What follows belongs to an exercise in optimizing a design on an open flow for small area; a production flow would make more cautious choices. RTL that was checked went through simulation tests only; none was proved equivalent to the original. Some runs may be left out. An edit can pass the tests and still lose a function that they never use. Function not checked in run 3: the RTL went through the layout flow alone.

===== flow/config.mk =====
export PLATFORM = sky130hd
export DESIGN_NAME = sev_seg_dis
export DESIGN_NICKNAME = sev_seg_dis
export VERILOG_FILES = /design/flow/design.v
export SDC_FILE = /design/flow/constraint.sdc
export NUM_CORES = 4
export LEC_CHECK = 0
export CAP_MARGIN = 20
export CORE_MARGIN = 2
export CORE_UTILIZATION = 40
export SLEW_MARGIN = 20

===== flow/constraint.sdc =====
create_clock -name core_clock -period 15.0 [get_ports {clk}]
set_input_delay 3.0000 -clock core_clock [delete_from_list [all_inputs] [get_ports {clk}]]
set_output_delay 3.0000 -clock core_clock [all_outputs]
set_load 0.01 [all_outputs]

===== flow/design.v =====
`timescale 1ns / 1ps
module sev_seg_dis(
    input rst,
    input btnU,
    input btnC,
    input btnD,
    input clk,
    input btnL,
    input btnR,
    output reg [6:0] seg,
    output reg [3:0] an,
    output reg [15:0] led
    );
    wire [1:0] s;
    wire [3:0] s1;
    wire [3:0] aen;
    reg [4:0]  seg_0;
    reg [4:0]  seg_1;
    reg [4:0]  seg_2;
    reg [4:0]  seg_3;
    reg [4:0]  digit;
    reg [6:0]  clkdiv;
    reg [8:0]  clkdiv2;
    reg [9:0]  move_left;
    reg [4:0]  rand_no;
    reg [12:0] score;
    reg [1:0] display_score;
    reg [9:0]  snr;
    reg prev_btnU;
    reg prev_btnD;
    reg prev_btnL;
    reg prev_btnR;
    reg [4:0]rmd;
    reg [4:0]rmd1;
    reg [4:0]rmd2;
    reg [4:0]rmd3;
    assign s1 = clkdiv2[8:5];
    assign s = clkdiv[6:5];
    assign aen = 4'b1111;    
    always @(posedge clk)
    begin
    if (rst)
    begin
        seg_0 = 5'b11111;
        seg_1 = 5'b11111;
        seg_2 = 5'b11111;
        seg_3 = 5'b00001;
        digit = 0;
        clkdiv = 0;
        clkdiv2 = 0;
        move_left = 0;
        rand_no = 0;
        score = 0;
        display_score = 0;
        snr = 10'b1111111111;
        prev_btnU = 0;
        prev_btnD = 0;
        prev_btnL = 0;
        prev_btnR = 0;
        led = 16'b1000000000000001;
        rmd = 5'b01010;
        rmd1 = 5'b10111;
        rmd2 = 5'b10110;
        rmd3 = 5'b00110;
    end
    else
    begin
        case(s1)
           0: led = 16'b1111111111111111;
           1: led = 16'b0100000000000010;
           2: led = 16'b0010000000000100;
           3: led = 16'b0001000000001000;
           4: led = 16'b0000100000010000;
           5: led = 16'b0000010000100000;
           6: led = 16'b0000001001000000;
           7: led = 16'b0000000110000000;
           8: led = 16'b0000001001000000;
           9: led = 16'b0000010000100000;
           10: led = 16'b0000100000010000;
           11: led = 16'b0001000000001000;
           12: led = 16'b0010000000000100;
           13: led = 16'b0100000000000010;
           14: led = 16'b1000000000000001;
           15: led = 16'b1000000000000001;
      default: led = 16'b1111111111111111;
        endcase
   if(clkdiv[4]==1) rmd = rmd+7;
   if(move_left[8]==1) rmd1 = rmd1+3;
   if(clkdiv[6]==1) rmd3 = rmd3*s;
        if( btnC == 1 )
        begin
            seg_0=5'b11111;
            seg_1=5'b11111;
            seg_2=5'b11111;
            seg_3=5'b00001;
            move_left=0;
            snr =10'b1111111111;
            score=0;
            display_score=0;
        end
        move_left = move_left + 1;
        if( prev_btnU==0 && btnU==1 )
        begin
            prev_btnU = 1;
            if(seg_3==5'b00001)
                seg_3 = 5'b00000;
            else if(seg_3==5'b00010)
                seg_3 = 5'b00001;
            else if(seg_3==5'b00100)
                seg_3 = 5'b00011;
            else if(seg_3==5'b00011)
                seg_3 = 5'b00000;
        end
        else if( prev_btnD==0 && btnD==1 )
        begin
            prev_btnD = 1;
            if(seg_3==5'b00000)
                seg_3 = 5'b00001;
            else if(seg_3==5'b00001)
                seg_3 = 5'b00010;
            else if(seg_3==5'b00011)
                seg_3 = 5'b00100;
            else if(seg_3==5'b00100)
                seg_3 = 5'b00010;
        end
                else if( prev_btnL==0 && btnL==1 )
        begin
            prev_btnL = 1;
            if(seg_3==5'b00000)
                seg_3 = 5'b00011;
            else if(seg_3==5'b00001)
                seg_3 = 5'b00100;
            else if(seg_3==5'b00010)
                seg_3 = 5'b00100;
        end
                else if( prev_btnR==0 && btnR==1 )
        begin
            prev_btnR = 1;
            if(seg_3==5'b00100)
                seg_3 = 5'b00001;
            else if(seg_3==5'b00011)
                seg_3 = 5'b00001;
        end
        if( seg_3 > 4 && seg_3 < 9 )         
            seg_3 = 5'b00001;
        if(btnU==0)
            prev_btnU = 0;
        if(btnD==0)
            prev_btnD = 0;
        if(btnL==0)
            prev_btnL = 0;
        if(btnR==0)
            prev_btnR = 0;
        rand_no = ( rand_no*rmd + rand_no*s +rmd3+rmd3*seg_0+rmd3*rand_no+rmd2+rmd2*rand_no + clkdiv[6:2] +clkdiv[3:0]+s*clkdiv[2:0]+ seg_0*rmd + rmd*seg_1 + rand_no*rmd1 +  seg_0*rmd1 + rmd1*seg_1+ seg_2 +seg_3 +rmd1+ rmd*btnU + rmd*btnD + rmd*btnL + rmd*btnR + rmd  + 113) % 16 ;
        if(score==7) snr= 10'b1100000000;
        else if(score==17) snr= 10'b1000000000;
        else if(score==27) snr= 10'b0111111111;
        if(move_left==snr)
        begin
                    move_left = 10'b0000000000;
            if( ( seg_3 == 0 && ( seg_2 == 0 || seg_2 == 6 || seg_2 == 5 || seg_2 == 6 || seg_2 == 10 || seg_2 == 15) ) || ( seg_3 == 1 && ( seg_2 == 1 || seg_2 == 6 || seg_2 == 7 || seg_2 == 13 || seg_2 == 14 || seg_2 == 15) ) || ( seg_3 == 2 && ( seg_2 == 2 || seg_2 == 7 || seg_2 == 5 || seg_2 == 11 || seg_2 == 12 || seg_2 == 15) ) || (seg_3 == 3  && (seg_2 ==3 || seg_2 == 8 || seg_2 == 9 || seg_2 == 11 || seg_2 == 13)) || (seg_3 == 4 && (seg_2 == 4 || seg_2 == 8 || seg_2 == 10 || seg_2 == 12 || seg_2 == 14)) || display_score == 1 )
            begin
                seg_3 = 16;
                seg_2 = 17;
                seg_1 = 18;
                seg_0 = 19;
                display_score = display_score + 1;
            end
            else if( display_score == 2 )
            begin
                score = score - 3;
                seg_0 = ( score % 10 ) + 20;
                score = score / 10;
                seg_1 = ( score % 10 ) + 20;
                score = score / 10;
                seg_2 = ( score % 10 ) + 20;
                score = score / 10;
                seg_3 = ( score % 10 ) + 20;
                display_score = display_score + 1;       
            end
            else if( display_score != 3 )
            begin
                seg_2 = seg_1;
                seg_1 = seg_0;
                seg_0 = rand_no;
                score = score + 1;
            end
        end
        case(s)
            0:begin digit = seg_0;end
            1:begin digit = seg_1;end
            2:begin digit = seg_2;end
            3:begin digit = seg_3;end
            default:digit = seg_0;
        endcase
        clkdiv = clkdiv+1;
        if(btnC == 1 || display_score == 2 || display_score == 3)
        begin
            clkdiv2 = 0;
        end
        else
        begin
            clkdiv2 = clkdiv2 +1;
        end
    end
    end
    always @(*)
    begin
        case(digit)
            0:  seg = 7'b1111110;
            1:  seg = 7'b0111111;
            2:  seg = 7'b1110111;
            3:  seg = 7'b1011111;
            4:  seg = 7'b1101111;
            5:  seg = 7'b1110110;
            6:  seg = 7'b0111110;
            7:  seg = 7'b0110111;
            8:  seg = 7'b1001111;
            9:  seg = 7'b1011110;
            10: seg = 7'b1001110;
            11: seg = 7'b1000111;
            12: seg = 7'b1100111;
            13: seg = 7'b0011111;
            14: seg = 7'b0101111;
            15: seg = 7'b0110110;
            16:  seg = 7'b1000111;      
            17:  seg = 7'b1000000;      
            18:  seg = 7'b0010010;      
            19:  seg = 7'b0000110;      
            20: seg = 7'b1000000;      
            21: seg = 7'b1111001;      
            22: seg = 7'b0100100;      
            23: seg = 7'b0110000;      
            24: seg = 7'b0011001;      
            25: seg = 7'b0010010;      
            26: seg = 7'b0000010;      
            27: seg = 7'b1111000;      
            28: seg = 7'b0000000;      
            29: seg = 7'b0011000;      
            default: seg = 7'b1111111;
        endcase
        an=4'b1111;
        if(aen[s] == 1)
            an[s] = 0;
    end
endmodule

===== flow/run.sh =====
#!/bin/bash
# synth_recipe.tcl (not shown) runs the flow's synth.tcl, then flattens the netlist and writes it again
# the make line also repeats each setting of config.mk as NAME=value (left out here)
make -C /OpenROAD-flow-scripts/flow DESIGN_CONFIG=/design/flow/config.mk WORK_HOME=/design/flow/orfs CLKGATE_MAP_FILE= SYNTH_SCRIPT=/design/flow/synth_recipe.tcl finish

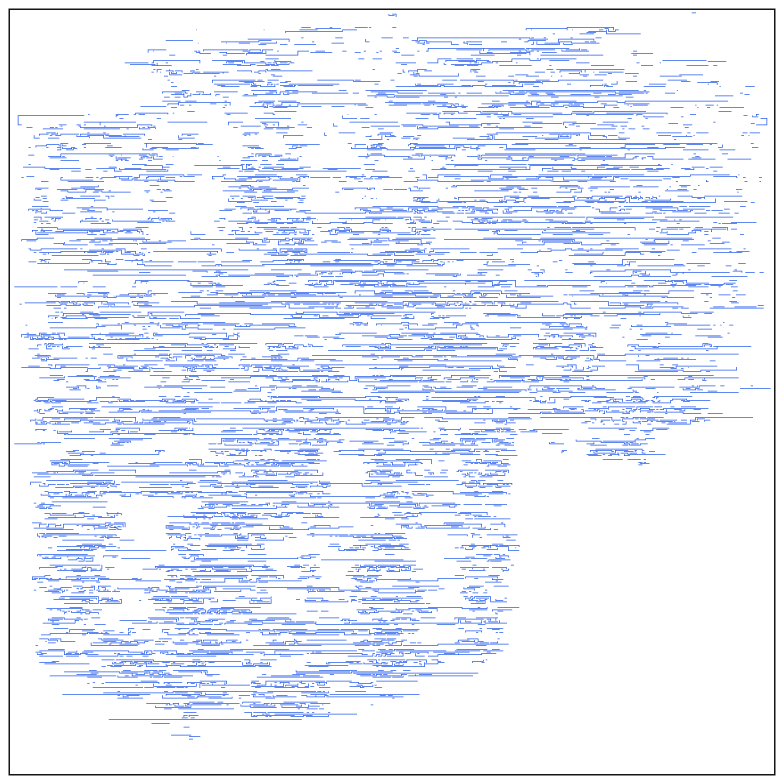
**Above:** run 1 (met1 routing).
wire length on this layer: 20.5 mm
nets with wire on the layer: 2019
main direction: horizontal
longest straight run: 55.2 µm
M1 GR Usage: 31.6%
final WL: 45.7 mm

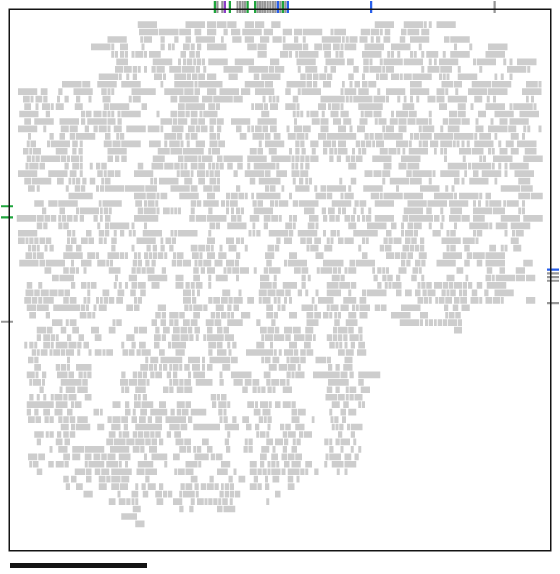
**Above:** run 1 (pin placement).
Bar = 50 µm. Pins as bars across the die edge, other pins in grey.
[purple] rst | pins: 1 | direction: input | edge: north
[green] seg | pins: 7 | direction: output | edge: 5 north, 2 west
[blue] an | pins: 4 | direction: output | edge: 3 north, 1 east
DIE HEIGHT: 197 µm
port bufs: 33
chip width: 197 µm

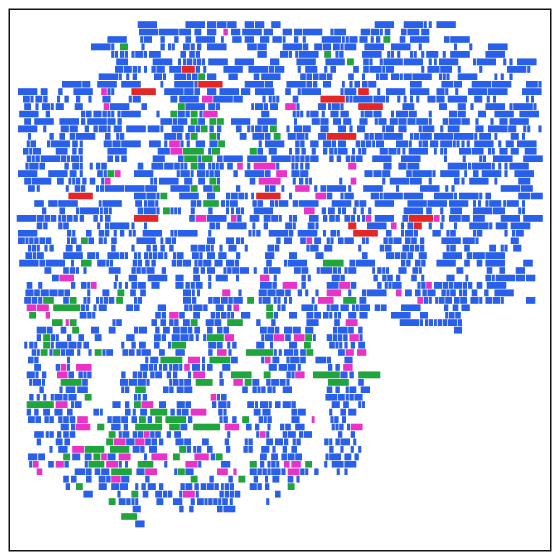
**Above:** run 1 (drive-strength map).
[blue] drive 1 or less | cells: 1783 | most used: nor2_1
[magenta] drive 2 | cells: 91 | most used: or2_2
[red] drive 6 and up | cells: 14 | most used: clkbuf_16
[green] drive 3 to 4 | cells: 104 | most used: buf_4
layout overhead on the synthesized area: 9.18%
final instance area: 16300 µm²

==> impl_metrics.toml, run 1 <==
[outcome]
status = "timing/DRC/antenna clean"

[placed_design]
place_area_um2 = 15600
gp_congestion = 0.962
dp_hpwl_mm = 35.4

[detailed_routing]
wl_met1_mm = 20.5
wl_met3_mm = 3.02

[global_route]
grtUsageMet2_pct = 38.2
globalRoute.totalOverflow = 0
grt_pass1_wl_mm = 73.1
global_route.usage.total_pct = 23.1

[synth]
synth_nets = 2145
netlist_area_um2 = 14900
synth_enable_flop_cells = 0
avgSynthCellArea_um2 = 7.47

[cts]
cts.htree.levels = 3
path_clk_slew_ns = 0.07
cts_sinks = 106

[min_path]
holdPathEnd = "clkdiv2[0]"
min-delay-start = "clkdiv2[0]"
holdCritPathClass = "flop to flop"

[setup_path]
crit_buf_inv = 9
crit_family = "simple AND/OR/NAND/NOR gates"
cp_max_fo = 8

[die]
initial_utilization_pct = 40.6
rows = 70

[sta]
final_hold_viol_count = 0
post-route-period-util_pct = 96.4
fin_crit_ns = 14.46
tns_ns = 0

[cells_and_area]
drive_above_1_share_pct = 10.5
fin_cells = 2460
==> run 1: sequential cells by signal, summed over array words and instances (netlist names), 7 cells and up <==
register / flops
move_left: 10
score: 13
led: 8
clkdiv: 7
seg: 7
snr: 10
clkdiv2: 9
==> run 1: layout make-up <==
cell class / count / area (µm²)
Sequential cell: 106 / 2120
Clock inverter: 5 / 67.6
Fill cell: 3724 / 20400
Tap cell: 468 / 586
Clock buffer: 11 / 243
Multi-Input combinational cell: 1643 / 12000
Inverter: 128 / 484
Timing Repair Buffer: 99 / 816
==> run 1: kinds of logic after synthesis <==
logic type | synth area share (%)
simple gates | 26.7
xor+xnor | 9.04
flops | 14.2
fa+ha+maj | 15.6
mux | 2.64
buf+inv | 6.92
compound gates | 24.8
==> run 1: synth_stat cells, drive strengths merged, types with 7 or more instances <==
library cell | number | share of area (%)
nand4 | 17 | 0.76
or3 | 14 | 0.59
nor4 | 20 | 0.94
o21bai | 11 | 0.55
and3 | 26 | 1.1
nand2 | 168 | 4.2
a21o | 21 | 1.1
or4 | 9 | 0.53
fa | 67 | 9.0
o211ai | 23 | 1.3
xnor2 | 113 | 6.9
a211o | 12 | 0.70
o31a | 10 | 0.59
clkbuf | 76 | 1.9
o22ai | 9 | 0.42
nor2b | 44 | 1.9
a221oi | 11 | 0.86
o311ai | 8 | 0.47
o21ai | 103 | 3.5
ha | 74 | 6.2
nor3b | 8 | 0.40
o32ai | 10 | 0.64
o221ai | 7 | 0.45
a22oi | 9 | 0.45
a21oi | 111 | 3.8
a211oi | 29 | 1.7
nand3 | 71 | 2.5
o31ai | 18 | 1.0
xor2 | 37 | 2.2
nor2 | 237 | 6.0
or2 | 25 | 1.1
nor3 | 80 | 3.0
buf | 44 | 1.8
a31oi | 41 | 2.0
mux2i | 22 | 1.6
inv | 125 | 3.1
mux2 | 10 | 0.78
and2 | 33 | 1.4
dfxtp | 106 | 14
o21a | 15 | 0.76
nand2b | 34 | 1.4
==> run 1: cells in the final DEF (no fill, tap or decap), drive strengths merged, types with 37 or more instances in the layout <==
cell,count
nand3,71
xor2,37
dfxtp,106
ha,74
nor2,237
nor2b,44
buf,68
nor3,80
inv,127
xnor2,113
fa,67
nand2,168
a21oi,111
o21ai,103
a31oi,41
==> run 1: what timing repair did <==
item	in CTS	in global routing
gates resized for setup	1	31
endpoints found under the setup margin	4	7
hold endpoints to repair	0	0
buffers inserted	0	21
pin swaps	0	9
**Run 1: sequential cells grouped by signal name**

Bar = 50 µm.
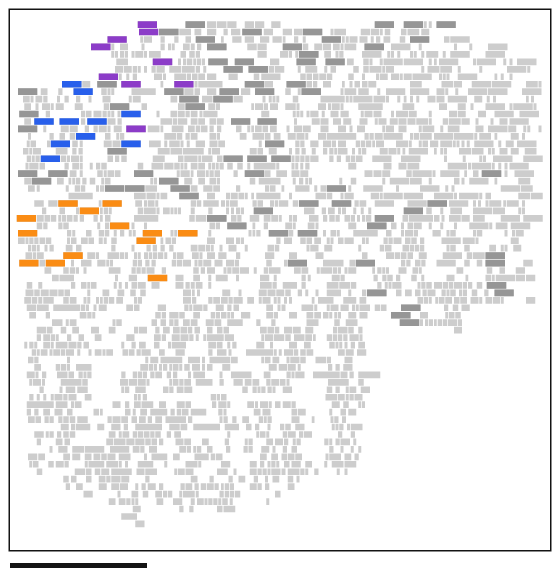

--- run 2 (changed files replaced; the others as in run 1) ---
==> flow/design.v <==
`timescale 1ns / 1ps
module sev_seg_dis(
    input rst,
    input btnU,
    input btnC,
    input btnD,
    input clk,
    input btnL,
    input btnR,
    output reg [6:0] seg,
    output reg [3:0] an,
    output reg [15:0] led
    );
    reg [4:0] seg_0, seg_1, seg_2, seg_3;
    reg [6:0] cprev;
    reg [8:0] q;
    reg       f;
    reg       jr;
    reg       fe;
    reg [9:0] move_left;
    reg [3:0] rand_no;
    reg [3:0] rmd1;
    reg [3:0] v0, v1, v2, v3;
    reg [1:0] ds;
    reg [1:0] sn;
    reg [3:0] prev;
    wire [6:0] c = cprev + 7'd1;
    wire [1:0] s = c[6:5];
    wire [8:0] clkdiv2 = (f | ds[1]) ? 9'd0 : q + 9'd1;
    wire eU = btnU & ~prev[0];
    wire eD = btnD & ~prev[1];
    wire eL = btnL & ~prev[2];
    wire eR = btnR & ~prev[3];
    wire [4:0] s0b = btnC ? 5'd31 : seg_0;
    wire [4:0] s1b = btnC ? 5'd31 : seg_1;
    wire [4:0] s2b = btnC ? 5'd31 : seg_2;
    wire [4:0] s3b = btnC ? 5'd1  : seg_3;
    reg  [4:0] s3n;
    always @(*) begin
        s3n = s3b;
        if (eU) begin
            case (s3b)
                5'd1: s3n = 5'd0;
                5'd2: s3n = 5'd1;
                5'd4: s3n = 5'd3;
                5'd3: s3n = 5'd0;
                default: ;
            endcase
        end else if (eD) begin
            case (s3b)
                5'd0: s3n = 5'd1;
                5'd1: s3n = 5'd2;
                5'd3: s3n = 5'd4;
                5'd4: s3n = 5'd2;
                default: ;
            endcase
        end else if (eL) begin
            case (s3b)
                5'd0: s3n = 5'd3;
                5'd1: s3n = 5'd4;
                5'd2: s3n = 5'd4;
                default: ;
            endcase
        end else if (eR) begin
            case (s3b)
                5'd4: s3n = 5'd1;
                5'd3: s3n = 5'd1;
                default: ;
            endcase
        end
    end
    wire [3:0] rmd_n  = c[4] ? (4'd10 + 4'd7 * (c[3:0] + 4'd1)) : 4'd10;
    wire [3:0] rmd1_n = rmd1 + (move_left[8] ? 4'd3 : 4'd0);
    wire [3:0] rmd3_n = fe ? (c[6] ? (c[0] ? 4'd8 : 4'd12) : 4'd6) : 4'd0;
    wire [2:0] nb = btnU + btnD + btnL + btnR;
    wire [3:0] rand_n = rand_no * (rmd_n + s + rmd3_n + 4'd6 + rmd1_n)
                      + s0b[3:0] * (rmd3_n + rmd_n + rmd1_n)
                      + s1b[3:0] * (rmd_n + rmd1_n)
                      + rmd_n * (4'd1 + nb)
                      + rmd3_n + 4'd6 + c[5:2] + c[3:0] + s * c[2:0]
                      + s2b[3:0] + s3n[3:0] + rmd1_n + 4'd1;
    wire ds3 = (ds == 2'd3);
    wire sc7  = ds3 ? (v3 == 4'd11) : (v3 == 4'd4 && v2 == 4'd4 && v1 == 4'd4 && v0 == 4'd8);
    wire sc17 = !ds3 && v3 == 4'd4 && v2 == 4'd4 && v1 == 4'd5 && v0 == 4'd8;
    wire sc27 = !ds3 && v3 == 4'd4 && v2 == 4'd4 && v1 == 4'd6 && v0 == 4'd8;
    wire [1:0] sn_n = btnC ? 2'd0 : sc7 ? 2'd1 : sc17 ? 2'd2 : sc27 ? 2'd3 : sn;
    reg  [9:0] snr;
    always @(*) begin
        case (sn_n)
            2'd0: snr = 10'd1023;
            2'd1: snr = 10'd768;
            2'd2: snr = 10'd512;
            default: snr = 10'd511;
        endcase
    end
    wire [9:0] ml1 = (btnC ? 10'd0 : move_left) + 10'd1;
    wire ev = (ml1 == snr);
    wire hit = (s3n == 5'd0 && (seg_2 == 5'd0 || seg_2 == 5'd5 || seg_2 == 5'd6 || seg_2 == 5'd10 || seg_2 == 5'd15))
            || (s3n == 5'd1 && (seg_2 == 5'd1 || seg_2 == 5'd6 || seg_2 == 5'd7 || seg_2 == 5'd13 || seg_2 == 5'd14 || seg_2 == 5'd15))
            || (s3n == 5'd2 && (seg_2 == 5'd2 || seg_2 == 5'd5 || seg_2 == 5'd7 || seg_2 == 5'd11 || seg_2 == 5'd12 || seg_2 == 5'd15))
            || (s3n == 5'd3 && (seg_2 == 5'd3 || seg_2 == 5'd8 || seg_2 == 5'd9 || seg_2 == 5'd11 || seg_2 == 5'd13))
            || (s3n == 5'd4 && (seg_2 == 5'd4 || seg_2 == 5'd8 || seg_2 == 5'd10 || seg_2 == 5'd12 || seg_2 == 5'd14));
    wire lose = hit || ds == 2'd1;
    wire wrap = (v3 == 4'd12 && v2 == 4'd5 && v1 == 4'd13 && v0 == 4'd5);
    wire c0 = (v0 == 4'd13);
    wire c1 = c0 && (v1 == 4'd13);
    wire c2 = c1 && (v2 == 4'd13);
    wire [3:0] v0i = wrap ? 4'd4 : c0 ? 4'd4 : v0 + 4'd1;
    wire [3:0] v1i = wrap ? 4'd4 : c0 ? (c1 ? 4'd4 : v1 + 4'd1) : v1;
    wire [3:0] v2i = wrap ? 4'd4 : c1 ? (c2 ? 4'd4 : v2 + 4'd1) : v2;
    wire [3:0] v3i = wrap ? 4'd4 : c2 ? v3 + 4'd1 : v3;
    wire [4:0] dsel = jr ? 5'd0 :
                      cprev[6:5] == 2'd0 ? seg_0 :
                      cprev[6:5] == 2'd1 ? seg_1 :
                      cprev[6:5] == 2'd2 ? seg_2 : seg_3;
    always @(*) begin
        case (dsel)
            0:  seg = 7'b1111110;
            1:  seg = 7'b0111111;
            2:  seg = 7'b1110111;
            3:  seg = 7'b1011111;
            4:  seg = 7'b1101111;
            5:  seg = 7'b1110110;
            6:  seg = 7'b0111110;
            7:  seg = 7'b0110111;
            8:  seg = 7'b1001111;
            9:  seg = 7'b1011110;
            10: seg = 7'b1001110;
            11: seg = 7'b1000111;
            12: seg = 7'b1100111;
            13: seg = 7'b0011111;
            14: seg = 7'b0101111;
            15: seg = 7'b0110110;
            16: seg = 7'b1000111;
            17: seg = 7'b1000000;
            18: seg = 7'b0010010;
            19: seg = 7'b0000110;
            20: seg = 7'b1000000;
            21: seg = 7'b1111001;
            22: seg = 7'b0100100;
            23: seg = 7'b0110000;
            24: seg = 7'b0011001;
            25: seg = 7'b0010010;
            26: seg = 7'b0000010;
            27: seg = 7'b1111000;
            28: seg = 7'b0000000;
            29: seg = 7'b0011000;
            default: seg = 7'b1111111;
        endcase
        an = 4'b1111;
        an[s] = 1'b0;
        case (q[8:5])
            0:  led = 16'b1111111111111111;
            1:  led = 16'b0100000000000010;
            2:  led = 16'b0010000000000100;
            3:  led = 16'b0001000000001000;
            4:  led = 16'b0000100000010000;
            5:  led = 16'b0000010000100000;
            6:  led = 16'b0000001001000000;
            7:  led = 16'b0000000110000000;
            8:  led = 16'b0000001001000000;
            9:  led = 16'b0000010000100000;
            10: led = 16'b0000100000010000;
            11: led = 16'b0001000000001000;
            12: led = 16'b0010000000000100;
            13: led = 16'b0100000000000010;
            default: led = 16'b1000000000000001;
        endcase
    end
    always @(posedge clk) begin
        if (rst) begin
            seg_0 <= 5'd31;
            seg_1 <= 5'd31;
            seg_2 <= 5'd31;
            seg_3 <= 5'd1;
            cprev <= 7'd127;
            q <= 9'd511;
            fe <= 1'b1;
            move_left <= 10'd0;
            rand_no <= 4'd0;
            rmd1 <= 4'd7;
            v3 <= 4'd12; v2 <= 4'd5; v1 <= 4'd12; v0 <= 4'd13;
            ds <= 2'd0;
            sn <= 2'd0;
            prev <= 4'd0;
        end else begin
            cprev <= c;
            q <= clkdiv2;
            fe <= fe & ~(c[6] & c[0]);
            rmd1 <= rmd1_n;
            rand_no <= rand_n;
            sn <= sn_n;
            prev[0] <= btnU;
            prev[1] <= btnD & (prev[1] | ~eU);
            prev[2] <= btnL & (prev[2] | ~(eU | eD));
            prev[3] <= btnR & (prev[3] | ~(eU | eD | eL));
            seg_0 <= s0b;
            seg_1 <= s1b;
            seg_2 <= s2b;
            seg_3 <= s3n;
            move_left <= ml1;
            if (btnC) begin
                v3 <= 4'd12; v2 <= 4'd5; v1 <= 4'd12; v0 <= 4'd13;
                ds <= 2'd0;
            end
            if (ev) begin
                move_left <= 10'd0;
                if (lose) begin
                    seg_3 <= 5'd16;
                    seg_2 <= 5'd17;
                    seg_1 <= 5'd18;
                    seg_0 <= 5'd19;
                    ds <= ds + 2'd1;
                end else if (ds == 2'd2) begin
                    seg_0 <= {1'b1, v0};
                    seg_1 <= {1'b1, v1};
                    seg_2 <= {1'b1, v2};
                    seg_3 <= {1'b1, v3};
                    ds <= 2'd3;
                end else if (ds != 2'd3) begin
                    seg_2 <= seg_1;
                    seg_1 <= seg_0;
                    seg_0 <= {1'b0, rand_n};
                    v0 <= v0i; v1 <= v1i; v2 <= v2i; v3 <= v3i;
                end
            end
        end
    end
    always @(posedge clk) begin
        f <= btnC;
        jr <= rst;
    end
endmodule
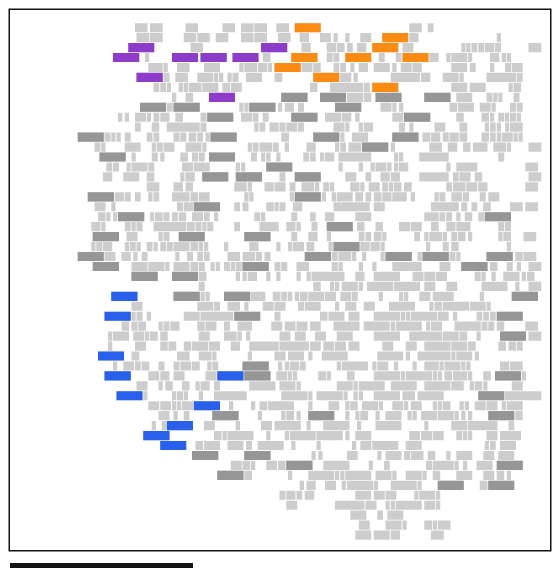
**Above:** run 2 (sequential cells grouped by signal name).
Bar = 50 µm.
[purple] led | sequential cells: 8
[blue] move_left | sequential cells: 10
[orange] q | sequential cells: 9
Finished Core Util: 44.3%

==> impl_metrics.toml, run 2 <==
[die]
rows = 52
initial_utilization_pct = 40.8

[cts]
ctsResizeCount = 0
cts_setup_buffers = 0
path_clk_slew_ns = 0.07

[sta]
post-route-period-util_pct = 67.3
fin_crit_ns = 10.10
final_hold_viol_count = 0
tns_ns = 0

[cells_and_area]
drive_above_1_share_pct = 6.79
largest_reg_flops = 10
multi_input_area_um2 = 5780
final-seq-area_um2 = 1780
fill_cells = 1993
final_area_um2 = 8960
final_cell_mix = "nor2_1 (107), inv_1 (106), dfxtp_1 (89)"
fin_cells = 1271
area_delta_synth_final_pct = 8.52

[synth]
synth_enable_flop_cells = 0
synth.area.top_cells = "dfxtp_1 (22%), fa_1 (10%), ha_1 (9.9%), xnor2_1 (5.3%), nor2_1 (4.9%)"
synth_nets = 1121
netlist_area_um2 = 8250
yosysMostFrequentCell = "nor2_1"
synth_top_cell_area_share_pct = 21.6
synth_top_cell_by_area = "dfxtp_1"

[placed_design]
portBuffers = 33
gp_congestion = 0.896
place_area_um2 = 8680

[global_route]
globalRoute.totalOverflow = 0

[outcome]
status = "timing/DRC/antenna clean"

[setup_path]
cp_max_fo = 3
start_kind = "input port"

[detailed_routing]
routed_wl_mm = 20.1
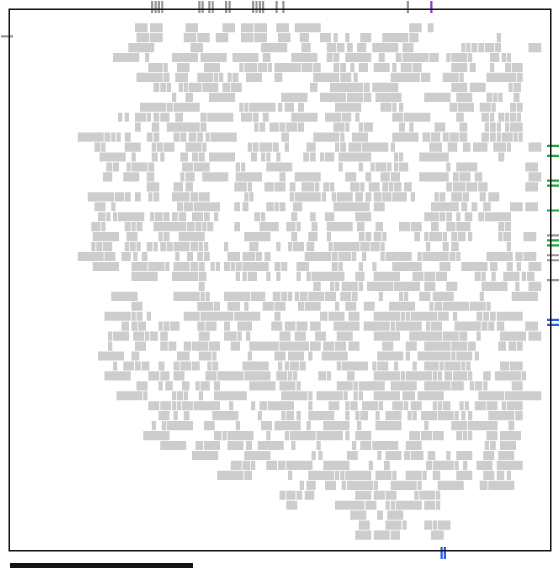
**Above:** run 2 (pin placement).
Bar = 50 µm. Pins as bars across the die edge, other pins in grey.
[green] seg | pins: 7 | direction: output | edge: east
[blue] an | pins: 4 | direction: output | edge: 2 south, 2 east
[purple] rst | pins: 1 | direction: input | edge: north
all pins by edge: 18 north, 13 east, 2 south, 1 west
chip width: 148 µm
DIE HEIGHT: 148 µm

[run 2: area by class of cell]
type	instances	share of cell area, %
clock inverters	5	0.461
flip-flops and latches	89	19.9
multi-input cells	750	64.5
inverters	107	4.48
well taps	270	3.77
repair buffers	40	4.22
clock buffers	10	2.67
[run 2: layer usage]
| layer | GRT usage (%) | up-vias | part of all wire, % |
|---|---|---|---|
| met4 | 7.31 | 0 | 2.7 |
| li1 | - | 3370 | - |
| met2 | 29.7 | 163 | 44 |
| met1 | 27.5 | 3236 | 49 |
| met3 | 3.21 | 37 | 4.3 |
| met5 | 0 | - | 0 |
[run 2: logic make-up (layout without fill, tap and decap cells)]
logic type      Yosys count  in the layout  share of synthesized area (%)
simple gates            344            344                           20.5
compound gates          197            197                           16.3
buf+inv                 168            162                           8.47
fa+ha+maj               108            108                           20.2
flops                    89             89                           21.6
xor+xnor                 86             86                           10.3
mux                      15             15                           2.65
[run 2: through the flow]
step | utilization [%] | worst slack (ns)
global route | 44.3 | 4.46
global placement | 42.9 | 4.68
floorplan | - | 5.38
CTS | 44.3 | 4.87
finish | 44.3 | 4.90
detailed placement | 42.9 | 4.55
[run 2: critical path: stages]
cell             delay, ns
clkdlybuf4s50_1       0.47
inv_1                 0.06
ha_1                  0.30
fa_1                  0.35
inv_1                 0.06
ha_1                  0.17
nand3_1               0.11
fa_1                  0.55
fa_1                  0.54
inv_1                 0.04
ha_1                  0.30
fa_1                  0.50
inv_1                 0.06
fa_1                  0.52
fa_1                  0.53
fa_1                  0.45
xnor2_1               0.14
xnor2_1               0.20
xnor2_1               0.16
xnor2_1               0.16
xnor2_1               0.15
xnor3_1               0.42
xnor2_1               0.15
xnor3_1               0.42
mux2_2                0.27
o21ai_1               0.11
a311o_1               0.17
[run 2: worst paths after layout]
| check | start | end |
|---|---|---|
| worst max-delay path | btnU | seg_0[3] |
| worst min-delay path | seg_1[4] | seg_2[4] |
| worst max register to register | cprev[0] | seg_0[3] |
| worst min register to register | seg_1[4] | seg_2[4] |
**Run 2: met1 routing**

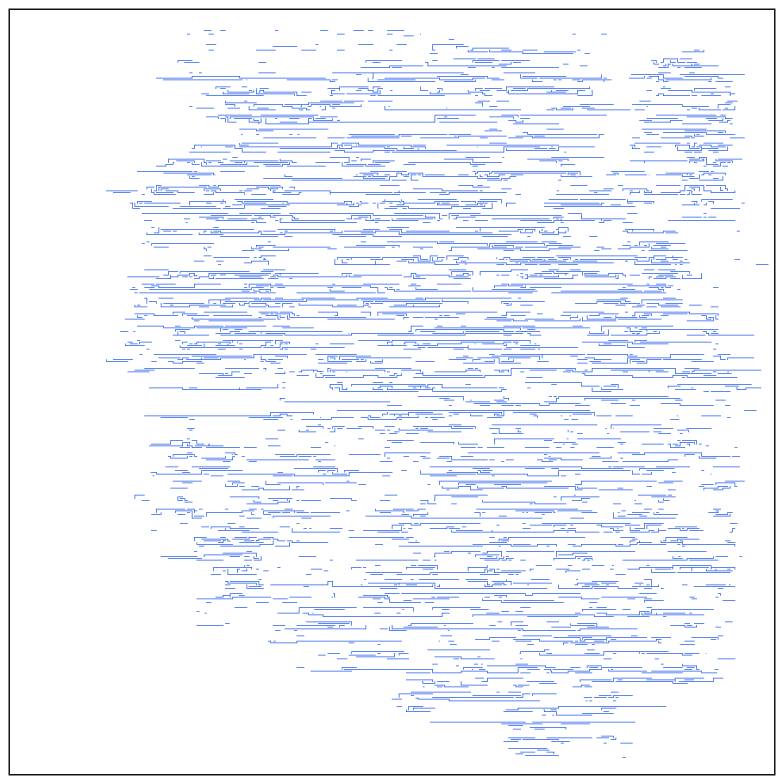

==> run 3: a larger rewrite; changed files in full <==
removed: flow/run.sh
==> flow/design.v <==
`timescale 1ns / 1ps
module sev_seg_dis(
    input rst,
    input btnU,
    input btnC,
    input btnD,
    input clk,
    input btnL,
    input btnR,
    output reg [6:0] seg,
    output [3:0] an,
    output [15:0] led
    );
    reg [4:0] seg_0, seg_1, seg_2, seg_3;
    reg [6:0] cp;
    reg [8:0] q;
    reg       f;
    reg       jr;
    reg       fe;
    reg [9:0] ml;
    reg [3:0] r;
    reg [3:0] e;
    reg [3:0] v0, v1, v2, v3;
    reg [1:0] ds;
    reg [1:0] sn;
    reg [3:0] prev;
    wire [6:0] c = cp ^ {&cp[5:0], &cp[4:0], &cp[3:0], &cp[2:0], &cp[1:0], cp[0], 1'b1};
    wire [1:0] s = c[6:5];
    wire       kclr = f | ds[1];
    wire [8:0] qi = q ^ {&q[7:0], &q[6:0], &q[5:0], &q[4:0], &q[3:0], &q[2:0], &q[1:0], q[0], 1'b1};
    wire [8:0] k = kclr ? 9'd0 : qi;
    wire eU = btnU & ~prev[0];
    wire eD = btnD & ~prev[1];
    wire eL = btnL & ~prev[2];
    wire eR = btnR & ~prev[3];
    wire [4:0] s3b = btnC ? 5'd1 : seg_3;
    wire [2:0] p = s3b[2:0];
    reg  [2:0] pn;
    always @(*) begin
        pn = p;
        if (eU) begin
            case (p)
                3'd1: pn = 3'd0;
                3'd2: pn = 3'd1;
                3'd3: pn = 3'd0;
                3'd4: pn = 3'd3;
                default: ;
            endcase
        end else if (eD) begin
            case (p)
                3'd0: pn = 3'd1;
                3'd1: pn = 3'd2;
                3'd3: pn = 3'd4;
                3'd4: pn = 3'd2;
                default: ;
            endcase
        end else if (eL) begin
            case (p)
                3'd0: pn = 3'd3;
                3'd1: pn = 3'd4;
                3'd2: pn = 3'd4;
                default: ;
            endcase
        end else if (eR) begin
            case (p)
                3'd3: pn = 3'd1;
                3'd4: pn = 3'd1;
                default: ;
            endcase
        end
    end
    wire [4:0] s3n = s3b[4] ? s3b : {2'b00, pn};
    wire [3:0] s0b = btnC ? 4'd15 : seg_0[3:0];
    wire [3:0] s1b = btnC ? 4'd15 : seg_1[3:0];
    wire [3:0] s2b = btnC ? 4'd15 : seg_2[3:0];
    reg [3:0] rmd;
    always @(*) begin
        case (c[4:0])
            5'd0: rmd = 4'd10;
            5'd1: rmd = 4'd10;
            5'd2: rmd = 4'd10;
            5'd3: rmd = 4'd10;
            5'd4: rmd = 4'd10;
            5'd5: rmd = 4'd10;
            5'd6: rmd = 4'd10;
            5'd7: rmd = 4'd10;
            5'd8: rmd = 4'd10;
            5'd9: rmd = 4'd10;
            5'd10: rmd = 4'd10;
            5'd11: rmd = 4'd10;
            5'd12: rmd = 4'd10;
            5'd13: rmd = 4'd10;
            5'd14: rmd = 4'd10;
            5'd15: rmd = 4'd10;
            5'd16: rmd = 4'd1;
            5'd17: rmd = 4'd8;
            5'd18: rmd = 4'd15;
            5'd19: rmd = 4'd6;
            5'd20: rmd = 4'd13;
            5'd21: rmd = 4'd4;
            5'd22: rmd = 4'd11;
            5'd23: rmd = 4'd2;
            5'd24: rmd = 4'd9;
            5'd25: rmd = 4'd0;
            5'd26: rmd = 4'd7;
            5'd27: rmd = 4'd14;
            5'd28: rmd = 4'd5;
            5'd29: rmd = 4'd12;
            5'd30: rmd = 4'd3;
            5'd31: rmd = 4'd10;
            default: rmd = 4'd0;
        endcase
    end
    wire [3:0] g = {fe ^ s[1], ~s[1] | (fe & ~c[0]), ~fe & ~s[1], s[0]};
    wire ea_1s = e[0] ^ c[4] ^ ml[8];
    wire ea_1c = (e[0] & c[4]) | (e[0] & ml[8]) | (c[4] & ml[8]);
    wire ea_2s = e[1] ^ c[4] ^ ml[8];
    wire ea_2c = (e[1] & c[4]) | (e[1] & ml[8]) | (c[4] & ml[8]);
    wire ea_3s = ea_1c ^ ea_2s;
    wire ea_3c = ea_1c & ea_2s;
    wire ea_4s = e[2] ^ c[4] ^ ea_2c;
    wire ea_4c = (e[2] & c[4]) | (e[2] & ea_2c) | (c[4] & ea_2c);
    wire ea_5s = ea_3c ^ ea_4s;
    wire ea_5c = ea_3c & ea_4s;
    wire ea_6s = e[3] ^ ea_4c ^ ea_5c;
    wire [3:0] en = {ea_6s, ea_5s, ea_3s, ea_1s};
    wire xa_1s = r[0] ^ s0b[0] ^ s1b[0];
    wire xa_1c = (r[0] & s0b[0]) | (r[0] & s1b[0]) | (s0b[0] & s1b[0]);
    wire xa_2s = 1'b1 ^ xa_1s;
    wire xa_2c = 1'b1 & xa_1s;
    wire xa_3s = r[1] ^ s0b[1] ^ s1b[1];
    wire xa_3c = (r[1] & s0b[1]) | (r[1] & s1b[1]) | (s0b[1] & s1b[1]);
    wire xa_4s = xa_1c ^ xa_2c ^ xa_3s;
    wire xa_4c = (xa_1c & xa_2c) | (xa_1c & xa_3s) | (xa_2c & xa_3s);
    wire xa_5s = r[2] ^ s0b[2] ^ s1b[2];
    wire xa_5c = (r[2] & s0b[2]) | (r[2] & s1b[2]) | (s0b[2] & s1b[2]);
    wire xa_6s = xa_3c ^ xa_4c ^ xa_5s;
    wire xa_6c = (xa_3c & xa_4c) | (xa_3c & xa_5s) | (xa_4c & xa_5s);
    wire xa_7s = r[3] ^ s0b[3] ^ s1b[3];
    wire xa_8s = xa_5c ^ xa_6c ^ xa_7s;
    wire [3:0] x = {xa_8s, xa_6s, xa_4s, xa_2s};
    wire na_1s = btnU ^ btnD ^ btnL;
    wire na_1c = (btnU & btnD) | (btnU & btnL) | (btnD & btnL);
    wire na_2s = btnR ^ na_1s;
    wire na_2c = btnR & na_1s;
    wire na_3s = na_1c ^ na_2c;
    wire na_3c = na_1c & na_2c;
    wire [2:0] nb = {na_3c, na_3s, na_2s};
    wire ra_1s = (en[0] & x[0]) ^ (r[0] & g[0]) ^ (rmd[0] & nb[0]);
    wire ra_1c = ((en[0] & x[0]) & (r[0] & g[0])) | ((en[0] & x[0]) & (rmd[0] & nb[0])) | ((r[0] & g[0]) & (rmd[0] & nb[0]));
    wire ra_2s = c[2] ^ c[0] ^ (s[0] & c[0]);
    wire ra_2c = (c[2] & c[0]) | (c[2] & (s[0] & c[0])) | (c[0] & (s[0] & c[0]));
    wire ra_3s = s2b[0] ^ s3n[0] ^ 1'b1;
    wire ra_3c = (s2b[0] & s3n[0]) | (s2b[0] & 1'b1) | (s3n[0] & 1'b1);
    wire ra_4s = ra_1s ^ ra_2s ^ ra_3s;
    wire ra_4c = (ra_1s & ra_2s) | (ra_1s & ra_3s) | (ra_2s & ra_3s);
    wire ra_5s = (en[0] & x[1]) ^ (en[1] & x[0]) ^ (r[0] & g[1]);
    wire ra_5c = ((en[0] & x[1]) & (en[1] & x[0])) | ((en[0] & x[1]) & (r[0] & g[1])) | ((en[1] & x[0]) & (r[0] & g[1]));
    wire ra_6s = (r[1] & g[0]) ^ (rmd[0] & nb[1]) ^ (rmd[1] & nb[0]);
    wire ra_6c = ((r[1] & g[0]) & (rmd[0] & nb[1])) | ((r[1] & g[0]) & (rmd[1] & nb[0])) | ((rmd[0] & nb[1]) & (rmd[1] & nb[0]));
    wire ra_7s = c[3] ^ c[1] ^ (s[0] & c[1]);
    wire ra_7c = (c[3] & c[1]) | (c[3] & (s[0] & c[1])) | (c[1] & (s[0] & c[1]));
    wire ra_8s = (s[1] & c[0]) ^ s2b[1] ^ s3n[1];
    wire ra_8c = ((s[1] & c[0]) & s2b[1]) | ((s[1] & c[0]) & s3n[1]) | (s2b[1] & s3n[1]);
    wire ra_9s = ra_1c ^ ra_2c ^ ra_3c;
    wire ra_9c = (ra_1c & ra_2c) | (ra_1c & ra_3c) | (ra_2c & ra_3c);
    wire ra_10s = ra_4c ^ 1'b1 ^ ra_5s;
    wire ra_10c = (ra_4c & 1'b1) | (ra_4c & ra_5s) | (1'b1 & ra_5s);
    wire ra_11s = ra_6s ^ ra_7s ^ ra_8s;
    wire ra_11c = (ra_6s & ra_7s) | (ra_6s & ra_8s) | (ra_7s & ra_8s);
    wire ra_12s = ra_9s ^ ra_10s ^ ra_11s;
    wire ra_12c = (ra_9s & ra_10s) | (ra_9s & ra_11s) | (ra_10s & ra_11s);
    wire ra_13s = (en[0] & x[2]) ^ (en[1] & x[1]) ^ (en[2] & x[0]);
    wire ra_13c = ((en[0] & x[2]) & (en[1] & x[1])) | ((en[0] & x[2]) & (en[2] & x[0])) | ((en[1] & x[1]) & (en[2] & x[0]));
    wire ra_14s = (r[0] & g[2]) ^ (r[1] & g[1]) ^ (r[2] & g[0]);
    wire ra_14c = ((r[0] & g[2]) & (r[1] & g[1])) | ((r[0] & g[2]) & (r[2] & g[0])) | ((r[1] & g[1]) & (r[2] & g[0]));
    wire ra_15s = (rmd[0] & nb[2]) ^ (rmd[1] & nb[1]) ^ (rmd[2] & nb[0]);
    wire ra_15c = ((rmd[0] & nb[2]) & (rmd[1] & nb[1])) | ((rmd[0] & nb[2]) & (rmd[2] & nb[0])) | ((rmd[1] & nb[1]) & (rmd[2] & nb[0]));
    wire ra_16s = c[4] ^ c[2] ^ (s[0] & c[2]);
    wire ra_16c = (c[4] & c[2]) | (c[4] & (s[0] & c[2])) | (c[2] & (s[0] & c[2]));
    wire ra_17s = (s[1] & c[1]) ^ s2b[2] ^ s3n[2];
    wire ra_17c = ((s[1] & c[1]) & s2b[2]) | ((s[1] & c[1]) & s3n[2]) | (s2b[2] & s3n[2]);
    wire ra_18s = ra_5c ^ ra_6c ^ ra_7c;
    wire ra_18c = (ra_5c & ra_6c) | (ra_5c & ra_7c) | (ra_6c & ra_7c);
    wire ra_19s = ra_8c ^ ra_9c ^ ra_10c;
    wire ra_19c = (ra_8c & ra_9c) | (ra_8c & ra_10c) | (ra_9c & ra_10c);
    wire ra_20s = ra_11c ^ ra_12c ^ 1'b1;
    wire ra_20c = (ra_11c & ra_12c) | (ra_11c & 1'b1) | (ra_12c & 1'b1);
    wire ra_21s = ra_13s ^ ra_14s ^ ra_15s;
    wire ra_21c = (ra_13s & ra_14s) | (ra_13s & ra_15s) | (ra_14s & ra_15s);
    wire ra_22s = ra_16s ^ ra_17s ^ ra_18s;
    wire ra_22c = (ra_16s & ra_17s) | (ra_16s & ra_18s) | (ra_17s & ra_18s);
    wire ra_23s = ra_19s ^ ra_20s ^ ra_21s;
    wire ra_23c = (ra_19s & ra_20s) | (ra_19s & ra_21s) | (ra_20s & ra_21s);
    wire ra_24s = ra_22s ^ ra_23s;
    wire ra_24c = ra_22s & ra_23s;
    wire ra_25s = (en[0] & x[3]) ^ (en[1] & x[2]) ^ (en[2] & x[1]);
    wire ra_26s = (en[3] & x[0]) ^ (r[0] & g[3]) ^ (r[1] & g[2]);
    wire ra_27s = (r[2] & g[1]) ^ (r[3] & g[0]) ^ (rmd[1] & nb[2]);
    wire ra_28s = (rmd[2] & nb[1]) ^ (rmd[3] & nb[0]) ^ c[5];
    wire ra_29s = c[3] ^ (s[1] & c[2]) ^ s2b[3];
    wire ra_30s = s3n[3] ^ ra_13c ^ ra_14c;
    wire ra_31s = ra_15c ^ ra_16c ^ ra_17c;
    wire ra_32s = ra_18c ^ ra_19c ^ ra_20c;
    wire ra_33s = ra_21c ^ ra_22c ^ ra_23c;
    wire ra_34s = ra_24c ^ ra_25s ^ ra_26s;
    wire ra_35s = ra_27s ^ ra_28s ^ ra_29s;
    wire ra_36s = ra_30s ^ ra_31s ^ ra_32s;
    wire ra_37s = ra_33s ^ ra_34s ^ ra_35s;
    wire ra_38s = ra_36s ^ ra_37s;
    wire [3:0] rn = {ra_38s, ra_24s, ra_12s, ra_4s};
    wire ds3 = ds == 2'd3;
    wire low = v3 == 4'd0 && v2 == 4'd0 && v0 == 4'd4;
    wire sc7  = ds3 ? v3 == 4'd7 : low && v1 == 4'd0;
    wire sc17 = !ds3 && low && v1 == 4'd1;
    wire sc27 = !ds3 && low && v1 == 4'd2;
    reg  mt;
    always @(*) begin
        case (sn)
            2'd0: mt = ml[9:8] == 2'b11 && !ml[0];
            2'd1: mt = ml[9:8] == 2'b10 &&  ml[0];
            2'd2: mt = ml[9:8] == 2'b01 &&  ml[0];
            default: mt = ml[9:8] == 2'b01 && !ml[0];
        endcase
    end
    wire ev = !btnC && (&ml[7:1]) && mt;
    wire [9:0] mli = ml ^ {&ml[8:0], &ml[7:0], &ml[6:0], &ml[5:0], &ml[4:0], &ml[3:0], &ml[2:0], &ml[1:0], ml[0], 1'b1};
    reg hit;
    always @(*) begin
        case (pn)
            3'd0: hit = seg_2 == 5'd0 || seg_2 == 5'd5 || seg_2 == 5'd6 || seg_2 == 5'd10 || seg_2 == 5'd15;
            3'd1: hit = seg_2 == 5'd1 || seg_2 == 5'd6 || seg_2 == 5'd7 || seg_2 == 5'd13 || seg_2 == 5'd14 || seg_2 == 5'd15;
            3'd2: hit = seg_2 == 5'd2 || seg_2 == 5'd5 || seg_2 == 5'd7 || seg_2 == 5'd11 || seg_2 == 5'd12 || seg_2 == 5'd15;
            3'd3: hit = seg_2 == 5'd3 || seg_2 == 5'd8 || seg_2 == 5'd9 || seg_2 == 5'd11 || seg_2 == 5'd13;
            3'd4: hit = seg_2 == 5'd4 || seg_2 == 5'd8 || seg_2 == 5'd10 || seg_2 == 5'd12 || seg_2 == 5'd14;
            default: hit = 1'b0;
        endcase
    end
    wire lose = (hit && !s3b[4]) || ds == 2'd1;
    wire n0 = v0[3] & v0[0];
    wire n1 = v1[3] & v1[0];
    wire n2 = v2[3] & v2[0];
    wire wrap = v3[3] & ~v2[3] & ~v2[2] & ~v2[1] & v2[0] & n1 & ~v0[3] & ~v0[2] & ~v0[1] & v0[0];
    wire i1 = n0;
    wire i2 = n0 & n1;
    wire i3 = n0 & n1 & n2;
    wire [3:0] v0i = wrap ? 4'd0 : {(v0[3] & ~v0[0]) | (v0[2] & v0[1] & v0[0]), v0[2] ^ (v0[1] & v0[0]), (v0[1] ^ v0[0]) & ~v0[3], ~v0[0]};
    wire [3:0] v1i = wrap ? 4'd0 : !i1 ? v1 : {(v1[3] & ~v1[0]) | (v1[2] & v1[1] & v1[0]), v1[2] ^ (v1[1] & v1[0]), (v1[1] ^ v1[0]) & ~v1[3], ~v1[0]};
    wire [3:0] v2i = wrap ? 4'd0 : !i2 ? v2 : {(v2[3] & ~v2[0]) | (v2[2] & v2[1] & v2[0]), v2[2] ^ (v2[1] & v2[0]), (v2[1] ^ v2[0]) & ~v2[3], ~v2[0]};
    wire [3:0] v3i = wrap ? 4'd0 : !i3 ? v3 : v3 + 4'd1;
    wire [1:0] sp = cp[6:5];
    wire [4:0] dsel = jr ? 5'd0 :
                      sp == 2'd0 ? seg_0 :
                      sp == 2'd1 ? seg_1 :
                      sp == 2'd2 ? seg_2 : seg_3;
    always @(*) begin
        case (dsel)
            0:  seg = 7'b1111110;
            1:  seg = 7'b0111111;
            2:  seg = 7'b1110111;
            3:  seg = 7'b1011111;
            4:  seg = 7'b1101111;
            5:  seg = 7'b1110110;
            6:  seg = 7'b0111110;
            7:  seg = 7'b0110111;
            8:  seg = 7'b1001111;
            9:  seg = 7'b1011110;
            10: seg = 7'b1001110;
            11: seg = 7'b1000111;
            12: seg = 7'b1100111;
            13: seg = 7'b0011111;
            14: seg = 7'b0101111;
            15: seg = 7'b0110110;
            16: seg = 7'b1000111;
            17: seg = 7'b1000000;
            18: seg = 7'b0010010;
            19: seg = 7'b0000110;
            20: seg = 7'b1000000;
            21: seg = 7'b1111001;
            22: seg = 7'b0100100;
            23: seg = 7'b0110000;
            24: seg = 7'b0011001;
            25: seg = 7'b0010010;
            26: seg = 7'b0000010;
            27: seg = 7'b1111000;
            28: seg = 7'b0000000;
            29: seg = 7'b0011000;
            default: seg = 7'b1111111;
        endcase
    end
    assign an = {s != 2'd3, s != 2'd2, s != 2'd1, s != 2'd0};
    wire [3:0] lk = q[8:5];
    wire [7:0] l;
    assign l[0] = lk == 4'd0 || lk == 4'd14 || lk == 4'd15;
    assign l[1] = lk == 4'd0 || lk == 4'd1 || lk == 4'd13;
    assign l[2] = lk == 4'd0 || lk == 4'd2 || lk == 4'd12;
    assign l[3] = lk == 4'd0 || lk == 4'd3 || lk == 4'd11;
    assign l[4] = lk == 4'd0 || lk == 4'd4 || lk == 4'd10;
    assign l[5] = lk == 4'd0 || lk == 4'd5 || lk == 4'd9;
    assign l[6] = lk == 4'd0 || lk == 4'd6 || lk == 4'd8;
    assign l[7] = lk == 4'd0 || lk == 4'd7;
    assign led = {l[0], l[1], l[2], l[3], l[4], l[5], l[6], l[7],
                  l[7], l[6], l[5], l[4], l[3], l[2], l[1], l[0]};
    always @(posedge clk) begin
        if (rst) begin
            seg_0 <= 5'd31;
            seg_1 <= 5'd31;
            seg_2 <= 5'd31;
            seg_3 <= 5'd1;
            cp <= 7'd127;
            q <= 9'd511;
            fe <= 1'b1;
            ml <= 10'd0;
            r <= 4'd0;
            e <= 4'd1;
            v3 <= 4'd8; v2 <= 4'd1; v1 <= 4'd8; v0 <= 4'd9;
            ds <= 2'd0;
            sn <= 2'd0;
            prev <= 4'd0;
        end else begin
            cp <= c;
            q <= k;
            fe <= fe & ~(c[6] & c[0]);
            e <= en;
            r <= rn;
            sn <= btnC ? 2'd0 : sc7 ? 2'd1 : sc17 ? 2'd2 : sc27 ? 2'd3 : sn;
            prev[0] <= btnU;
            prev[1] <= btnD & (prev[1] | ~eU);
            prev[2] <= btnL & (prev[2] | ~(eU | eD));
            prev[3] <= btnR & (prev[3] | ~(eU | eD | eL));
            seg_0 <= {seg_0[4] | btnC, s0b};
            seg_1 <= {seg_1[4] | btnC, s1b};
            seg_2 <= {seg_2[4] | btnC, s2b};
            seg_3 <= s3n;
            if (btnC) begin
                ml <= 10'd1;
                v3 <= 4'd8; v2 <= 4'd1; v1 <= 4'd8; v0 <= 4'd9;
                ds <= 2'd0;
            end else if (ev) begin
                ml <= 10'd0;
                if (lose) begin
                    seg_3 <= 5'd16;
                    seg_2 <= 5'd17;
                    seg_1 <= 5'd18;
                    seg_0 <= 5'd19;
                    ds <= ds + 2'd1;
                end else if (ds == 2'd2) begin
                    seg_0 <= {1'b1, v0[3] ^ v0[2], ~v0[2], v0[1:0]};
                    seg_1 <= {1'b1, v1[3] ^ v1[2], ~v1[2], v1[1:0]};
                    seg_2 <= {1'b1, v2[3] ^ v2[2], ~v2[2], v2[1:0]};
                    seg_3 <= {1'b1, v3[3] ^ v3[2], ~v3[2], v3[1:0]};
                    ds <= 2'd3;
                end else if (ds == 2'd0) begin
                    seg_2 <= seg_1;
                    seg_1 <= seg_0;
                    seg_0 <= {1'b0, rn};
                    v0 <= v0i; v1 <= v1i; v2 <= v2i; v3 <= v3i;
                end
            end else begin
                ml <= mli;
            end
        end
    end
    always @(posedge clk) begin
        f <= btnC;
        jr <= rst;
    end
endmodule
==> flow/flow/run.sh <==
#!/bin/bash
# Own layout flow: the standard flow, except that synthesis maps the logic
# for area (no full-adder extraction or Kogge-Stone carry chains, and an ABC
# script with &deepsyn and area-oriented mapping). Registers are untouched, so
# they keep the standard synthesis's names and cell types. Every tool's output
# goes to a log in this folder (orfs/logs/... and the *.log files here).
set -euo pipefail
W=$(pwd)
F=$W/flow

# synthesis body: ORFS's synth.tcl with the two changes above
python3 - "$FLOW_HOME/scripts/synth.tcl" "$W/synth_body.tcl" "$F/abc_area.script" <<'PY'
import sys
src, dst, scr = sys.argv[1:4]
t = open(src).read()
a = '"-extra-map $::env(FLOW_HOME)/platforms/common/lcu_kogge_stone.v"'
assert t.count(a) == 1
t = t.replace(a, '""')
a = "if {\n  [env_var_exists_and_non_empty ADDER_MAP_FILE] &&"
assert t.count(a) == 1
t = t.replace(a, "if {\n  0 && [env_var_exists_and_non_empty ADDER_MAP_FILE] &&")
a = "  log_cmd abc {*}$abc_args\n"
assert t.count(a) == 1
t = t.replace(a, "  set abc_args [lreplace $abc_args 1 1 {%s}]\n" % scr + a)
open(dst, "w").write(t)
PY
sed "s#source \$::env(SCRIPTS_DIR)/synth.tcl#source {$W/synth_body.tcl}#" synth_recipe.tcl > my_synth.tcl
grep -q "synth_body.tcl" my_synth.tcl
sed "s#SYNTH_SCRIPT=[^ ]*#SYNTH_SCRIPT=$W/my_synth.tcl#" standard.sh > my_standard.sh
grep -q "SYNTH_SCRIPT=$W/my_synth.tcl" my_standard.sh

bash my_standard.sh finish > flow_make.log 2>&1
==> flow/flow/abc_area.script <==
strash
&get -n
&st
&deepsyn -J 20 -T 200
&dch -f
&nf -a -R 1000
&put
==> flow/standard.sh <==
#!/bin/bash
# synth_recipe.tcl (not shown) runs the flow's synth.tcl, then flattens the netlist and writes it again
# the make line also repeats each setting of config.mk as NAME=value (left out here)
make -C /OpenROAD-flow-scripts/flow DESIGN_CONFIG=/design/flow/config.mk WORK_HOME=/design/flow/orfs CLKGATE_MAP_FILE= SYNTH_SCRIPT=/design/flow/synth_recipe.tcl "${@:-finish}"
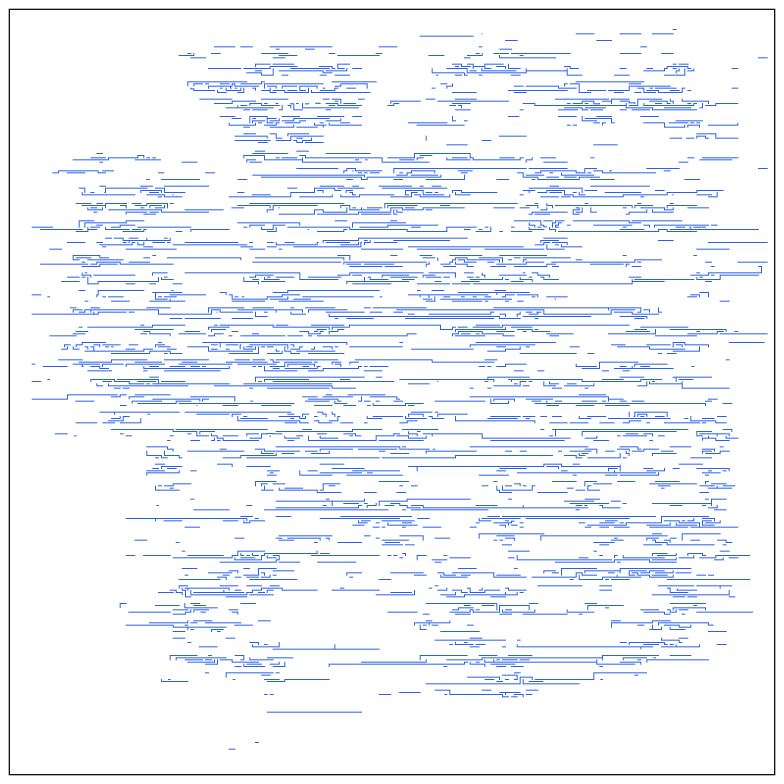
**Above:** run 3 (met1 routing).
main direction: horizontal
longest straight run: 26.7 µm
wire length on this layer: 6710 µm
DR vias: 5327
final WL: 14.2 mm
M1 GR Usage: 27.3%

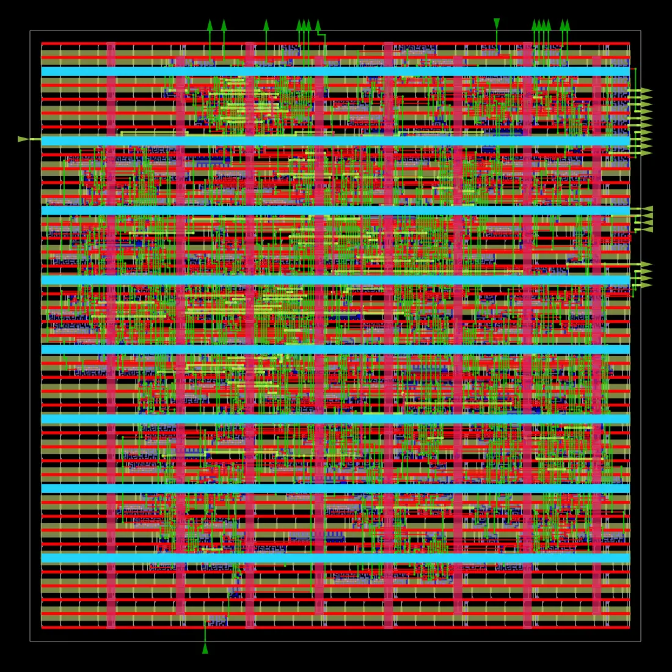
**Above:** run 3 (finished layout with every layer on).
I/O pins: 34
chip width: 120 µm

==> impl_metrics.toml, run 3 <==
[synth]
synth.area.top_cells = "dfxtp_1 (30%), xnor2_1 (9.7%), nand2_1 (6.7%), nor2_1 (6.6%), a21oi_1 (5.6%)"
yosysMostFrequentCell = "nand2_1"
synth_nets = 731
synth_top_cell_area_share_pct = 30.4
netlist_area_um2 = 5340
synth_enable_flop_cells = 0
synth_top_cell_by_area = "dfxtp_1"

[sta]
tns_ns = 0
fin_crit_ns = 8.56

[die]
rows = 42
initial_utilization_pct = 40.6

[cells_and_area]
final_area_um2 = 6180
largest_reg_flops = 10
area_delta_synth_final_pct = 15.8
fin_cells = 943
fin_util_pct = 47.0

[setup_path]
crit_path_top_delay_cell = "clkdlybuf4s50_1"
cp_common_cell = "and2_0"
slowest_delay_ns = 0.83

[placed_design]
place_area_um2 = 5850

[min_path]
holdCritPathClass = "flop to flop"

[global_route]
globalRoute.totalOverflow = 0

[outcome]
status = "timing/DRC/antenna clean"

[cts]
cts.htree.levels = 3
==> run 3: worst paths after layout <==
kind                                from       end  slack [ns]  cells past startpoint
worst min-delay path            seg_0[4]  seg_0[4]        0.50                      1
worst min register to register  seg_0[4]  seg_0[4]        0.50                      1
worst max-delay path                btnC     v3[2]        6.44                     23
worst max register to register  seg_3[1]     v3[2]        9.55                     24
==> run 3: kinds of logic after synthesis <==
| kind of cell | share of synthesized area, % |
|---|---|
| AO/OA/AOI/OAI | 20.4 |
| XOR/XNOR | 14.4 |
| buffers and inverters | 2.18 |
| multiplexers | 0.375 |
| AND/OR/NAND/NOR | 30.2 |
| flip-flops | 30.4 |
| adder cells (fa/ha/maj) | 2.06 |
==> run 3: critical path, delay by kind of cell <==
| family | cells | cell delay [ns] |
|---|---|---|
| AO/OA/AOI/OAI | 5 | 0.71 |
| buffers and inverters | 1 | 0.83 |
| AND/OR/NAND/NOR | 17 | 4.19 |
==> run 3: layout make-up <==
class | instances | area [µm²]
Timing Repair Buffer | 35 | 345
Clock inverter | 5 | 86.3
Tap cell | 176 | 220
Sequential cell | 81 | 1620
Multi-Input combinational cell | 620 | 3600
Clock buffer | 11 | 243
Inverter | 15 | 56.3
Fill cell | 1331 | 6960
==> run 3: per-layer routing <==
metal | vias up | track usage [%] | wire length (µm)
met5 | - | 0 | 0
met4 | 0 | 4.04 | 110
met3 | 14 | 4.99 | 789
met2 | 180 | 33.5 | 6630
met1 | 2493 | 27.3 | 6710
li1 | 2640 | - | -
==> run 3: per-stage QoR <==
| step | setup WS, ns |
|---|---|
| floorplan | 7.86 |
| global placement | 6.42 |
| detailed placement | 6.16 |
| CTS | 6.53 |
| global route | 5.89 |
| finish | 6.44 |
**Run 3: drive-strength map**

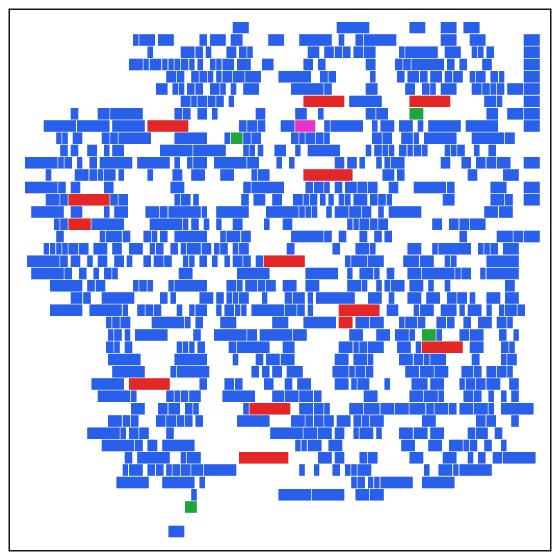

==> run 4, diff against run 3 <==
--- a/flow/design.v
+++ b/flow/design.v
@@ -33,7 +33,8 @@
     wire eD = btnD & ~prev[1];
     wire eL = btnL & ~prev[2];
     wire eR = btnR & ~prev[3];
-    wire [4:0] s3b = btnC ? 5'd1 : seg_3;
+    wire clr = btnC | rst;
+    wire [4:0] s3b = clr ? 5'd1 : seg_3;
     wire [2:0] p = s3b[2:0];
     reg  [2:0] pn;
     always @(*) begin
@@ -70,9 +71,9 @@
         end
     end
     wire [4:0] s3n = s3b[4] ? s3b : {2'b00, pn};
-    wire [3:0] s0b = btnC ? 4'd15 : seg_0[3:0];
-    wire [3:0] s1b = btnC ? 4'd15 : seg_1[3:0];
-    wire [3:0] s2b = btnC ? 4'd15 : seg_2[3:0];
+    wire [3:0] s0b = clr ? 4'd15 : seg_0[3:0];
+    wire [3:0] s1b = clr ? 4'd15 : seg_1[3:0];
+    wire [3:0] s2b = clr ? 4'd15 : seg_2[3:0];
     reg [3:0] rmd;
     always @(*) begin
         case (c[4:0])
@@ -223,7 +224,7 @@
             default: mt = ml[9:8] == 2'b01 && !ml[0];
         endcase
     end
-    wire ev = !btnC && (&ml[7:1]) && mt;
+    wire ev = !clr && (&ml[7:1]) && mt;
     wire [9:0] mli = ml ^ {&ml[8:0], &ml[7:0], &ml[6:0], &ml[5:0], &ml[4:0], &ml[3:0], &ml[2:0], &ml[1:0], ml[0], 1'b1};
     reg hit;
     always @(*) begin
@@ -303,66 +304,54 @@
                   l[7], l[6], l[5], l[4], l[3], l[2], l[1], l[0]};
     always @(posedge clk) begin
         if (rst) begin
-            seg_0 <= 5'd31;
-            seg_1 <= 5'd31;
-            seg_2 <= 5'd31;
             seg_3 <= 5'd1;
             cp <= 7'd127;
-            q <= 9'd511;
             fe <= 1'b1;
             ml <= 10'd0;
             r <= 4'd0;
             e <= 4'd1;
-            v3 <= 4'd8; v2 <= 4'd1; v1 <= 4'd8; v0 <= 4'd9;
-            ds <= 2'd0;
-            sn <= 2'd0;
             prev <= 4'd0;
         end else begin
+            seg_3 <= s3n;
             cp <= c;
-            q <= k;
             fe <= fe & ~(c[6] & c[0]);
-            e <= en;
+            ml <= btnC ? 10'd1 : ev ? 10'd0 : mli;
             r <= rn;
-            sn <= btnC ? 2'd0 : sc7 ? 2'd1 : sc17 ? 2'd2 : sc27 ? 2'd3 : sn;
+            e <= en;
             prev[0] <= btnU;
             prev[1] <= btnD & (prev[1] | ~eU);
             prev[2] <= btnL & (prev[2] | ~(eU | eD));
             prev[3] <= btnR & (prev[3] | ~(eU | eD | eL));
-            seg_0 <= {seg_0[4] | btnC, s0b};
-            seg_1 <= {seg_1[4] | btnC, s1b};
-            seg_2 <= {seg_2[4] | btnC, s2b};
-            seg_3 <= s3n;
-            if (btnC) begin
-                ml <= 10'd1;
-                v3 <= 4'd8; v2 <= 4'd1; v1 <= 4'd8; v0 <= 4'd9;
-                ds <= 2'd0;
-            end else if (ev) begin
-                ml <= 10'd0;
-                if (lose) begin
-                    seg_3 <= 5'd16;
-                    seg_2 <= 5'd17;
-                    seg_1 <= 5'd18;
-                    seg_0 <= 5'd19;
-                    ds <= ds + 2'd1;
-                end else if (ds == 2'd2) begin
-                    seg_0 <= {1'b1, v0[3] ^ v0[2], ~v0[2], v0[1:0]};
-                    seg_1 <= {1'b1, v1[3] ^ v1[2], ~v1[2], v1[1:0]};
-                    seg_2 <= {1'b1, v2[3] ^ v2[2], ~v2[2], v2[1:0]};
-                    seg_3 <= {1'b1, v3[3] ^ v3[2], ~v3[2], v3[1:0]};
-                    ds <= 2'd3;
-                end else if (ds == 2'd0) begin
-                    seg_2 <= seg_1;
-                    seg_1 <= seg_0;
-                    seg_0 <= {1'b0, rn};
-                    v0 <= v0i; v1 <= v1i; v2 <= v2i; v3 <= v3i;
-                end
-            end else begin
-                ml <= mli;
-            end
         end
-    end
-    always @(posedge clk) begin
-        f <= btnC;
+        q <= {k[8:6] | {3{rst}}, k[5:0]};
+        f <= clr;
         jr <= rst;
+        seg_0 <= {seg_0[4] | clr, s0b};
+        seg_1 <= {seg_1[4] | clr, s1b};
+        seg_2 <= {seg_2[4] | clr, s2b};
+        sn <= clr ? 2'd0 : sc7 ? 2'd1 : sc17 ? 2'd2 : sc27 ? 2'd3 : sn;
+        if (clr) begin
+            v3 <= 4'd8; v2 <= 4'd1; v1 <= 4'd8; v0 <= 4'd9;
+            ds <= 2'd0;
+        end else if (ev) begin
+            if (lose) begin
+                seg_3 <= 5'd16;
+                seg_2 <= 5'd17;
+                seg_1 <= 5'd18;
+                seg_0 <= 5'd19;
+                ds <= ds + 2'd1;
+            end else if (ds == 2'd2) begin
+                seg_0 <= {1'b1, v0[3] ^ v0[2], ~v0[2], v0[1:0]};
+                seg_1 <= {1'b1, v1[3] ^ v1[2], ~v1[2], v1[1:0]};
+                seg_2 <= {1'b1, v2[3] ^ v2[2], ~v2[2], v2[1:0]};
+                seg_3 <= {1'b1, v3[3] ^ v3[2], ~v3[2], v3[1:0]};
+                ds <= 2'd3;
+            end else if (ds == 2'd0) begin
+                seg_2 <= seg_1;
+                seg_1 <= seg_0;
+                seg_0 <= {1'b0, rn};
+                v0 <= v0i; v1 <= v1i; v2 <= v2i; v3 <= v3i;
+            end
+        end
     end
 endmodule
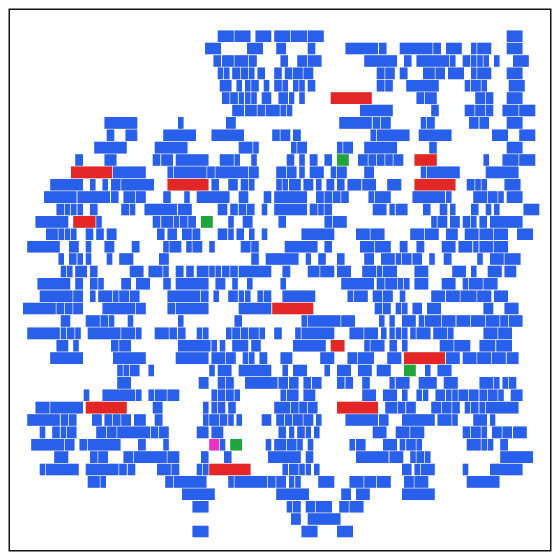
**Above:** run 4 (drive-strength map).
[green] drive 3 to 4 | cells: 4
[blue] drive 1 or less | cells: 740 | most used: nor2_1
[red] drive 6 and up | cells: 12 | most used: clkbuf_16
[magenta] drive 2 | cells: 1 | most used: nor2_2
final instance area: 6040 µm²
layout overhead on the synthesized area: 15.0%
final worst slack: 6.75 ns
Non-clk bufs: 35

==> impl_metrics.toml, run 4 <==
[outcome]
status = "timing/DRC/antenna clean"

[synth]
netlist_area_um2 = 5260
yosysMostFrequentCell = "nor2_1"
synth_nets = 721
synth_enable_flop_cells = 0
yosys-top-cells-count = "nor2_1 (94), dfxtp_1 (81), nand2_1 (81)"
synth_top_cell_area_share_pct = 30.8
synth.area.top_cells = "dfxtp_1 (31%), xnor2_1 (10%), nor2_1 (6.7%), o21ai_0 (5.8%), nand2_1 (5.8%)"

[detailed_routing]
vias = 5206

[setup_path]
cp_common_cell = "and3_1"
crit_path_top_delay_cell = "clkdlybuf4s50_1"
crit_buf_inv = 3
slowest_delay_ns = 0.70
crit_family = "simple AND/OR/NAND/NOR gates"
start_kind = "input port"
crit_start = "rst"
path_cells = "clkdlybuf4s50_1 > nor2_2 > buf_4 > clkinv_1 > o41ai_1 > a32o_1 > o21ai_0 > o21ai_0 > nand3_1 > a31oi_1 > a41oi_1 > or3_1 > and3_1 > and3_1 > and2_0 > and3_1 > and3_1 > and2_0 > nand2_1 > nor3b_1"
r2r-start = "seg_3[0]"
cp_max_fo = 29

[cts]
cts_setup_buffers = 0
cts.htree.levels = 3
cts_sinks = 81
path_clk_slew_ns = 0.06
ctsResizeCount = 0

[cells_and_area]
fin_util_pct = 47.5
final_cell_mix = "nor2_1 (93), nand2_1 (81), dfxtp_1 (81)"
final_common_cell = "nor2_1"
drive_above_1_share_pct = 2.25
largest_reg_flops = 10

[placed_design]
place_area_um2 = 5760
portBuffers = 33
gp_congestion = 0.927
post-place-ws_ns = 6.47
dp_hpwl_mm = 10.8

[sta]
tns_ns = 0
fin_crit_ns = 8.25

[die]
ios = 34

[global_route]
global_route.usage.total_pct = 20.7
globalRoute.totalOverflow = 0
grt_pass1_wl_mm = 23.7

[min_path]
holdCritPathClass = "flop to flop"
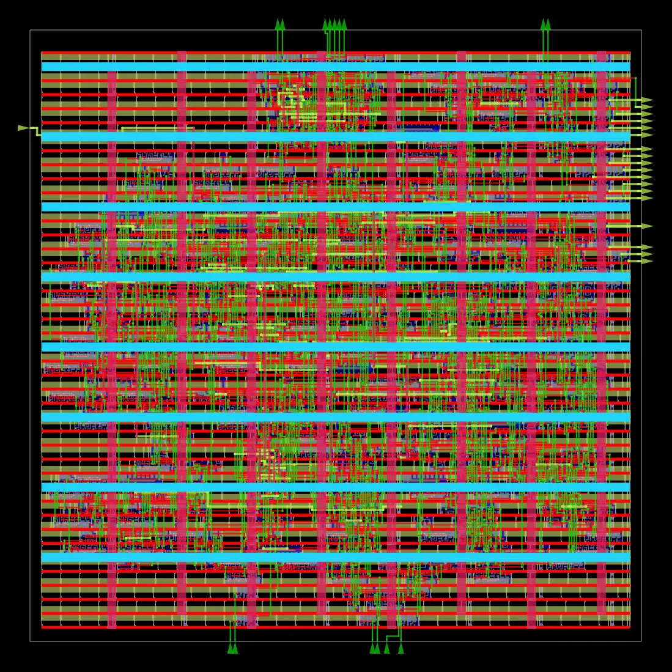
**Above:** run 4 (finished layout with every layer on).
die area: 14100 µm²
chip width: 119 µm
FP Rows: 41
DIE HEIGHT: 119 µm
final WL: 14.3 mm

run 4: cell type report:
type                       count  area (µm²)
clock buffer                  13         260
clock inverter                 3        23.8
fill                        1308        6680
inverter                      25        93.8
multi-input combinational    600        3480
sequential                    81        1620
tap                          172         215
timing repair buffer          35         345
run 4: stage by stage:
step | hold slack [ns] | instances
after global placement | 0.440 | 913
after floorplan | 0.430 | 714
after CTS | 0.467 | 929
final | 0.471 | 929
after detailed placement | 0.453 | 913
after global routing | 0.495 | 929
run 4: final timing paths:
check | endpoint | slack (ns) | cells past startpoint
hold reg to reg | q[0] | 0.47 | 1
setup / recovery | v3[2] | 6.75 | 20
setup reg to reg | v3[3] | 9.81 | 24
hold / removal | q[0] | 0.47 | 1
run 4: kinds of logic (layout without fill, tap and decap cells):
group	count (synthesis)	after routing	synth area share (%)
compound gates	202	202	22.9
xor+xnor	86	86	14.3
fa+ha+maj	7	7	1.33
buf+inv	33	76	2.93
flops	81	81	30.8
mux	4	4	0.786
simple gates	301	301	26.9
run 4: per-layer routing:
layer  global-route usage [%]  vias up  share of wire (%)
met3                     4.92       36                5.4
met2                     34.0      155                 47
met5                        0        -                  0
met1                     26.5     2396                 46
li1                         -     2619                  -
met4                     7.37        0                2.1
**Run 4: met1 routing**

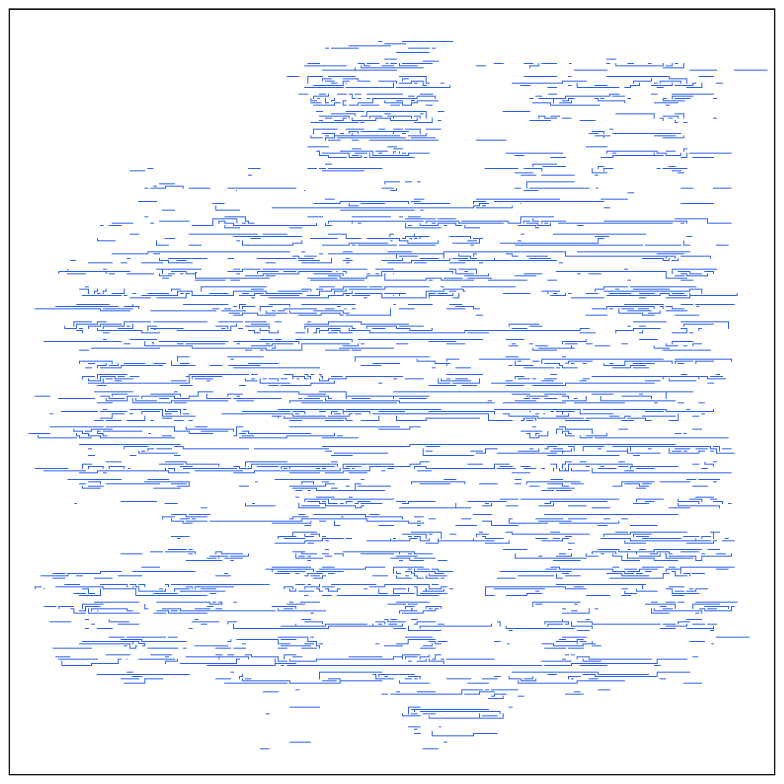

==> run 5, diff against run 4 <==
--- a/flow/flow/run.sh
+++ b/flow/flow/run.sh
@@ -29,4 +29,4 @@
 sed "s#SYNTH_SCRIPT=[^ ]*#SYNTH_SCRIPT=$W/my_synth.tcl#" standard.sh > my_standard.sh
 grep -q "SYNTH_SCRIPT=$W/my_synth.tcl" my_standard.sh
 
-bash my_standard.sh finish > flow_make.log 2>&1
+bash my_standard.sh BUFFER_PORTS_ARGS="-buffer_cell sky130_fd_sc_hd__buf_1" finish > flow_make.log 2>&1
--- a/flow/config.mk
+++ b/flow/config.mk
@@ -8,4 +8,5 @@
 export CAP_MARGIN = 20
 export CORE_MARGIN = 2
 export CORE_UTILIZATION = 40
+export CTS_BUF_LIST = sky130_fd_sc_hd__clkbuf_4 sky130_fd_sc_hd__clkbuf_8
 export SLEW_MARGIN = 20
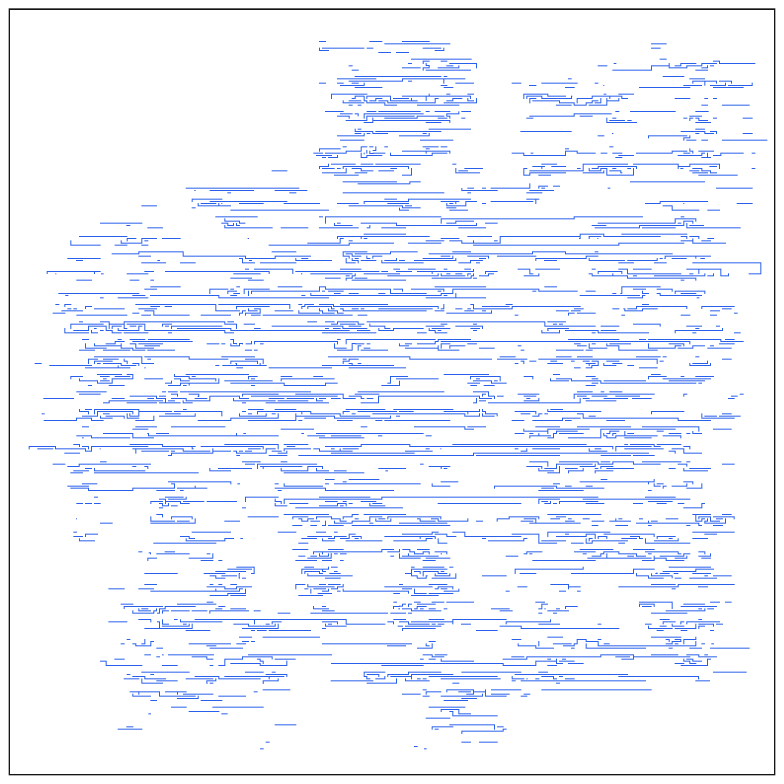
**Above:** run 5 (met1 routing).
main direction: horizontal
nets with wire on the layer: 710
longest straight run: 38.6 µm
DR vias: 5177
M1 GR Usage: 26.4%
final WL: 14.1 mm

==> impl_metrics.toml, run 5 <==
[outcome]
status = "timing/DRC/antenna clean"

[cts]
cts_sinks = 81
ctsResizeCount = 0
cts_setup_buffers = 0
path_clk_slew_ns = 0.08
cts.htree.levels = 3

[synth]
avgSynthCellArea_um2 = 7.36
netlist_area_um2 = 5260
synth_enable_flop_cells = 0
synth_nets = 721
yosysMostFrequentCell = "nor2_1"
synth_top_cell_area_share_pct = 30.8
seq_area_frac_synth_pct = 30.8
yosys-top-cells-count = "nor2_1 (94), dfxtp_1 (81), nand2_1 (81)"
synth.area.top_cells = "dfxtp_1 (31%), xnor2_1 (10%), nor2_1 (6.7%), o21ai_0 (5.8%), nand2_1 (5.8%)"
synth_top_cell_by_area = "dfxtp_1"

[die]
die_h_um = 119
ios = 34
initial_utilization_pct = 41.3
die_area_um2 = 14100
core_region_area_um2 = 12700
fp.dieW_um = 119
rows = 41

[sta]
holdWs_ns = 0.469
fin_crit_ns = 7.92
final_hold_viol_count = 0
post-route-period-util_pct = 52.8
tns_ns = 0

[cells_and_area]
multi_input_area_um2 = 3490
final_common_cell = "nor2_1"
final-seq-area_um2 = 1620
fill_cells = 1341
final_cell_mix = "nor2_1 (93), nand2_1 (81), dfxtp_1 (81)"
drive_above_1_share_pct = 2.64

[min_path]
holdCritPathClass = "flop to flop"

[setup_path]
cp_data_required_time_ns = 15.26
r2r_setup_slack_ns = 9.71
start_kind = "input port"
cp_max_fo = 29

[placed_design]
portBuffers = 33
dp_hpwl_mm = 10.8
post-place-ws_ns = 6.83
gp_congestion = 0.885

[global_route]
global_route.usage.total_pct = 20.3
globalRoute.totalOverflow = 0
first_global_vias = 4785
grt_pass1_wl_mm = 23.3
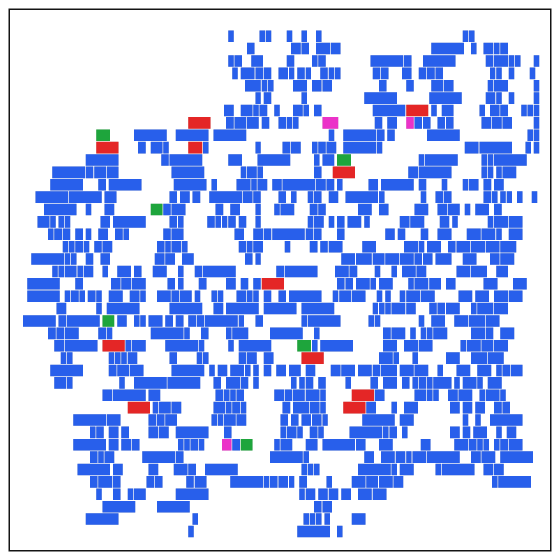
**Above:** run 5 (drive-strength map).
[blue] drive 1 or less | cells: 737 | most used: nor2_1
[green] drive 3 to 4 | cells: 6 | most used: clkinv_4
[magenta] drive 2 | cells: 3
[red] drive 6 and up | cells: 11 | most used: clkbuf_8
final worst slack: 7.08 ns
layout overhead on the synthesized area: 9.26%

run 5: cell counts after synthesis:
Identical to the previous run, type by type.
run 5: worst max-delay path: stages:
cell	delay, ns
buf_1	0.50
nor2_2	0.05
buf_4	0.25
nand2_1	0.09
nor2_1	0.05
a31oi_1	0.20
a21oi_1	0.11
o21a_1	0.13
a21oi_1	0.14
nor3_1	0.06
a31oi_1	0.36
nand2_1	0.21
o21ai_0	0.28
nor4b_1	0.09
o21ai_0	0.20
a31oi_1	0.12
a41oi_1	0.20
or3_1	0.22
and3_1	0.33
and3_1	0.24
and2_0	0.34
and3_1	0.33
and3_1	0.22
and2_0	0.19
nand2_1	0.10
xor2_1	0.15
run 5: logic make-up (layout without fill, tap and decap cells):
group                      count (synthesis)  in the layout  synth area share, %
DFF                                       81             81                 30.8
xor gates and xnor gates                  86             86                 14.3
buffers and inverters                     33             76                 2.93
AOI/OAI and AO/OA                        202            202                 22.9
and+or+nand+nor                          301            301                 26.9
adders and majority gates                  7              7                 1.33
muxes                                      4              4                0.786
run 5: cell type report:
type / count / area share (%)
clock buffer: 11 / 2.53
clock inverter: 5 / 0.697
inverter: 25 / 1.63
multi-input combinational: 600 / 60.7
sequential: 81 / 28.2
tap: 172 / 3.75
timing repair buffer: 35 / 2.42
run 5: final timing paths:
kind | from | to | depth (start not counted)
setup / recovery | rst | v3[3] | 26
hold / removal | q[3] | q[3] | 1
setup reg to reg | seg_3[0] | v3[3] | 24
hold reg to reg | q[3] | q[3] | 1
run 5: routing by layer:
metal,global-route usage (%),up-vias,part of all wire [%]
met5,0,-,0
met4,5.43,0,1.6
met3,4.44,18,4.6
met2,33.8,137,47
met1,26.4,2413,47
li1,-,2609,-
run 5: through the flow:
stage | instances | utilization, % | cell area (µm²)
2_1_floorplan | 714 | - | 5260
3_3_place_gp | 913 | 43.6 | 5550
3_5_place_dp | 913 | 43.6 | 5550
4_1_cts | 929 | 45.1 | 5740
5_1_grt | 929 | 45.1 | 5740
6_report | 929 | 45.1 | 5740
**Run 5: pin placement**

Bar = 20 µm. Pins as bars across the die edge, other pins in grey.
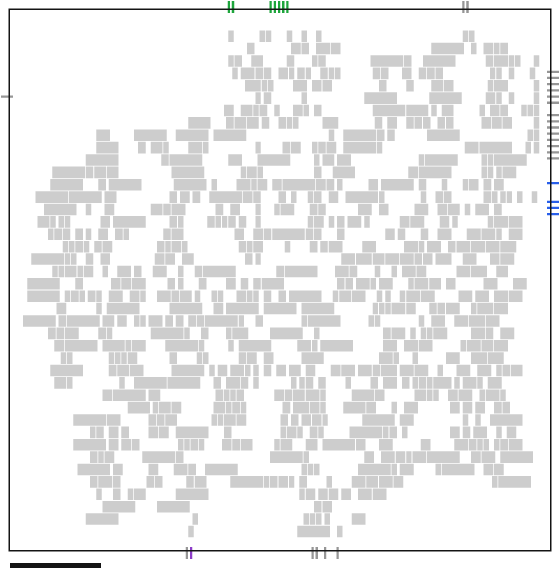

==> run 6, diff against run 5 <==
--- a/flow/config.mk
+++ b/flow/config.mk
@@ -8,5 +8,5 @@
 export CAP_MARGIN = 20
 export CORE_MARGIN = 2
 export CORE_UTILIZATION = 40
-export CTS_BUF_LIST = sky130_fd_sc_hd__clkbuf_4 sky130_fd_sc_hd__clkbuf_8
+export CTS_BUF_LIST = sky130_fd_sc_hd__clkbuf_8
 export SLEW_MARGIN = 20
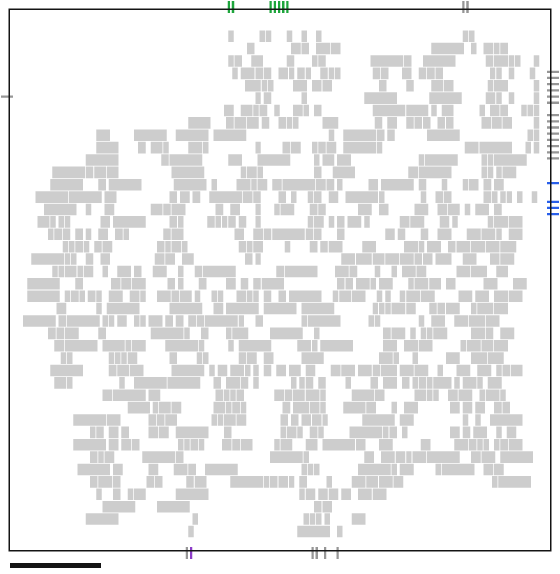
**Above:** run 6 (pin placement).
Bar = 20 µm. Pins as bars across the die edge, other pins in grey.
[purple] rst | pins: 1 | direction: input | edge: south
[blue] an | pins: 4 | direction: output | edge: east
[green] seg | pins: 7 | direction: output | edge: north
all pins by edge: 18 east, 9 north, 6 south, 1 west

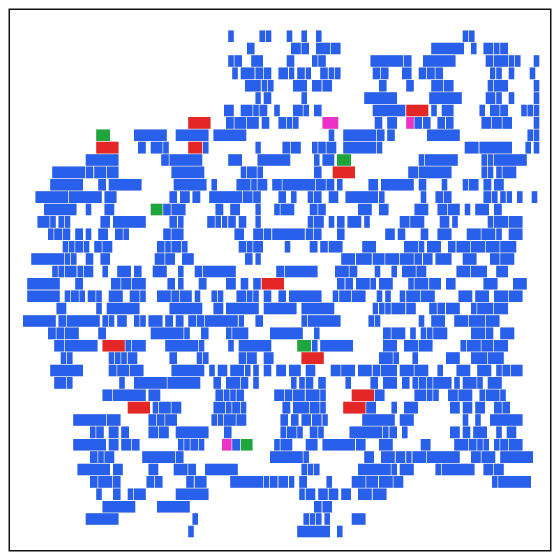
**Above:** run 6 (drive-strength map).
layout overhead on the synthesized area: 9.19%
final worst slack: 7.03 ns
final instance area: 5740 µm²

==> impl_metrics.toml, run 6 <==
[setup_path]
cp_max_fo = 29
start_kind = "input port"

[die]
core_region_area_um2 = 12700
die_h_um = 119
die_area_um2 = 14100
initial_utilization_pct = 41.3
ios = 34

[cts]
cts_sinks = 81
path_clk_slew_ns = 0.08
ctsResizeCount = 0
cts_setup_buffers = 0

[sta]
tns_ns = 0
final_hold_viol_count = 0
fin_crit_ns = 7.97
post-route-period-util_pct = 53.1

[detailed_routing]
wl_met3_um = 733
wl_met1_mm = 6.56
vias = 5207
top_layer_used = "met4"

[cells_and_area]
final_common_cell = "nor2_1"
final_cell_mix = "nor2_1 (93), nand2_1 (81), dfxtp_1 (81)"
drive_above_1_share_pct = 2.51
largest_reg_flops = 10

[placed_design]
portBuffers = 33
dp_hpwl_mm = 10.8
gp_congestion = 0.885

[outcome]
status = "timing/DRC/antenna clean"

[synth]
netlist_area_um2 = 5260
yosysMostFrequentCell = "nor2_1"
synth_enable_flop_cells = 0
synth.area.top_cells = "dfxtp_1 (31%), xnor2_1 (10%), nor2_1 (6.7%), o21ai_0 (5.8%), nand2_1 (5.8%)"
avgSynthCellArea_um2 = 7.36
synth_top_cell_area_share_pct = 30.8

[global_route]
globalRoute.totalOverflow = 0
global_route.usage.total_pct = 20.3

[min_path]
holdCritPathClass = "flop to flop"
[run 6: cell counts after synthesis]
Identical to the previous run, type by type.
[run 6: per-stage QoR]
step,instance area [µm²],std cells,hold slack [ns],setup slack (ns)
floorplan,5260,714,0.430,7.23
global placement,5550,913,0.441,7.09
detailed placement,5550,913,0.456,6.83
CTS,5730,929,0.468,7.20
global route,5740,929,0.486,6.54
finish,5740,929,0.469,7.03
[run 6: worst paths after layout]
path                               start  endpoint  slack (ns)  cells past startpoint
worst max-delay path                 rst     v3[3]        7.03                     26
worst min-delay path                q[1]      q[1]        0.47                      1
worst max register to register  seg_3[0]     v3[3]        9.64                     24
worst min register to register      q[1]      q[1]        0.47                      1
[run 6: kinds of logic (layout without fill, tap and decap cells)]
family	Yosys count	count (layout)	share of synthesized area, %
xor gates and xnor gates	86	86	14.3
muxes	4	4	0.786
buffers and inverters	33	76	2.93
and+or+nand+nor	301	301	26.9
adders and majority gates	7	7	1.33
AOI/OAI and AO/OA	202	202	22.9
DFF	81	81	30.8
[run 6: worst max-delay path, stage by stage]
cell and delay [ns]:
buf_1 0.49, nor2_2 0.05, buf_4 0.25, nand2_1 0.09
nor2_1 0.05, a31oi_1 0.20, a21oi_1 0.11, o21a_1 0.13
a21oi_1 0.14, nor3_1 0.06, a31oi_1 0.37, nand2_1 0.21
o21ai_0 0.29, nor4b_1 0.09, o21ai_0 0.21, a31oi_1 0.13
a41oi_1 0.20, or3_1 0.22, and3_1 0.33, and3_1 0.24
and2_0 0.35, and3_1 0.33, and3_1 0.22, and2_0 0.19
nand2_1 0.10, xor2_1 0.15
[run 6: area by class of cell]
cell class,instances,area (µm²)
Inverter,25,93.8
Sequential cell,81,1620
Clock buffer,10,138
Multi-Input combinational cell,600,3490
Timing Repair Buffer,35,139
Tap cell,172,215
Clock inverter,6,43.8
Fill cell,1342,6980
[run 6: per-layer routing]
layer | track usage (%) | vias up
met5 | 0 | -
met4 | 5.43 | 0
met3 | 4.44 | 17
met2 | 33.8 | 151
met1 | 26.4 | 2426
li1 | - | 2613
**Run 6: finished layout with every layer on**

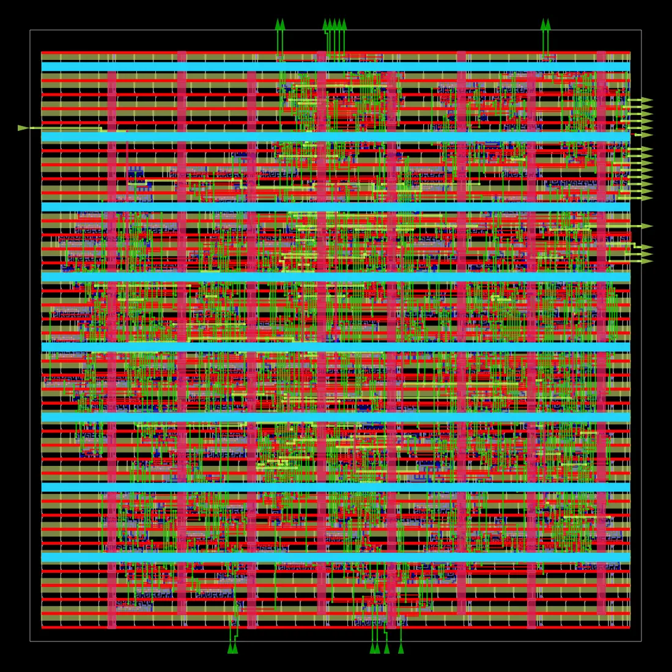

==> run 7, diff against run 6 <==
--- a/flow/design.v
+++ b/flow/design.v
@@ -15,7 +15,6 @@
     reg [6:0] cp;
     reg [8:0] q;
     reg       f;
-    reg       jr;
     reg       fe;
     reg [9:0] ml;
     reg [3:0] r;
@@ -211,8 +210,8 @@
     wire ra_38s = ra_36s ^ ra_37s;
     wire [3:0] rn = {ra_38s, ra_24s, ra_12s, ra_4s};
     wire ds3 = ds == 2'd3;
-    wire low = v3 == 4'd0 && v2 == 4'd0 && v0 == 4'd4;
-    wire sc7  = ds3 ? v3 == 4'd7 : low && v1 == 4'd0;
+    wire low = v3 == 4'd0 && v2 == 4'd0 && v0[2:0] == 3'd4;
+    wire sc7  = ds3 ? &v3[2:0] : low && v1 == 4'd0;
     wire sc17 = !ds3 && low && v1 == 4'd1;
     wire sc27 = !ds3 && low && v1 == 4'd2;
     reg  mt;
@@ -241,7 +240,7 @@
     wire n0 = v0[3] & v0[0];
     wire n1 = v1[3] & v1[0];
     wire n2 = v2[3] & v2[0];
-    wire wrap = v3[3] & ~v2[3] & ~v2[2] & ~v2[1] & v2[0] & n1 & ~v0[3] & ~v0[2] & ~v0[1] & v0[0];
+    wire wrap = v3[3] & v2[0] & n1 & v0[0];
     wire i1 = n0;
     wire i2 = n0 & n1;
     wire i3 = n0 & n1 & n2;
@@ -250,7 +249,8 @@
     wire [3:0] v2i = wrap ? 4'd0 : !i2 ? v2 : {(v2[3] & ~v2[0]) | (v2[2] & v2[1] & v2[0]), v2[2] ^ (v2[1] & v2[0]), (v2[1] ^ v2[0]) & ~v2[3], ~v2[0]};
     wire [3:0] v3i = wrap ? 4'd0 : !i3 ? v3 : v3 + 4'd1;
     wire [1:0] sp = cp[6:5];
-    wire [4:0] dsel = jr ? 5'd0 :
+    wire jr0 = fe & ~|c;
+    wire [4:0] dsel = jr0 ? 5'd0 :
                       sp == 2'd0 ? seg_0 :
                       sp == 2'd1 ? seg_1 :
                       sp == 2'd2 ? seg_2 : seg_3;
@@ -315,7 +315,7 @@
             seg_3 <= s3n;
             cp <= c;
             fe <= fe & ~(c[6] & c[0]);
-            ml <= btnC ? 10'd1 : ev ? 10'd0 : mli;
+            ml[0] <= btnC | (~ev & mli[0]);
             r <= rn;
             e <= en;
             prev[0] <= btnU;
@@ -325,7 +325,7 @@
         end
         q <= {k[8:6] | {3{rst}}, k[5:0]};
         f <= clr;
-        jr <= rst;
+        ml[9:1] <= (clr | ev) ? 9'd0 : mli[9:1];
         seg_0 <= {seg_0[4] | clr, s0b};
         seg_1 <= {seg_1[4] | clr, s1b};
         seg_2 <= {seg_2[4] | clr, s2b};
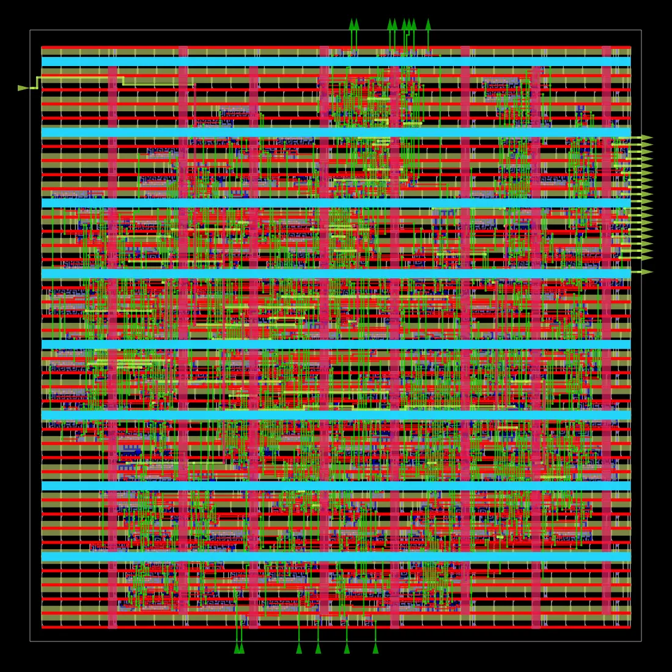
**Above:** run 7 (finished layout with every layer on).
chip width: 118 µm
die area: 13800 µm²
final WL: 14.0 mm
DIE HEIGHT: 118 µm
final instance area: 5650 µm²

==> impl_metrics.toml, run 7 <==
[synth]
synth_top_cell_area_share_pct = 31.0
seq_area_frac_synth_pct = 31.0
synth_nets = 705
yosysMostFrequentCell = "nor2_1"
synth_enable_flop_cells = 0

[global_route]
grt_pass1_wl_mm = 23.6
globalRoute.totalOverflow = 0
global_route.usage.total_pct = 20.7

[cells_and_area]
largest_reg_flops = 10
final_common_cell = "nor2_1"
fill_cells = 1328
fin_cells = 915
final-seq-area_um2 = 1600

[outcome]
status = "timing/DRC/antenna clean"

[cts]
cts_setup_buffers = 0
cts_sinks = 80
path_clk_slew_ns = 0.08
ctsResizeCount = 0

[detailed_routing]
vias = 5078

[min_path]
min-delay-start = "q[0]"

[die]
initial_utilization_pct = 40.9

[setup_path]
r2r-start = "cp[0]"
cp_max_fo = 18
cp_data_required_time_ns = 15.28
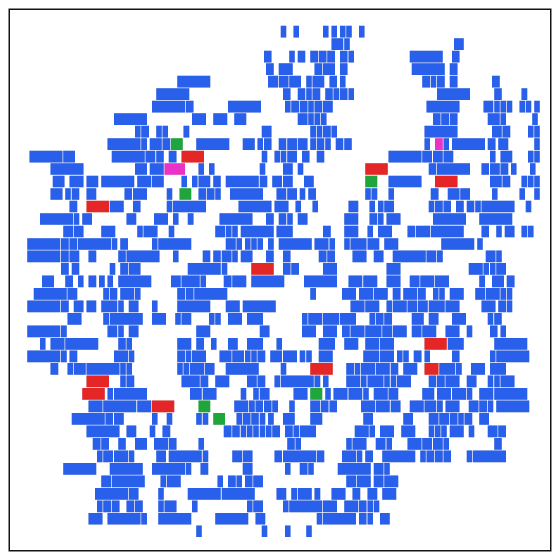
**Above:** run 7 (drive-strength map).
layout overhead on the synthesized area: 9.48%
final worst slack: 7.68 ns
Non-clk bufs: 37

-- run 7: changes by cell type after synthesis, moves of 5 or more --
cell and delta:
o21ai_0 -13, and3_1 -8, o211ai_1 +6, nand3_1 +8, a31oi_1 -6, or2_0 +8, o21a_1 -5, maj3_1 +5
nand2b_1 -5
-- run 7: per-layer routing --
metal,global-route usage (%),wire length [µm],up-vias
li1,-,-,2548
met1,26.0,6480,2389
met2,35.2,6690,118
met3,3.73,548,23
met4,7.91,260,0
met5,0,0,-
-- run 7: final timing paths --
kind / end / cells after the start / slack, ns
setup / recovery: v2[2] / 22 / 7.68
hold / removal: q[0] / 1 / 0.47
setup reg to reg: seg_0[3] / 19 / 9.74
hold reg to reg: q[0] / 1 / 0.47
-- run 7: kinds of logic after synthesis --
| family | count (synthesis) | synth area share, % |
|---|---|---|
| fa+ha+maj | 12 | 2.33 |
| flops | 80 | 31.0 |
| compound gates | 182 | 21.3 |
| mux | 4 | 0.800 |
| xor+xnor | 85 | 14.4 |
| simple gates | 303 | 27.2 |
| buf+inv | 32 | 2.91 |
-- run 7: worst max-delay path, delay by kind of cell --
kind,cells,cell delay [ns]
buffers and inverters,3,0.92
AOI/OAI and AO/OA,9,2.12
and+or+nand+nor,8,1.21
xor gates and xnor gates,2,0.33
-- run 7: layout make-up --
cell class | count | area share, %
repair buffers | 37 | 2.72
clock inverters | 6 | 0.642
inverters | 24 | 1.59
multi-input cells | 586 | 60.5
well taps | 172 | 3.81
flip-flops and latches | 80 | 28.3
clock buffers | 10 | 2.44
-- run 7: through the flow --
step | utilization [%] | worst slack [ns] | hold slack, ns | area [µm²]
6_report | 44.8 | 7.68 | 0.473 | 5650
5_1_grt | 44.8 | 7.13 | 0.517 | 5650
4_1_cts | 44.8 | 7.48 | 0.477 | 5650
3_5_place_dp | 43.4 | 7.13 | 0.466 | 5480
3_3_place_gp | 43.4 | 7.43 | 0.443 | 5480
2_1_floorplan | - | 6.82 | 0.430 | 5160
**Run 7: sequential cells grouped by signal name**

Bar = 20 µm.
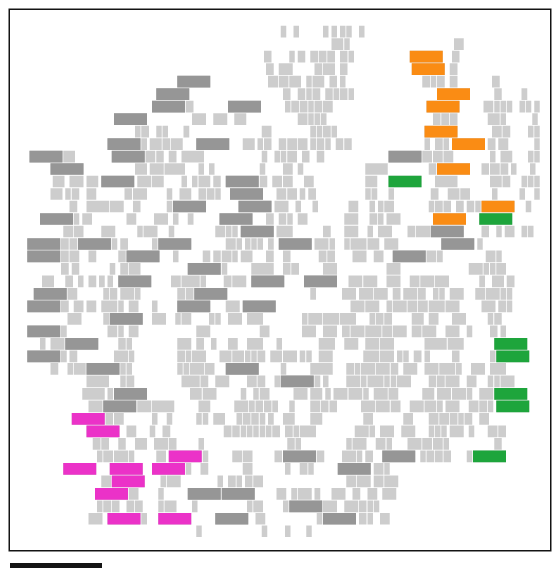

==> run 8, diff against run 7 <==
--- a/flow/config.mk
+++ b/flow/config.mk
@@ -5,8 +5,9 @@
 export SDC_FILE = /design/flow/constraint.sdc
 export NUM_CORES = 4
 export LEC_CHECK = 0
-export CAP_MARGIN = 20
+export CAP_MARGIN = 0
 export CORE_MARGIN = 2
 export CORE_UTILIZATION = 40
 export CTS_BUF_LIST = sky130_fd_sc_hd__clkbuf_8
-export SLEW_MARGIN = 20
+export GPL_TIMING_DRIVEN = 0
+export SLEW_MARGIN = 0
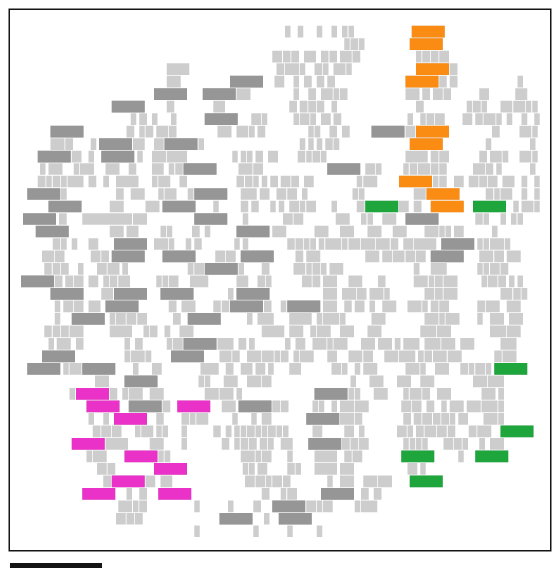
**Above:** run 8 (sequential cells grouped by signal name).
Bar = 20 µm.
FF+latch area: 1600 µm²
Finished Core Util: 45.4%
fraction of area in registers: 28.0%

==> impl_metrics.toml, run 8 <==
[setup_path]
r2r-start = "cp[0]"
crit_buf_inv = 3
cp_max_fo = 22
start_kind = "input port"
r2r_setup_slack_ns = 9.69
reg2reg_to = "seg_0[3]"
slowest_delay_ns = 0.78
crit_family = "compound AO/OA/AOI/OAI gates"
path_cells = "buf_1 > nor2_1 > clkinv_1 > a21oi_1 > a21o_1 > nand2_1 > o22ai_1 > o21ai_0 > o211ai_1 > a21oi_1 > a41oi_1 > o221ai_1 > a21oi_1 > nor2_1 > nor4_2 > buf_4 > xnor2_1 > nand2_1 > a21oi_1 > nand4_1 > xor2_1 > a211oi_1"
crit_path_top_delay_cell = "clkinv_1"
cp_common_cell = "a21oi_1"
cp_data_required_time_ns = 15.27
reg2reg_depth = 19

[cells_and_area]
final_common_cell = "nor2_1"
drive_above_1_share_pct = 3.47
largest_reg_flops = 10

[synth]
synthAdderAreaFrac_pct = 2.33
synth_enable_flop_cells = 0
synth_nets = 705
synth_top_cell_area_share_pct = 31.0
avgSynthCellArea_um2 = 7.39
synthMuxAreaShare_pct = 0.800
yosys.area_share.xor_xnor_pct = 14.4
netlist_area_um2 = 5160
synth.area.top_cells = "dfxtp_1 (31%), xnor2_1 (9.8%), nor2_1 (7.1%), a21oi_1 (5.9%), nand2_1 (5.8%)"
synth_top_family_by_area = "simple AND/OR/NAND/NOR gates"

[die]
rows = 41
core_region_area_um2 = 12600
die_area_um2 = 13800
initial_utilization_pct = 40.9
die_h_um = 118
fp.dieW_um = 118
ios = 34

[global_route]
globalRoute.totalOverflow = 0
first_global_vias = 4805

[cts]
path_clk_slew_ns = 0.09
cts_setup_buffers = 0
cts_sinks = 80
ctsResizeCount = 0

[sta]
tns_ns = 0
final_hold_viol_count = 0
setup_ws_ns = 6.37
post-route-period-util_pct = 57.6

[min_path]
holdCritPathClass = "flop to flop"
holdPathEnd = "q[0]"
min-delay-start = "q[0]"
hold_depth = 1

[outcome]
status = "timing/DRC/antenna clean"

[placed_design]
portBuffers = 33
dp_hpwl_mm = 10.4
post-place-ws_ns = 6.04
gp_congestion = 0.827
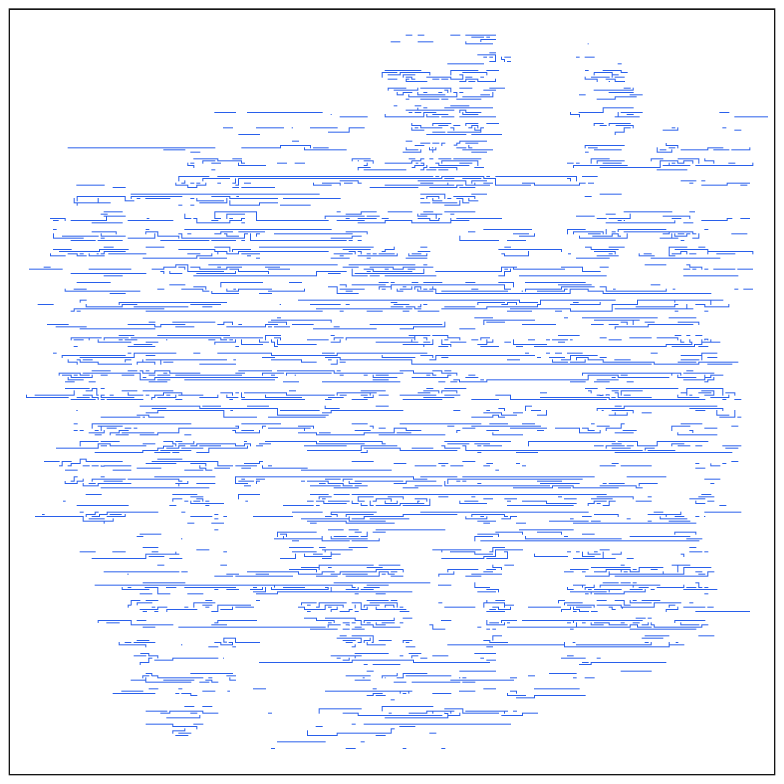
**Above:** run 8 (met1 routing).
longest straight run: 39.6 µm
wire length on this layer: 6420 µm
nets with wire on the layer: 712
share of all routed wire: 47%
M1 GR Usage: 26.4%
DR vias: 5130
final WL: 13.8 mm

## run 8: changes by cell type in the layout (fill, tap and decap cells not counted), sizes merged
| cell | before | now |
|---|---|---|
| bufinv | 0 | 1 |
| buf | 37 | 43 |
| clkinvlp | 2 | 1 |
## run 8: stage by stage
step	utilization [%]	instance area, µm²	std cells	hold slack [ns]
2_1_floorplan	-	5160	698	0.430
3_3_place_gp	43.6	5500	903	0.443
3_5_place_dp	43.8	5520	905	0.459
4_1_cts	45.4	5730	921	0.471
5_1_grt	45.4	5730	921	0.494
6_report	45.4	5730	921	0.471
## run 8: worst max-delay path by stage
| stage | start | end | slack [ns] |
|---|---|---|---|
| after CTS | rst | v2[1] | 6.45 |
| after floorplan | btnC | v2[3] | 6.82 |
| after global placement | rst | v3[3] | 3.96 |
| after global routing | rst | v2[2] | 5.72 |
| final | rst | v2[1] | 6.37 |
| after detailed placement | rst | v2[1] | 6.04 |
## run 8: logic make-up (layout without fill, tap and decap cells)
family / count (synthesis) / after routing
and+or+nand+nor: 303 / 303
AOI/OAI and AO/OA: 182 / 182
xor gates and xnor gates: 85 / 85
DFF: 80 / 80
buffers and inverters: 32 / 83
adders and majority gates: 12 / 12
muxes: 4 / 4
## run 8: per-layer routing
metal / global-route usage (%) / wire length (µm) / vias to the layer above
li1: - / - / 2570
met1: 26.4 / 6420 / 2407
met2: 33.7 / 6500 / 128
met3: 2.96 / 525 / 25
met4: 9.41 / 354 / 0
met5: 0 / 0 / -
## run 8: final cells by class
cell class,instances,area (µm²)
plain buffers,8,60.1
fillers,1330,6890
multi-input cells,586,3420
flip-flops and latches,80,1600
repair buffers,35,139
well taps,172,215
inverters,24,90.1
clock inverters,6,67.6
clock buffers,10,138
**Run 8: pin placement**

Bar = 20 µm. Pins as bars across the die edge, other pins in grey.
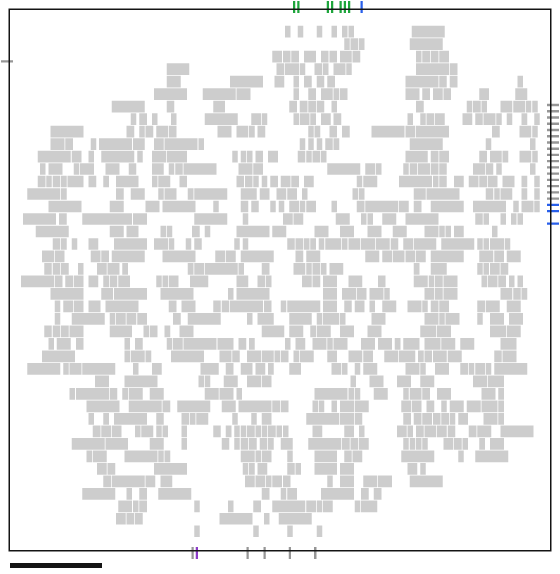

==> run 9, diff against run 8 <==
--- a/flow/flow/run.sh
+++ b/flow/flow/run.sh
@@ -29,4 +29,4 @@
 sed "s#SYNTH_SCRIPT=[^ ]*#SYNTH_SCRIPT=$W/my_synth.tcl#" standard.sh > my_standard.sh
 grep -q "SYNTH_SCRIPT=$W/my_synth.tcl" my_standard.sh
 
-bash my_standard.sh BUFFER_PORTS_ARGS="-buffer_cell sky130_fd_sc_hd__buf_1" finish > flow_make.log 2>&1
+bash my_standard.sh CTS_ARGS="-sink_clustering_enable -repair_clock_nets -buf_list sky130_fd_sc_hd__clkbuf_16 -sink_clustering_size 40 -sink_clustering_max_diameter 200 -sink_buffer_max_cap_derate 1.0 -sink_clustering_levels 1" BUFFER_PORTS_ARGS="-buffer_cell sky130_fd_sc_hd__buf_1" finish > flow_make.log 2>&1
==> flow/config.mk (replaced) <==
export PLATFORM = sky130hd
export DESIGN_NAME = sev_seg_dis
export DESIGN_NICKNAME = sev_seg_dis
export VERILOG_FILES = /design/flow/design.v
export SDC_FILE = /design/flow/constraint.sdc
export NUM_CORES = 4
export LEC_CHECK = 0
export CAP_MARGIN = 20
export CORE_MARGIN = 2
export CORE_UTILIZATION = 40
export CTS_BUF_LIST = sky130_fd_sc_hd__clkbuf_8
export SLEW_MARGIN = 20
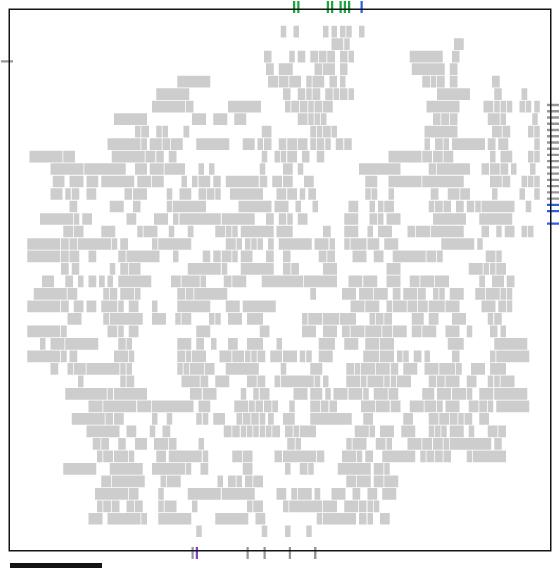
**Above:** run 9 (pin placement).
Bar = 20 µm. Pins as bars across the die edge, other pins in grey.
[blue] an | pins: 4 | direction: output | edge: 3 east, 1 north
[purple] rst | pins: 1 | direction: input | edge: south
[green] seg | pins: 7 | direction: output | edge: north

==> impl_metrics.toml, run 9 <==
[synth]
synth_top_cell_by_area = "dfxtp_1"
seq_area_frac_synth_pct = 31.0
yosysMostFrequentCell = "nor2_1"
synth_enable_flop_cells = 0

[global_route]
grt_pass1_wl_mm = 23.6
global_route.usage.total_pct = 20.7

[cells_and_area]
multi_input_area_um2 = 3420
final_cell_mix = "nor2_1 (98), nand2_1 (80), dfxtp_1 (80)"
fill_cells = 1311
final_common_cell = "nor2_1"

[setup_path]
cp_common_cell = "a21oi_1"
crit_buf_inv = 3
r2r-start = "cp[0]"
crit_family = "compound AO/OA/AOI/OAI gates"
cp_max_fo = 18
slowest_delay_ns = 0.51

[cts]
path_clk_slew_ns = 0.06
cts.htree.levels = 3
cts_setup_buffers = 0
ctsResizeCount = 0

[sta]
holdWs_ns = 0.469
final_hold_viol_count = 0

[die]
initial_utilization_pct = 40.9
fp.dieW_um = 118
rows = 41
die_h_um = 118

[placed_design]
dp_hpwl_mm = 10.5

[min_path]
holdPathEnd = "q[0]"
hold_depth = 1

[detailed_routing]
vias = 5131

[outcome]
status = "timing/DRC/antenna clean"
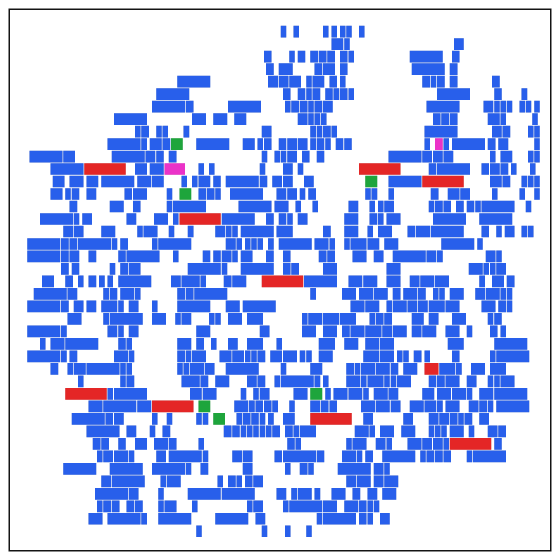
**Above:** run 9 (drive-strength map).
final instance area: 5740 µm²
final worst slack: 7.65 ns
layout overhead on the synthesized area: 11.2%

-- run 9: cell counts after synthesis --
No cell type changed its count.
-- run 9: kinds of logic (layout without fill, tap and decap cells) --
| group | after synthesis | after routing | synth area share, % |
|---|---|---|---|
| and+or+nand+nor | 303 | 303 | 27.2 |
| AOI/OAI and AO/OA | 182 | 182 | 21.3 |
| xor gates and xnor gates | 85 | 85 | 14.4 |
| DFF | 80 | 80 | 31.0 |
| buffers and inverters | 32 | 77 | 2.91 |
| adders and majority gates | 12 | 12 | 2.33 |
| muxes | 4 | 4 | 0.800 |
-- run 9: worst max path at each step --
stage / end / cells past startpoint / from / slack (ns)
6_report: v2[2] / 22 / rst / 7.65
3_5_place_dp: seg_0[3] / 20 / rst / 7.13
4_1_cts: seg_0[3] / 20 / rst / 7.44
5_1_grt: v2[2] / 22 / rst / 7.09
3_3_place_gp: seg_0[3] / 20 / rst / 7.43
2_1_floorplan: v2[3] / 19 / btnC / 6.82
-- run 9: final cells by class --
| type | count | share of cell area, % |
|---|---|---|
| inverter | 24 | 1.57 |
| clock inverter | 7 | 0.697 |
| clock buffer | 9 | 3.92 |
| multi-input combinational | 586 | 59.5 |
| tap | 172 | 3.75 |
| sequential | 80 | 27.9 |
| timing repair buffer | 37 | 2.68 |
-- run 9: per-layer routing --
layer | wire length [µm] | GRT usage [%] | up-vias
li1 | - | - | 2549
met2 | 6660 | 35.2 | 151
met1 | 6370 | 26.0 | 2400
met3 | 682 | 4.60 | 31
met4 | 254 | 6.48 | 0
met5 | 0 | 0 | -
-- run 9: stage by stage --
stage | instances | cell area (µm²)
2_1_floorplan | 698 | 5160
3_3_place_gp | 899 | 5480
3_5_place_dp | 899 | 5480
4_1_cts | 915 | 5740
5_1_grt | 915 | 5740
6_report | 915 | 5740

==> gallery <==
Finished layout with every layer on.
image #1
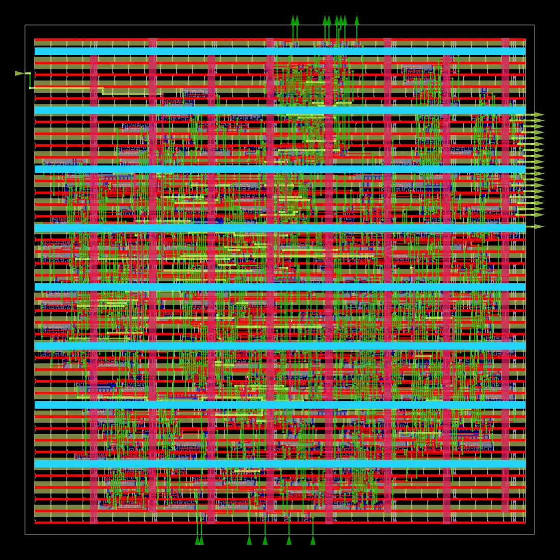
image #2
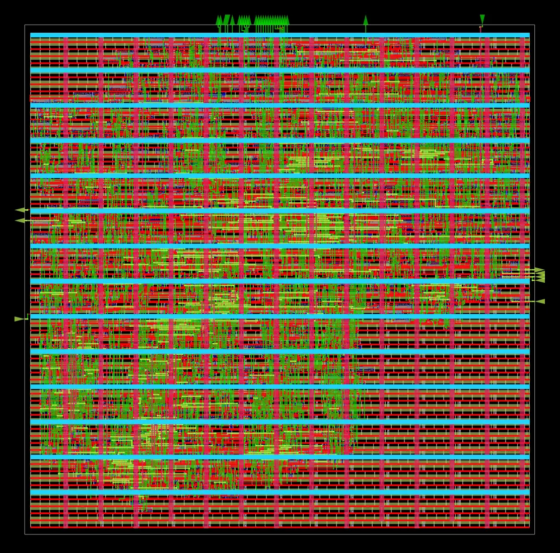
image #3
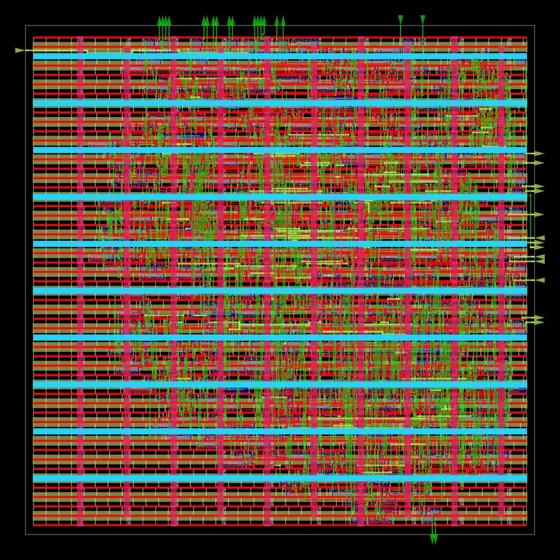
image #1 -> run 9
image #2 -> run 1
image #3 -> run 2
- fewest cells: image #1
- smallest die: image #1

==> separate check: timing with driven ports <==
Ports are ideal in the flow. The routed layouts listed here were re-timed in OpenROAD. Step 1 sets driving cells, clkbuf_16 on the clock port and buf_2 on the other inputs (assumed; they add their load-dependent delay and slew). Step 2 adds t to the input delays and takes it off the output delays; t is the mean of the earliest and latest rising clock arrival at the registers after step 1. Input paths then give back, and output paths get back, about the clock's delay inside the block. a / b / c = no drivers / after step 1 / after step 2; a / b = the first two.
run	t (ns)	setup slack, ns	slew at the worst register clock pin (ns)	worst slew at a driven data input, ns	cell pins on the clock port's net
run 1	0.413	0.541 / 0.565 / 0.151	0.08 / 0.08	0.03	1
run 2	0.398	4.900 / 4.923 / 4.525	0.07 / 0.07	0.03	1
run 3	0.382	6.440 / 6.457 / 6.075	0.06 / 0.06	0.03	1
run 4	0.390	6.749 / 6.767 / 6.377	0.07 / 0.07	0.03	1
run 5	0.399	7.078 / 7.089 / 6.689	0.09 / 0.09	0.03	1
run 6	0.400	7.029 / 7.040 / 6.640	0.09 / 0.09	0.03	1
run 7	0.405	7.684 / 7.695 / 7.290	0.09 / 0.09	0.03	1
run 8	0.404	6.366 / 6.384 / 5.980	0.09 / 0.09	0.03	1
run 9	0.382	7.652 / 7.668 / 7.286	0.07 / 0.07	0.03	1
After both steps setup and hold are still met in every run listed. For run 7, which loses most, drivers alone change the setup slack by +0.011 ns; drivers and shift together by -0.394 ns.
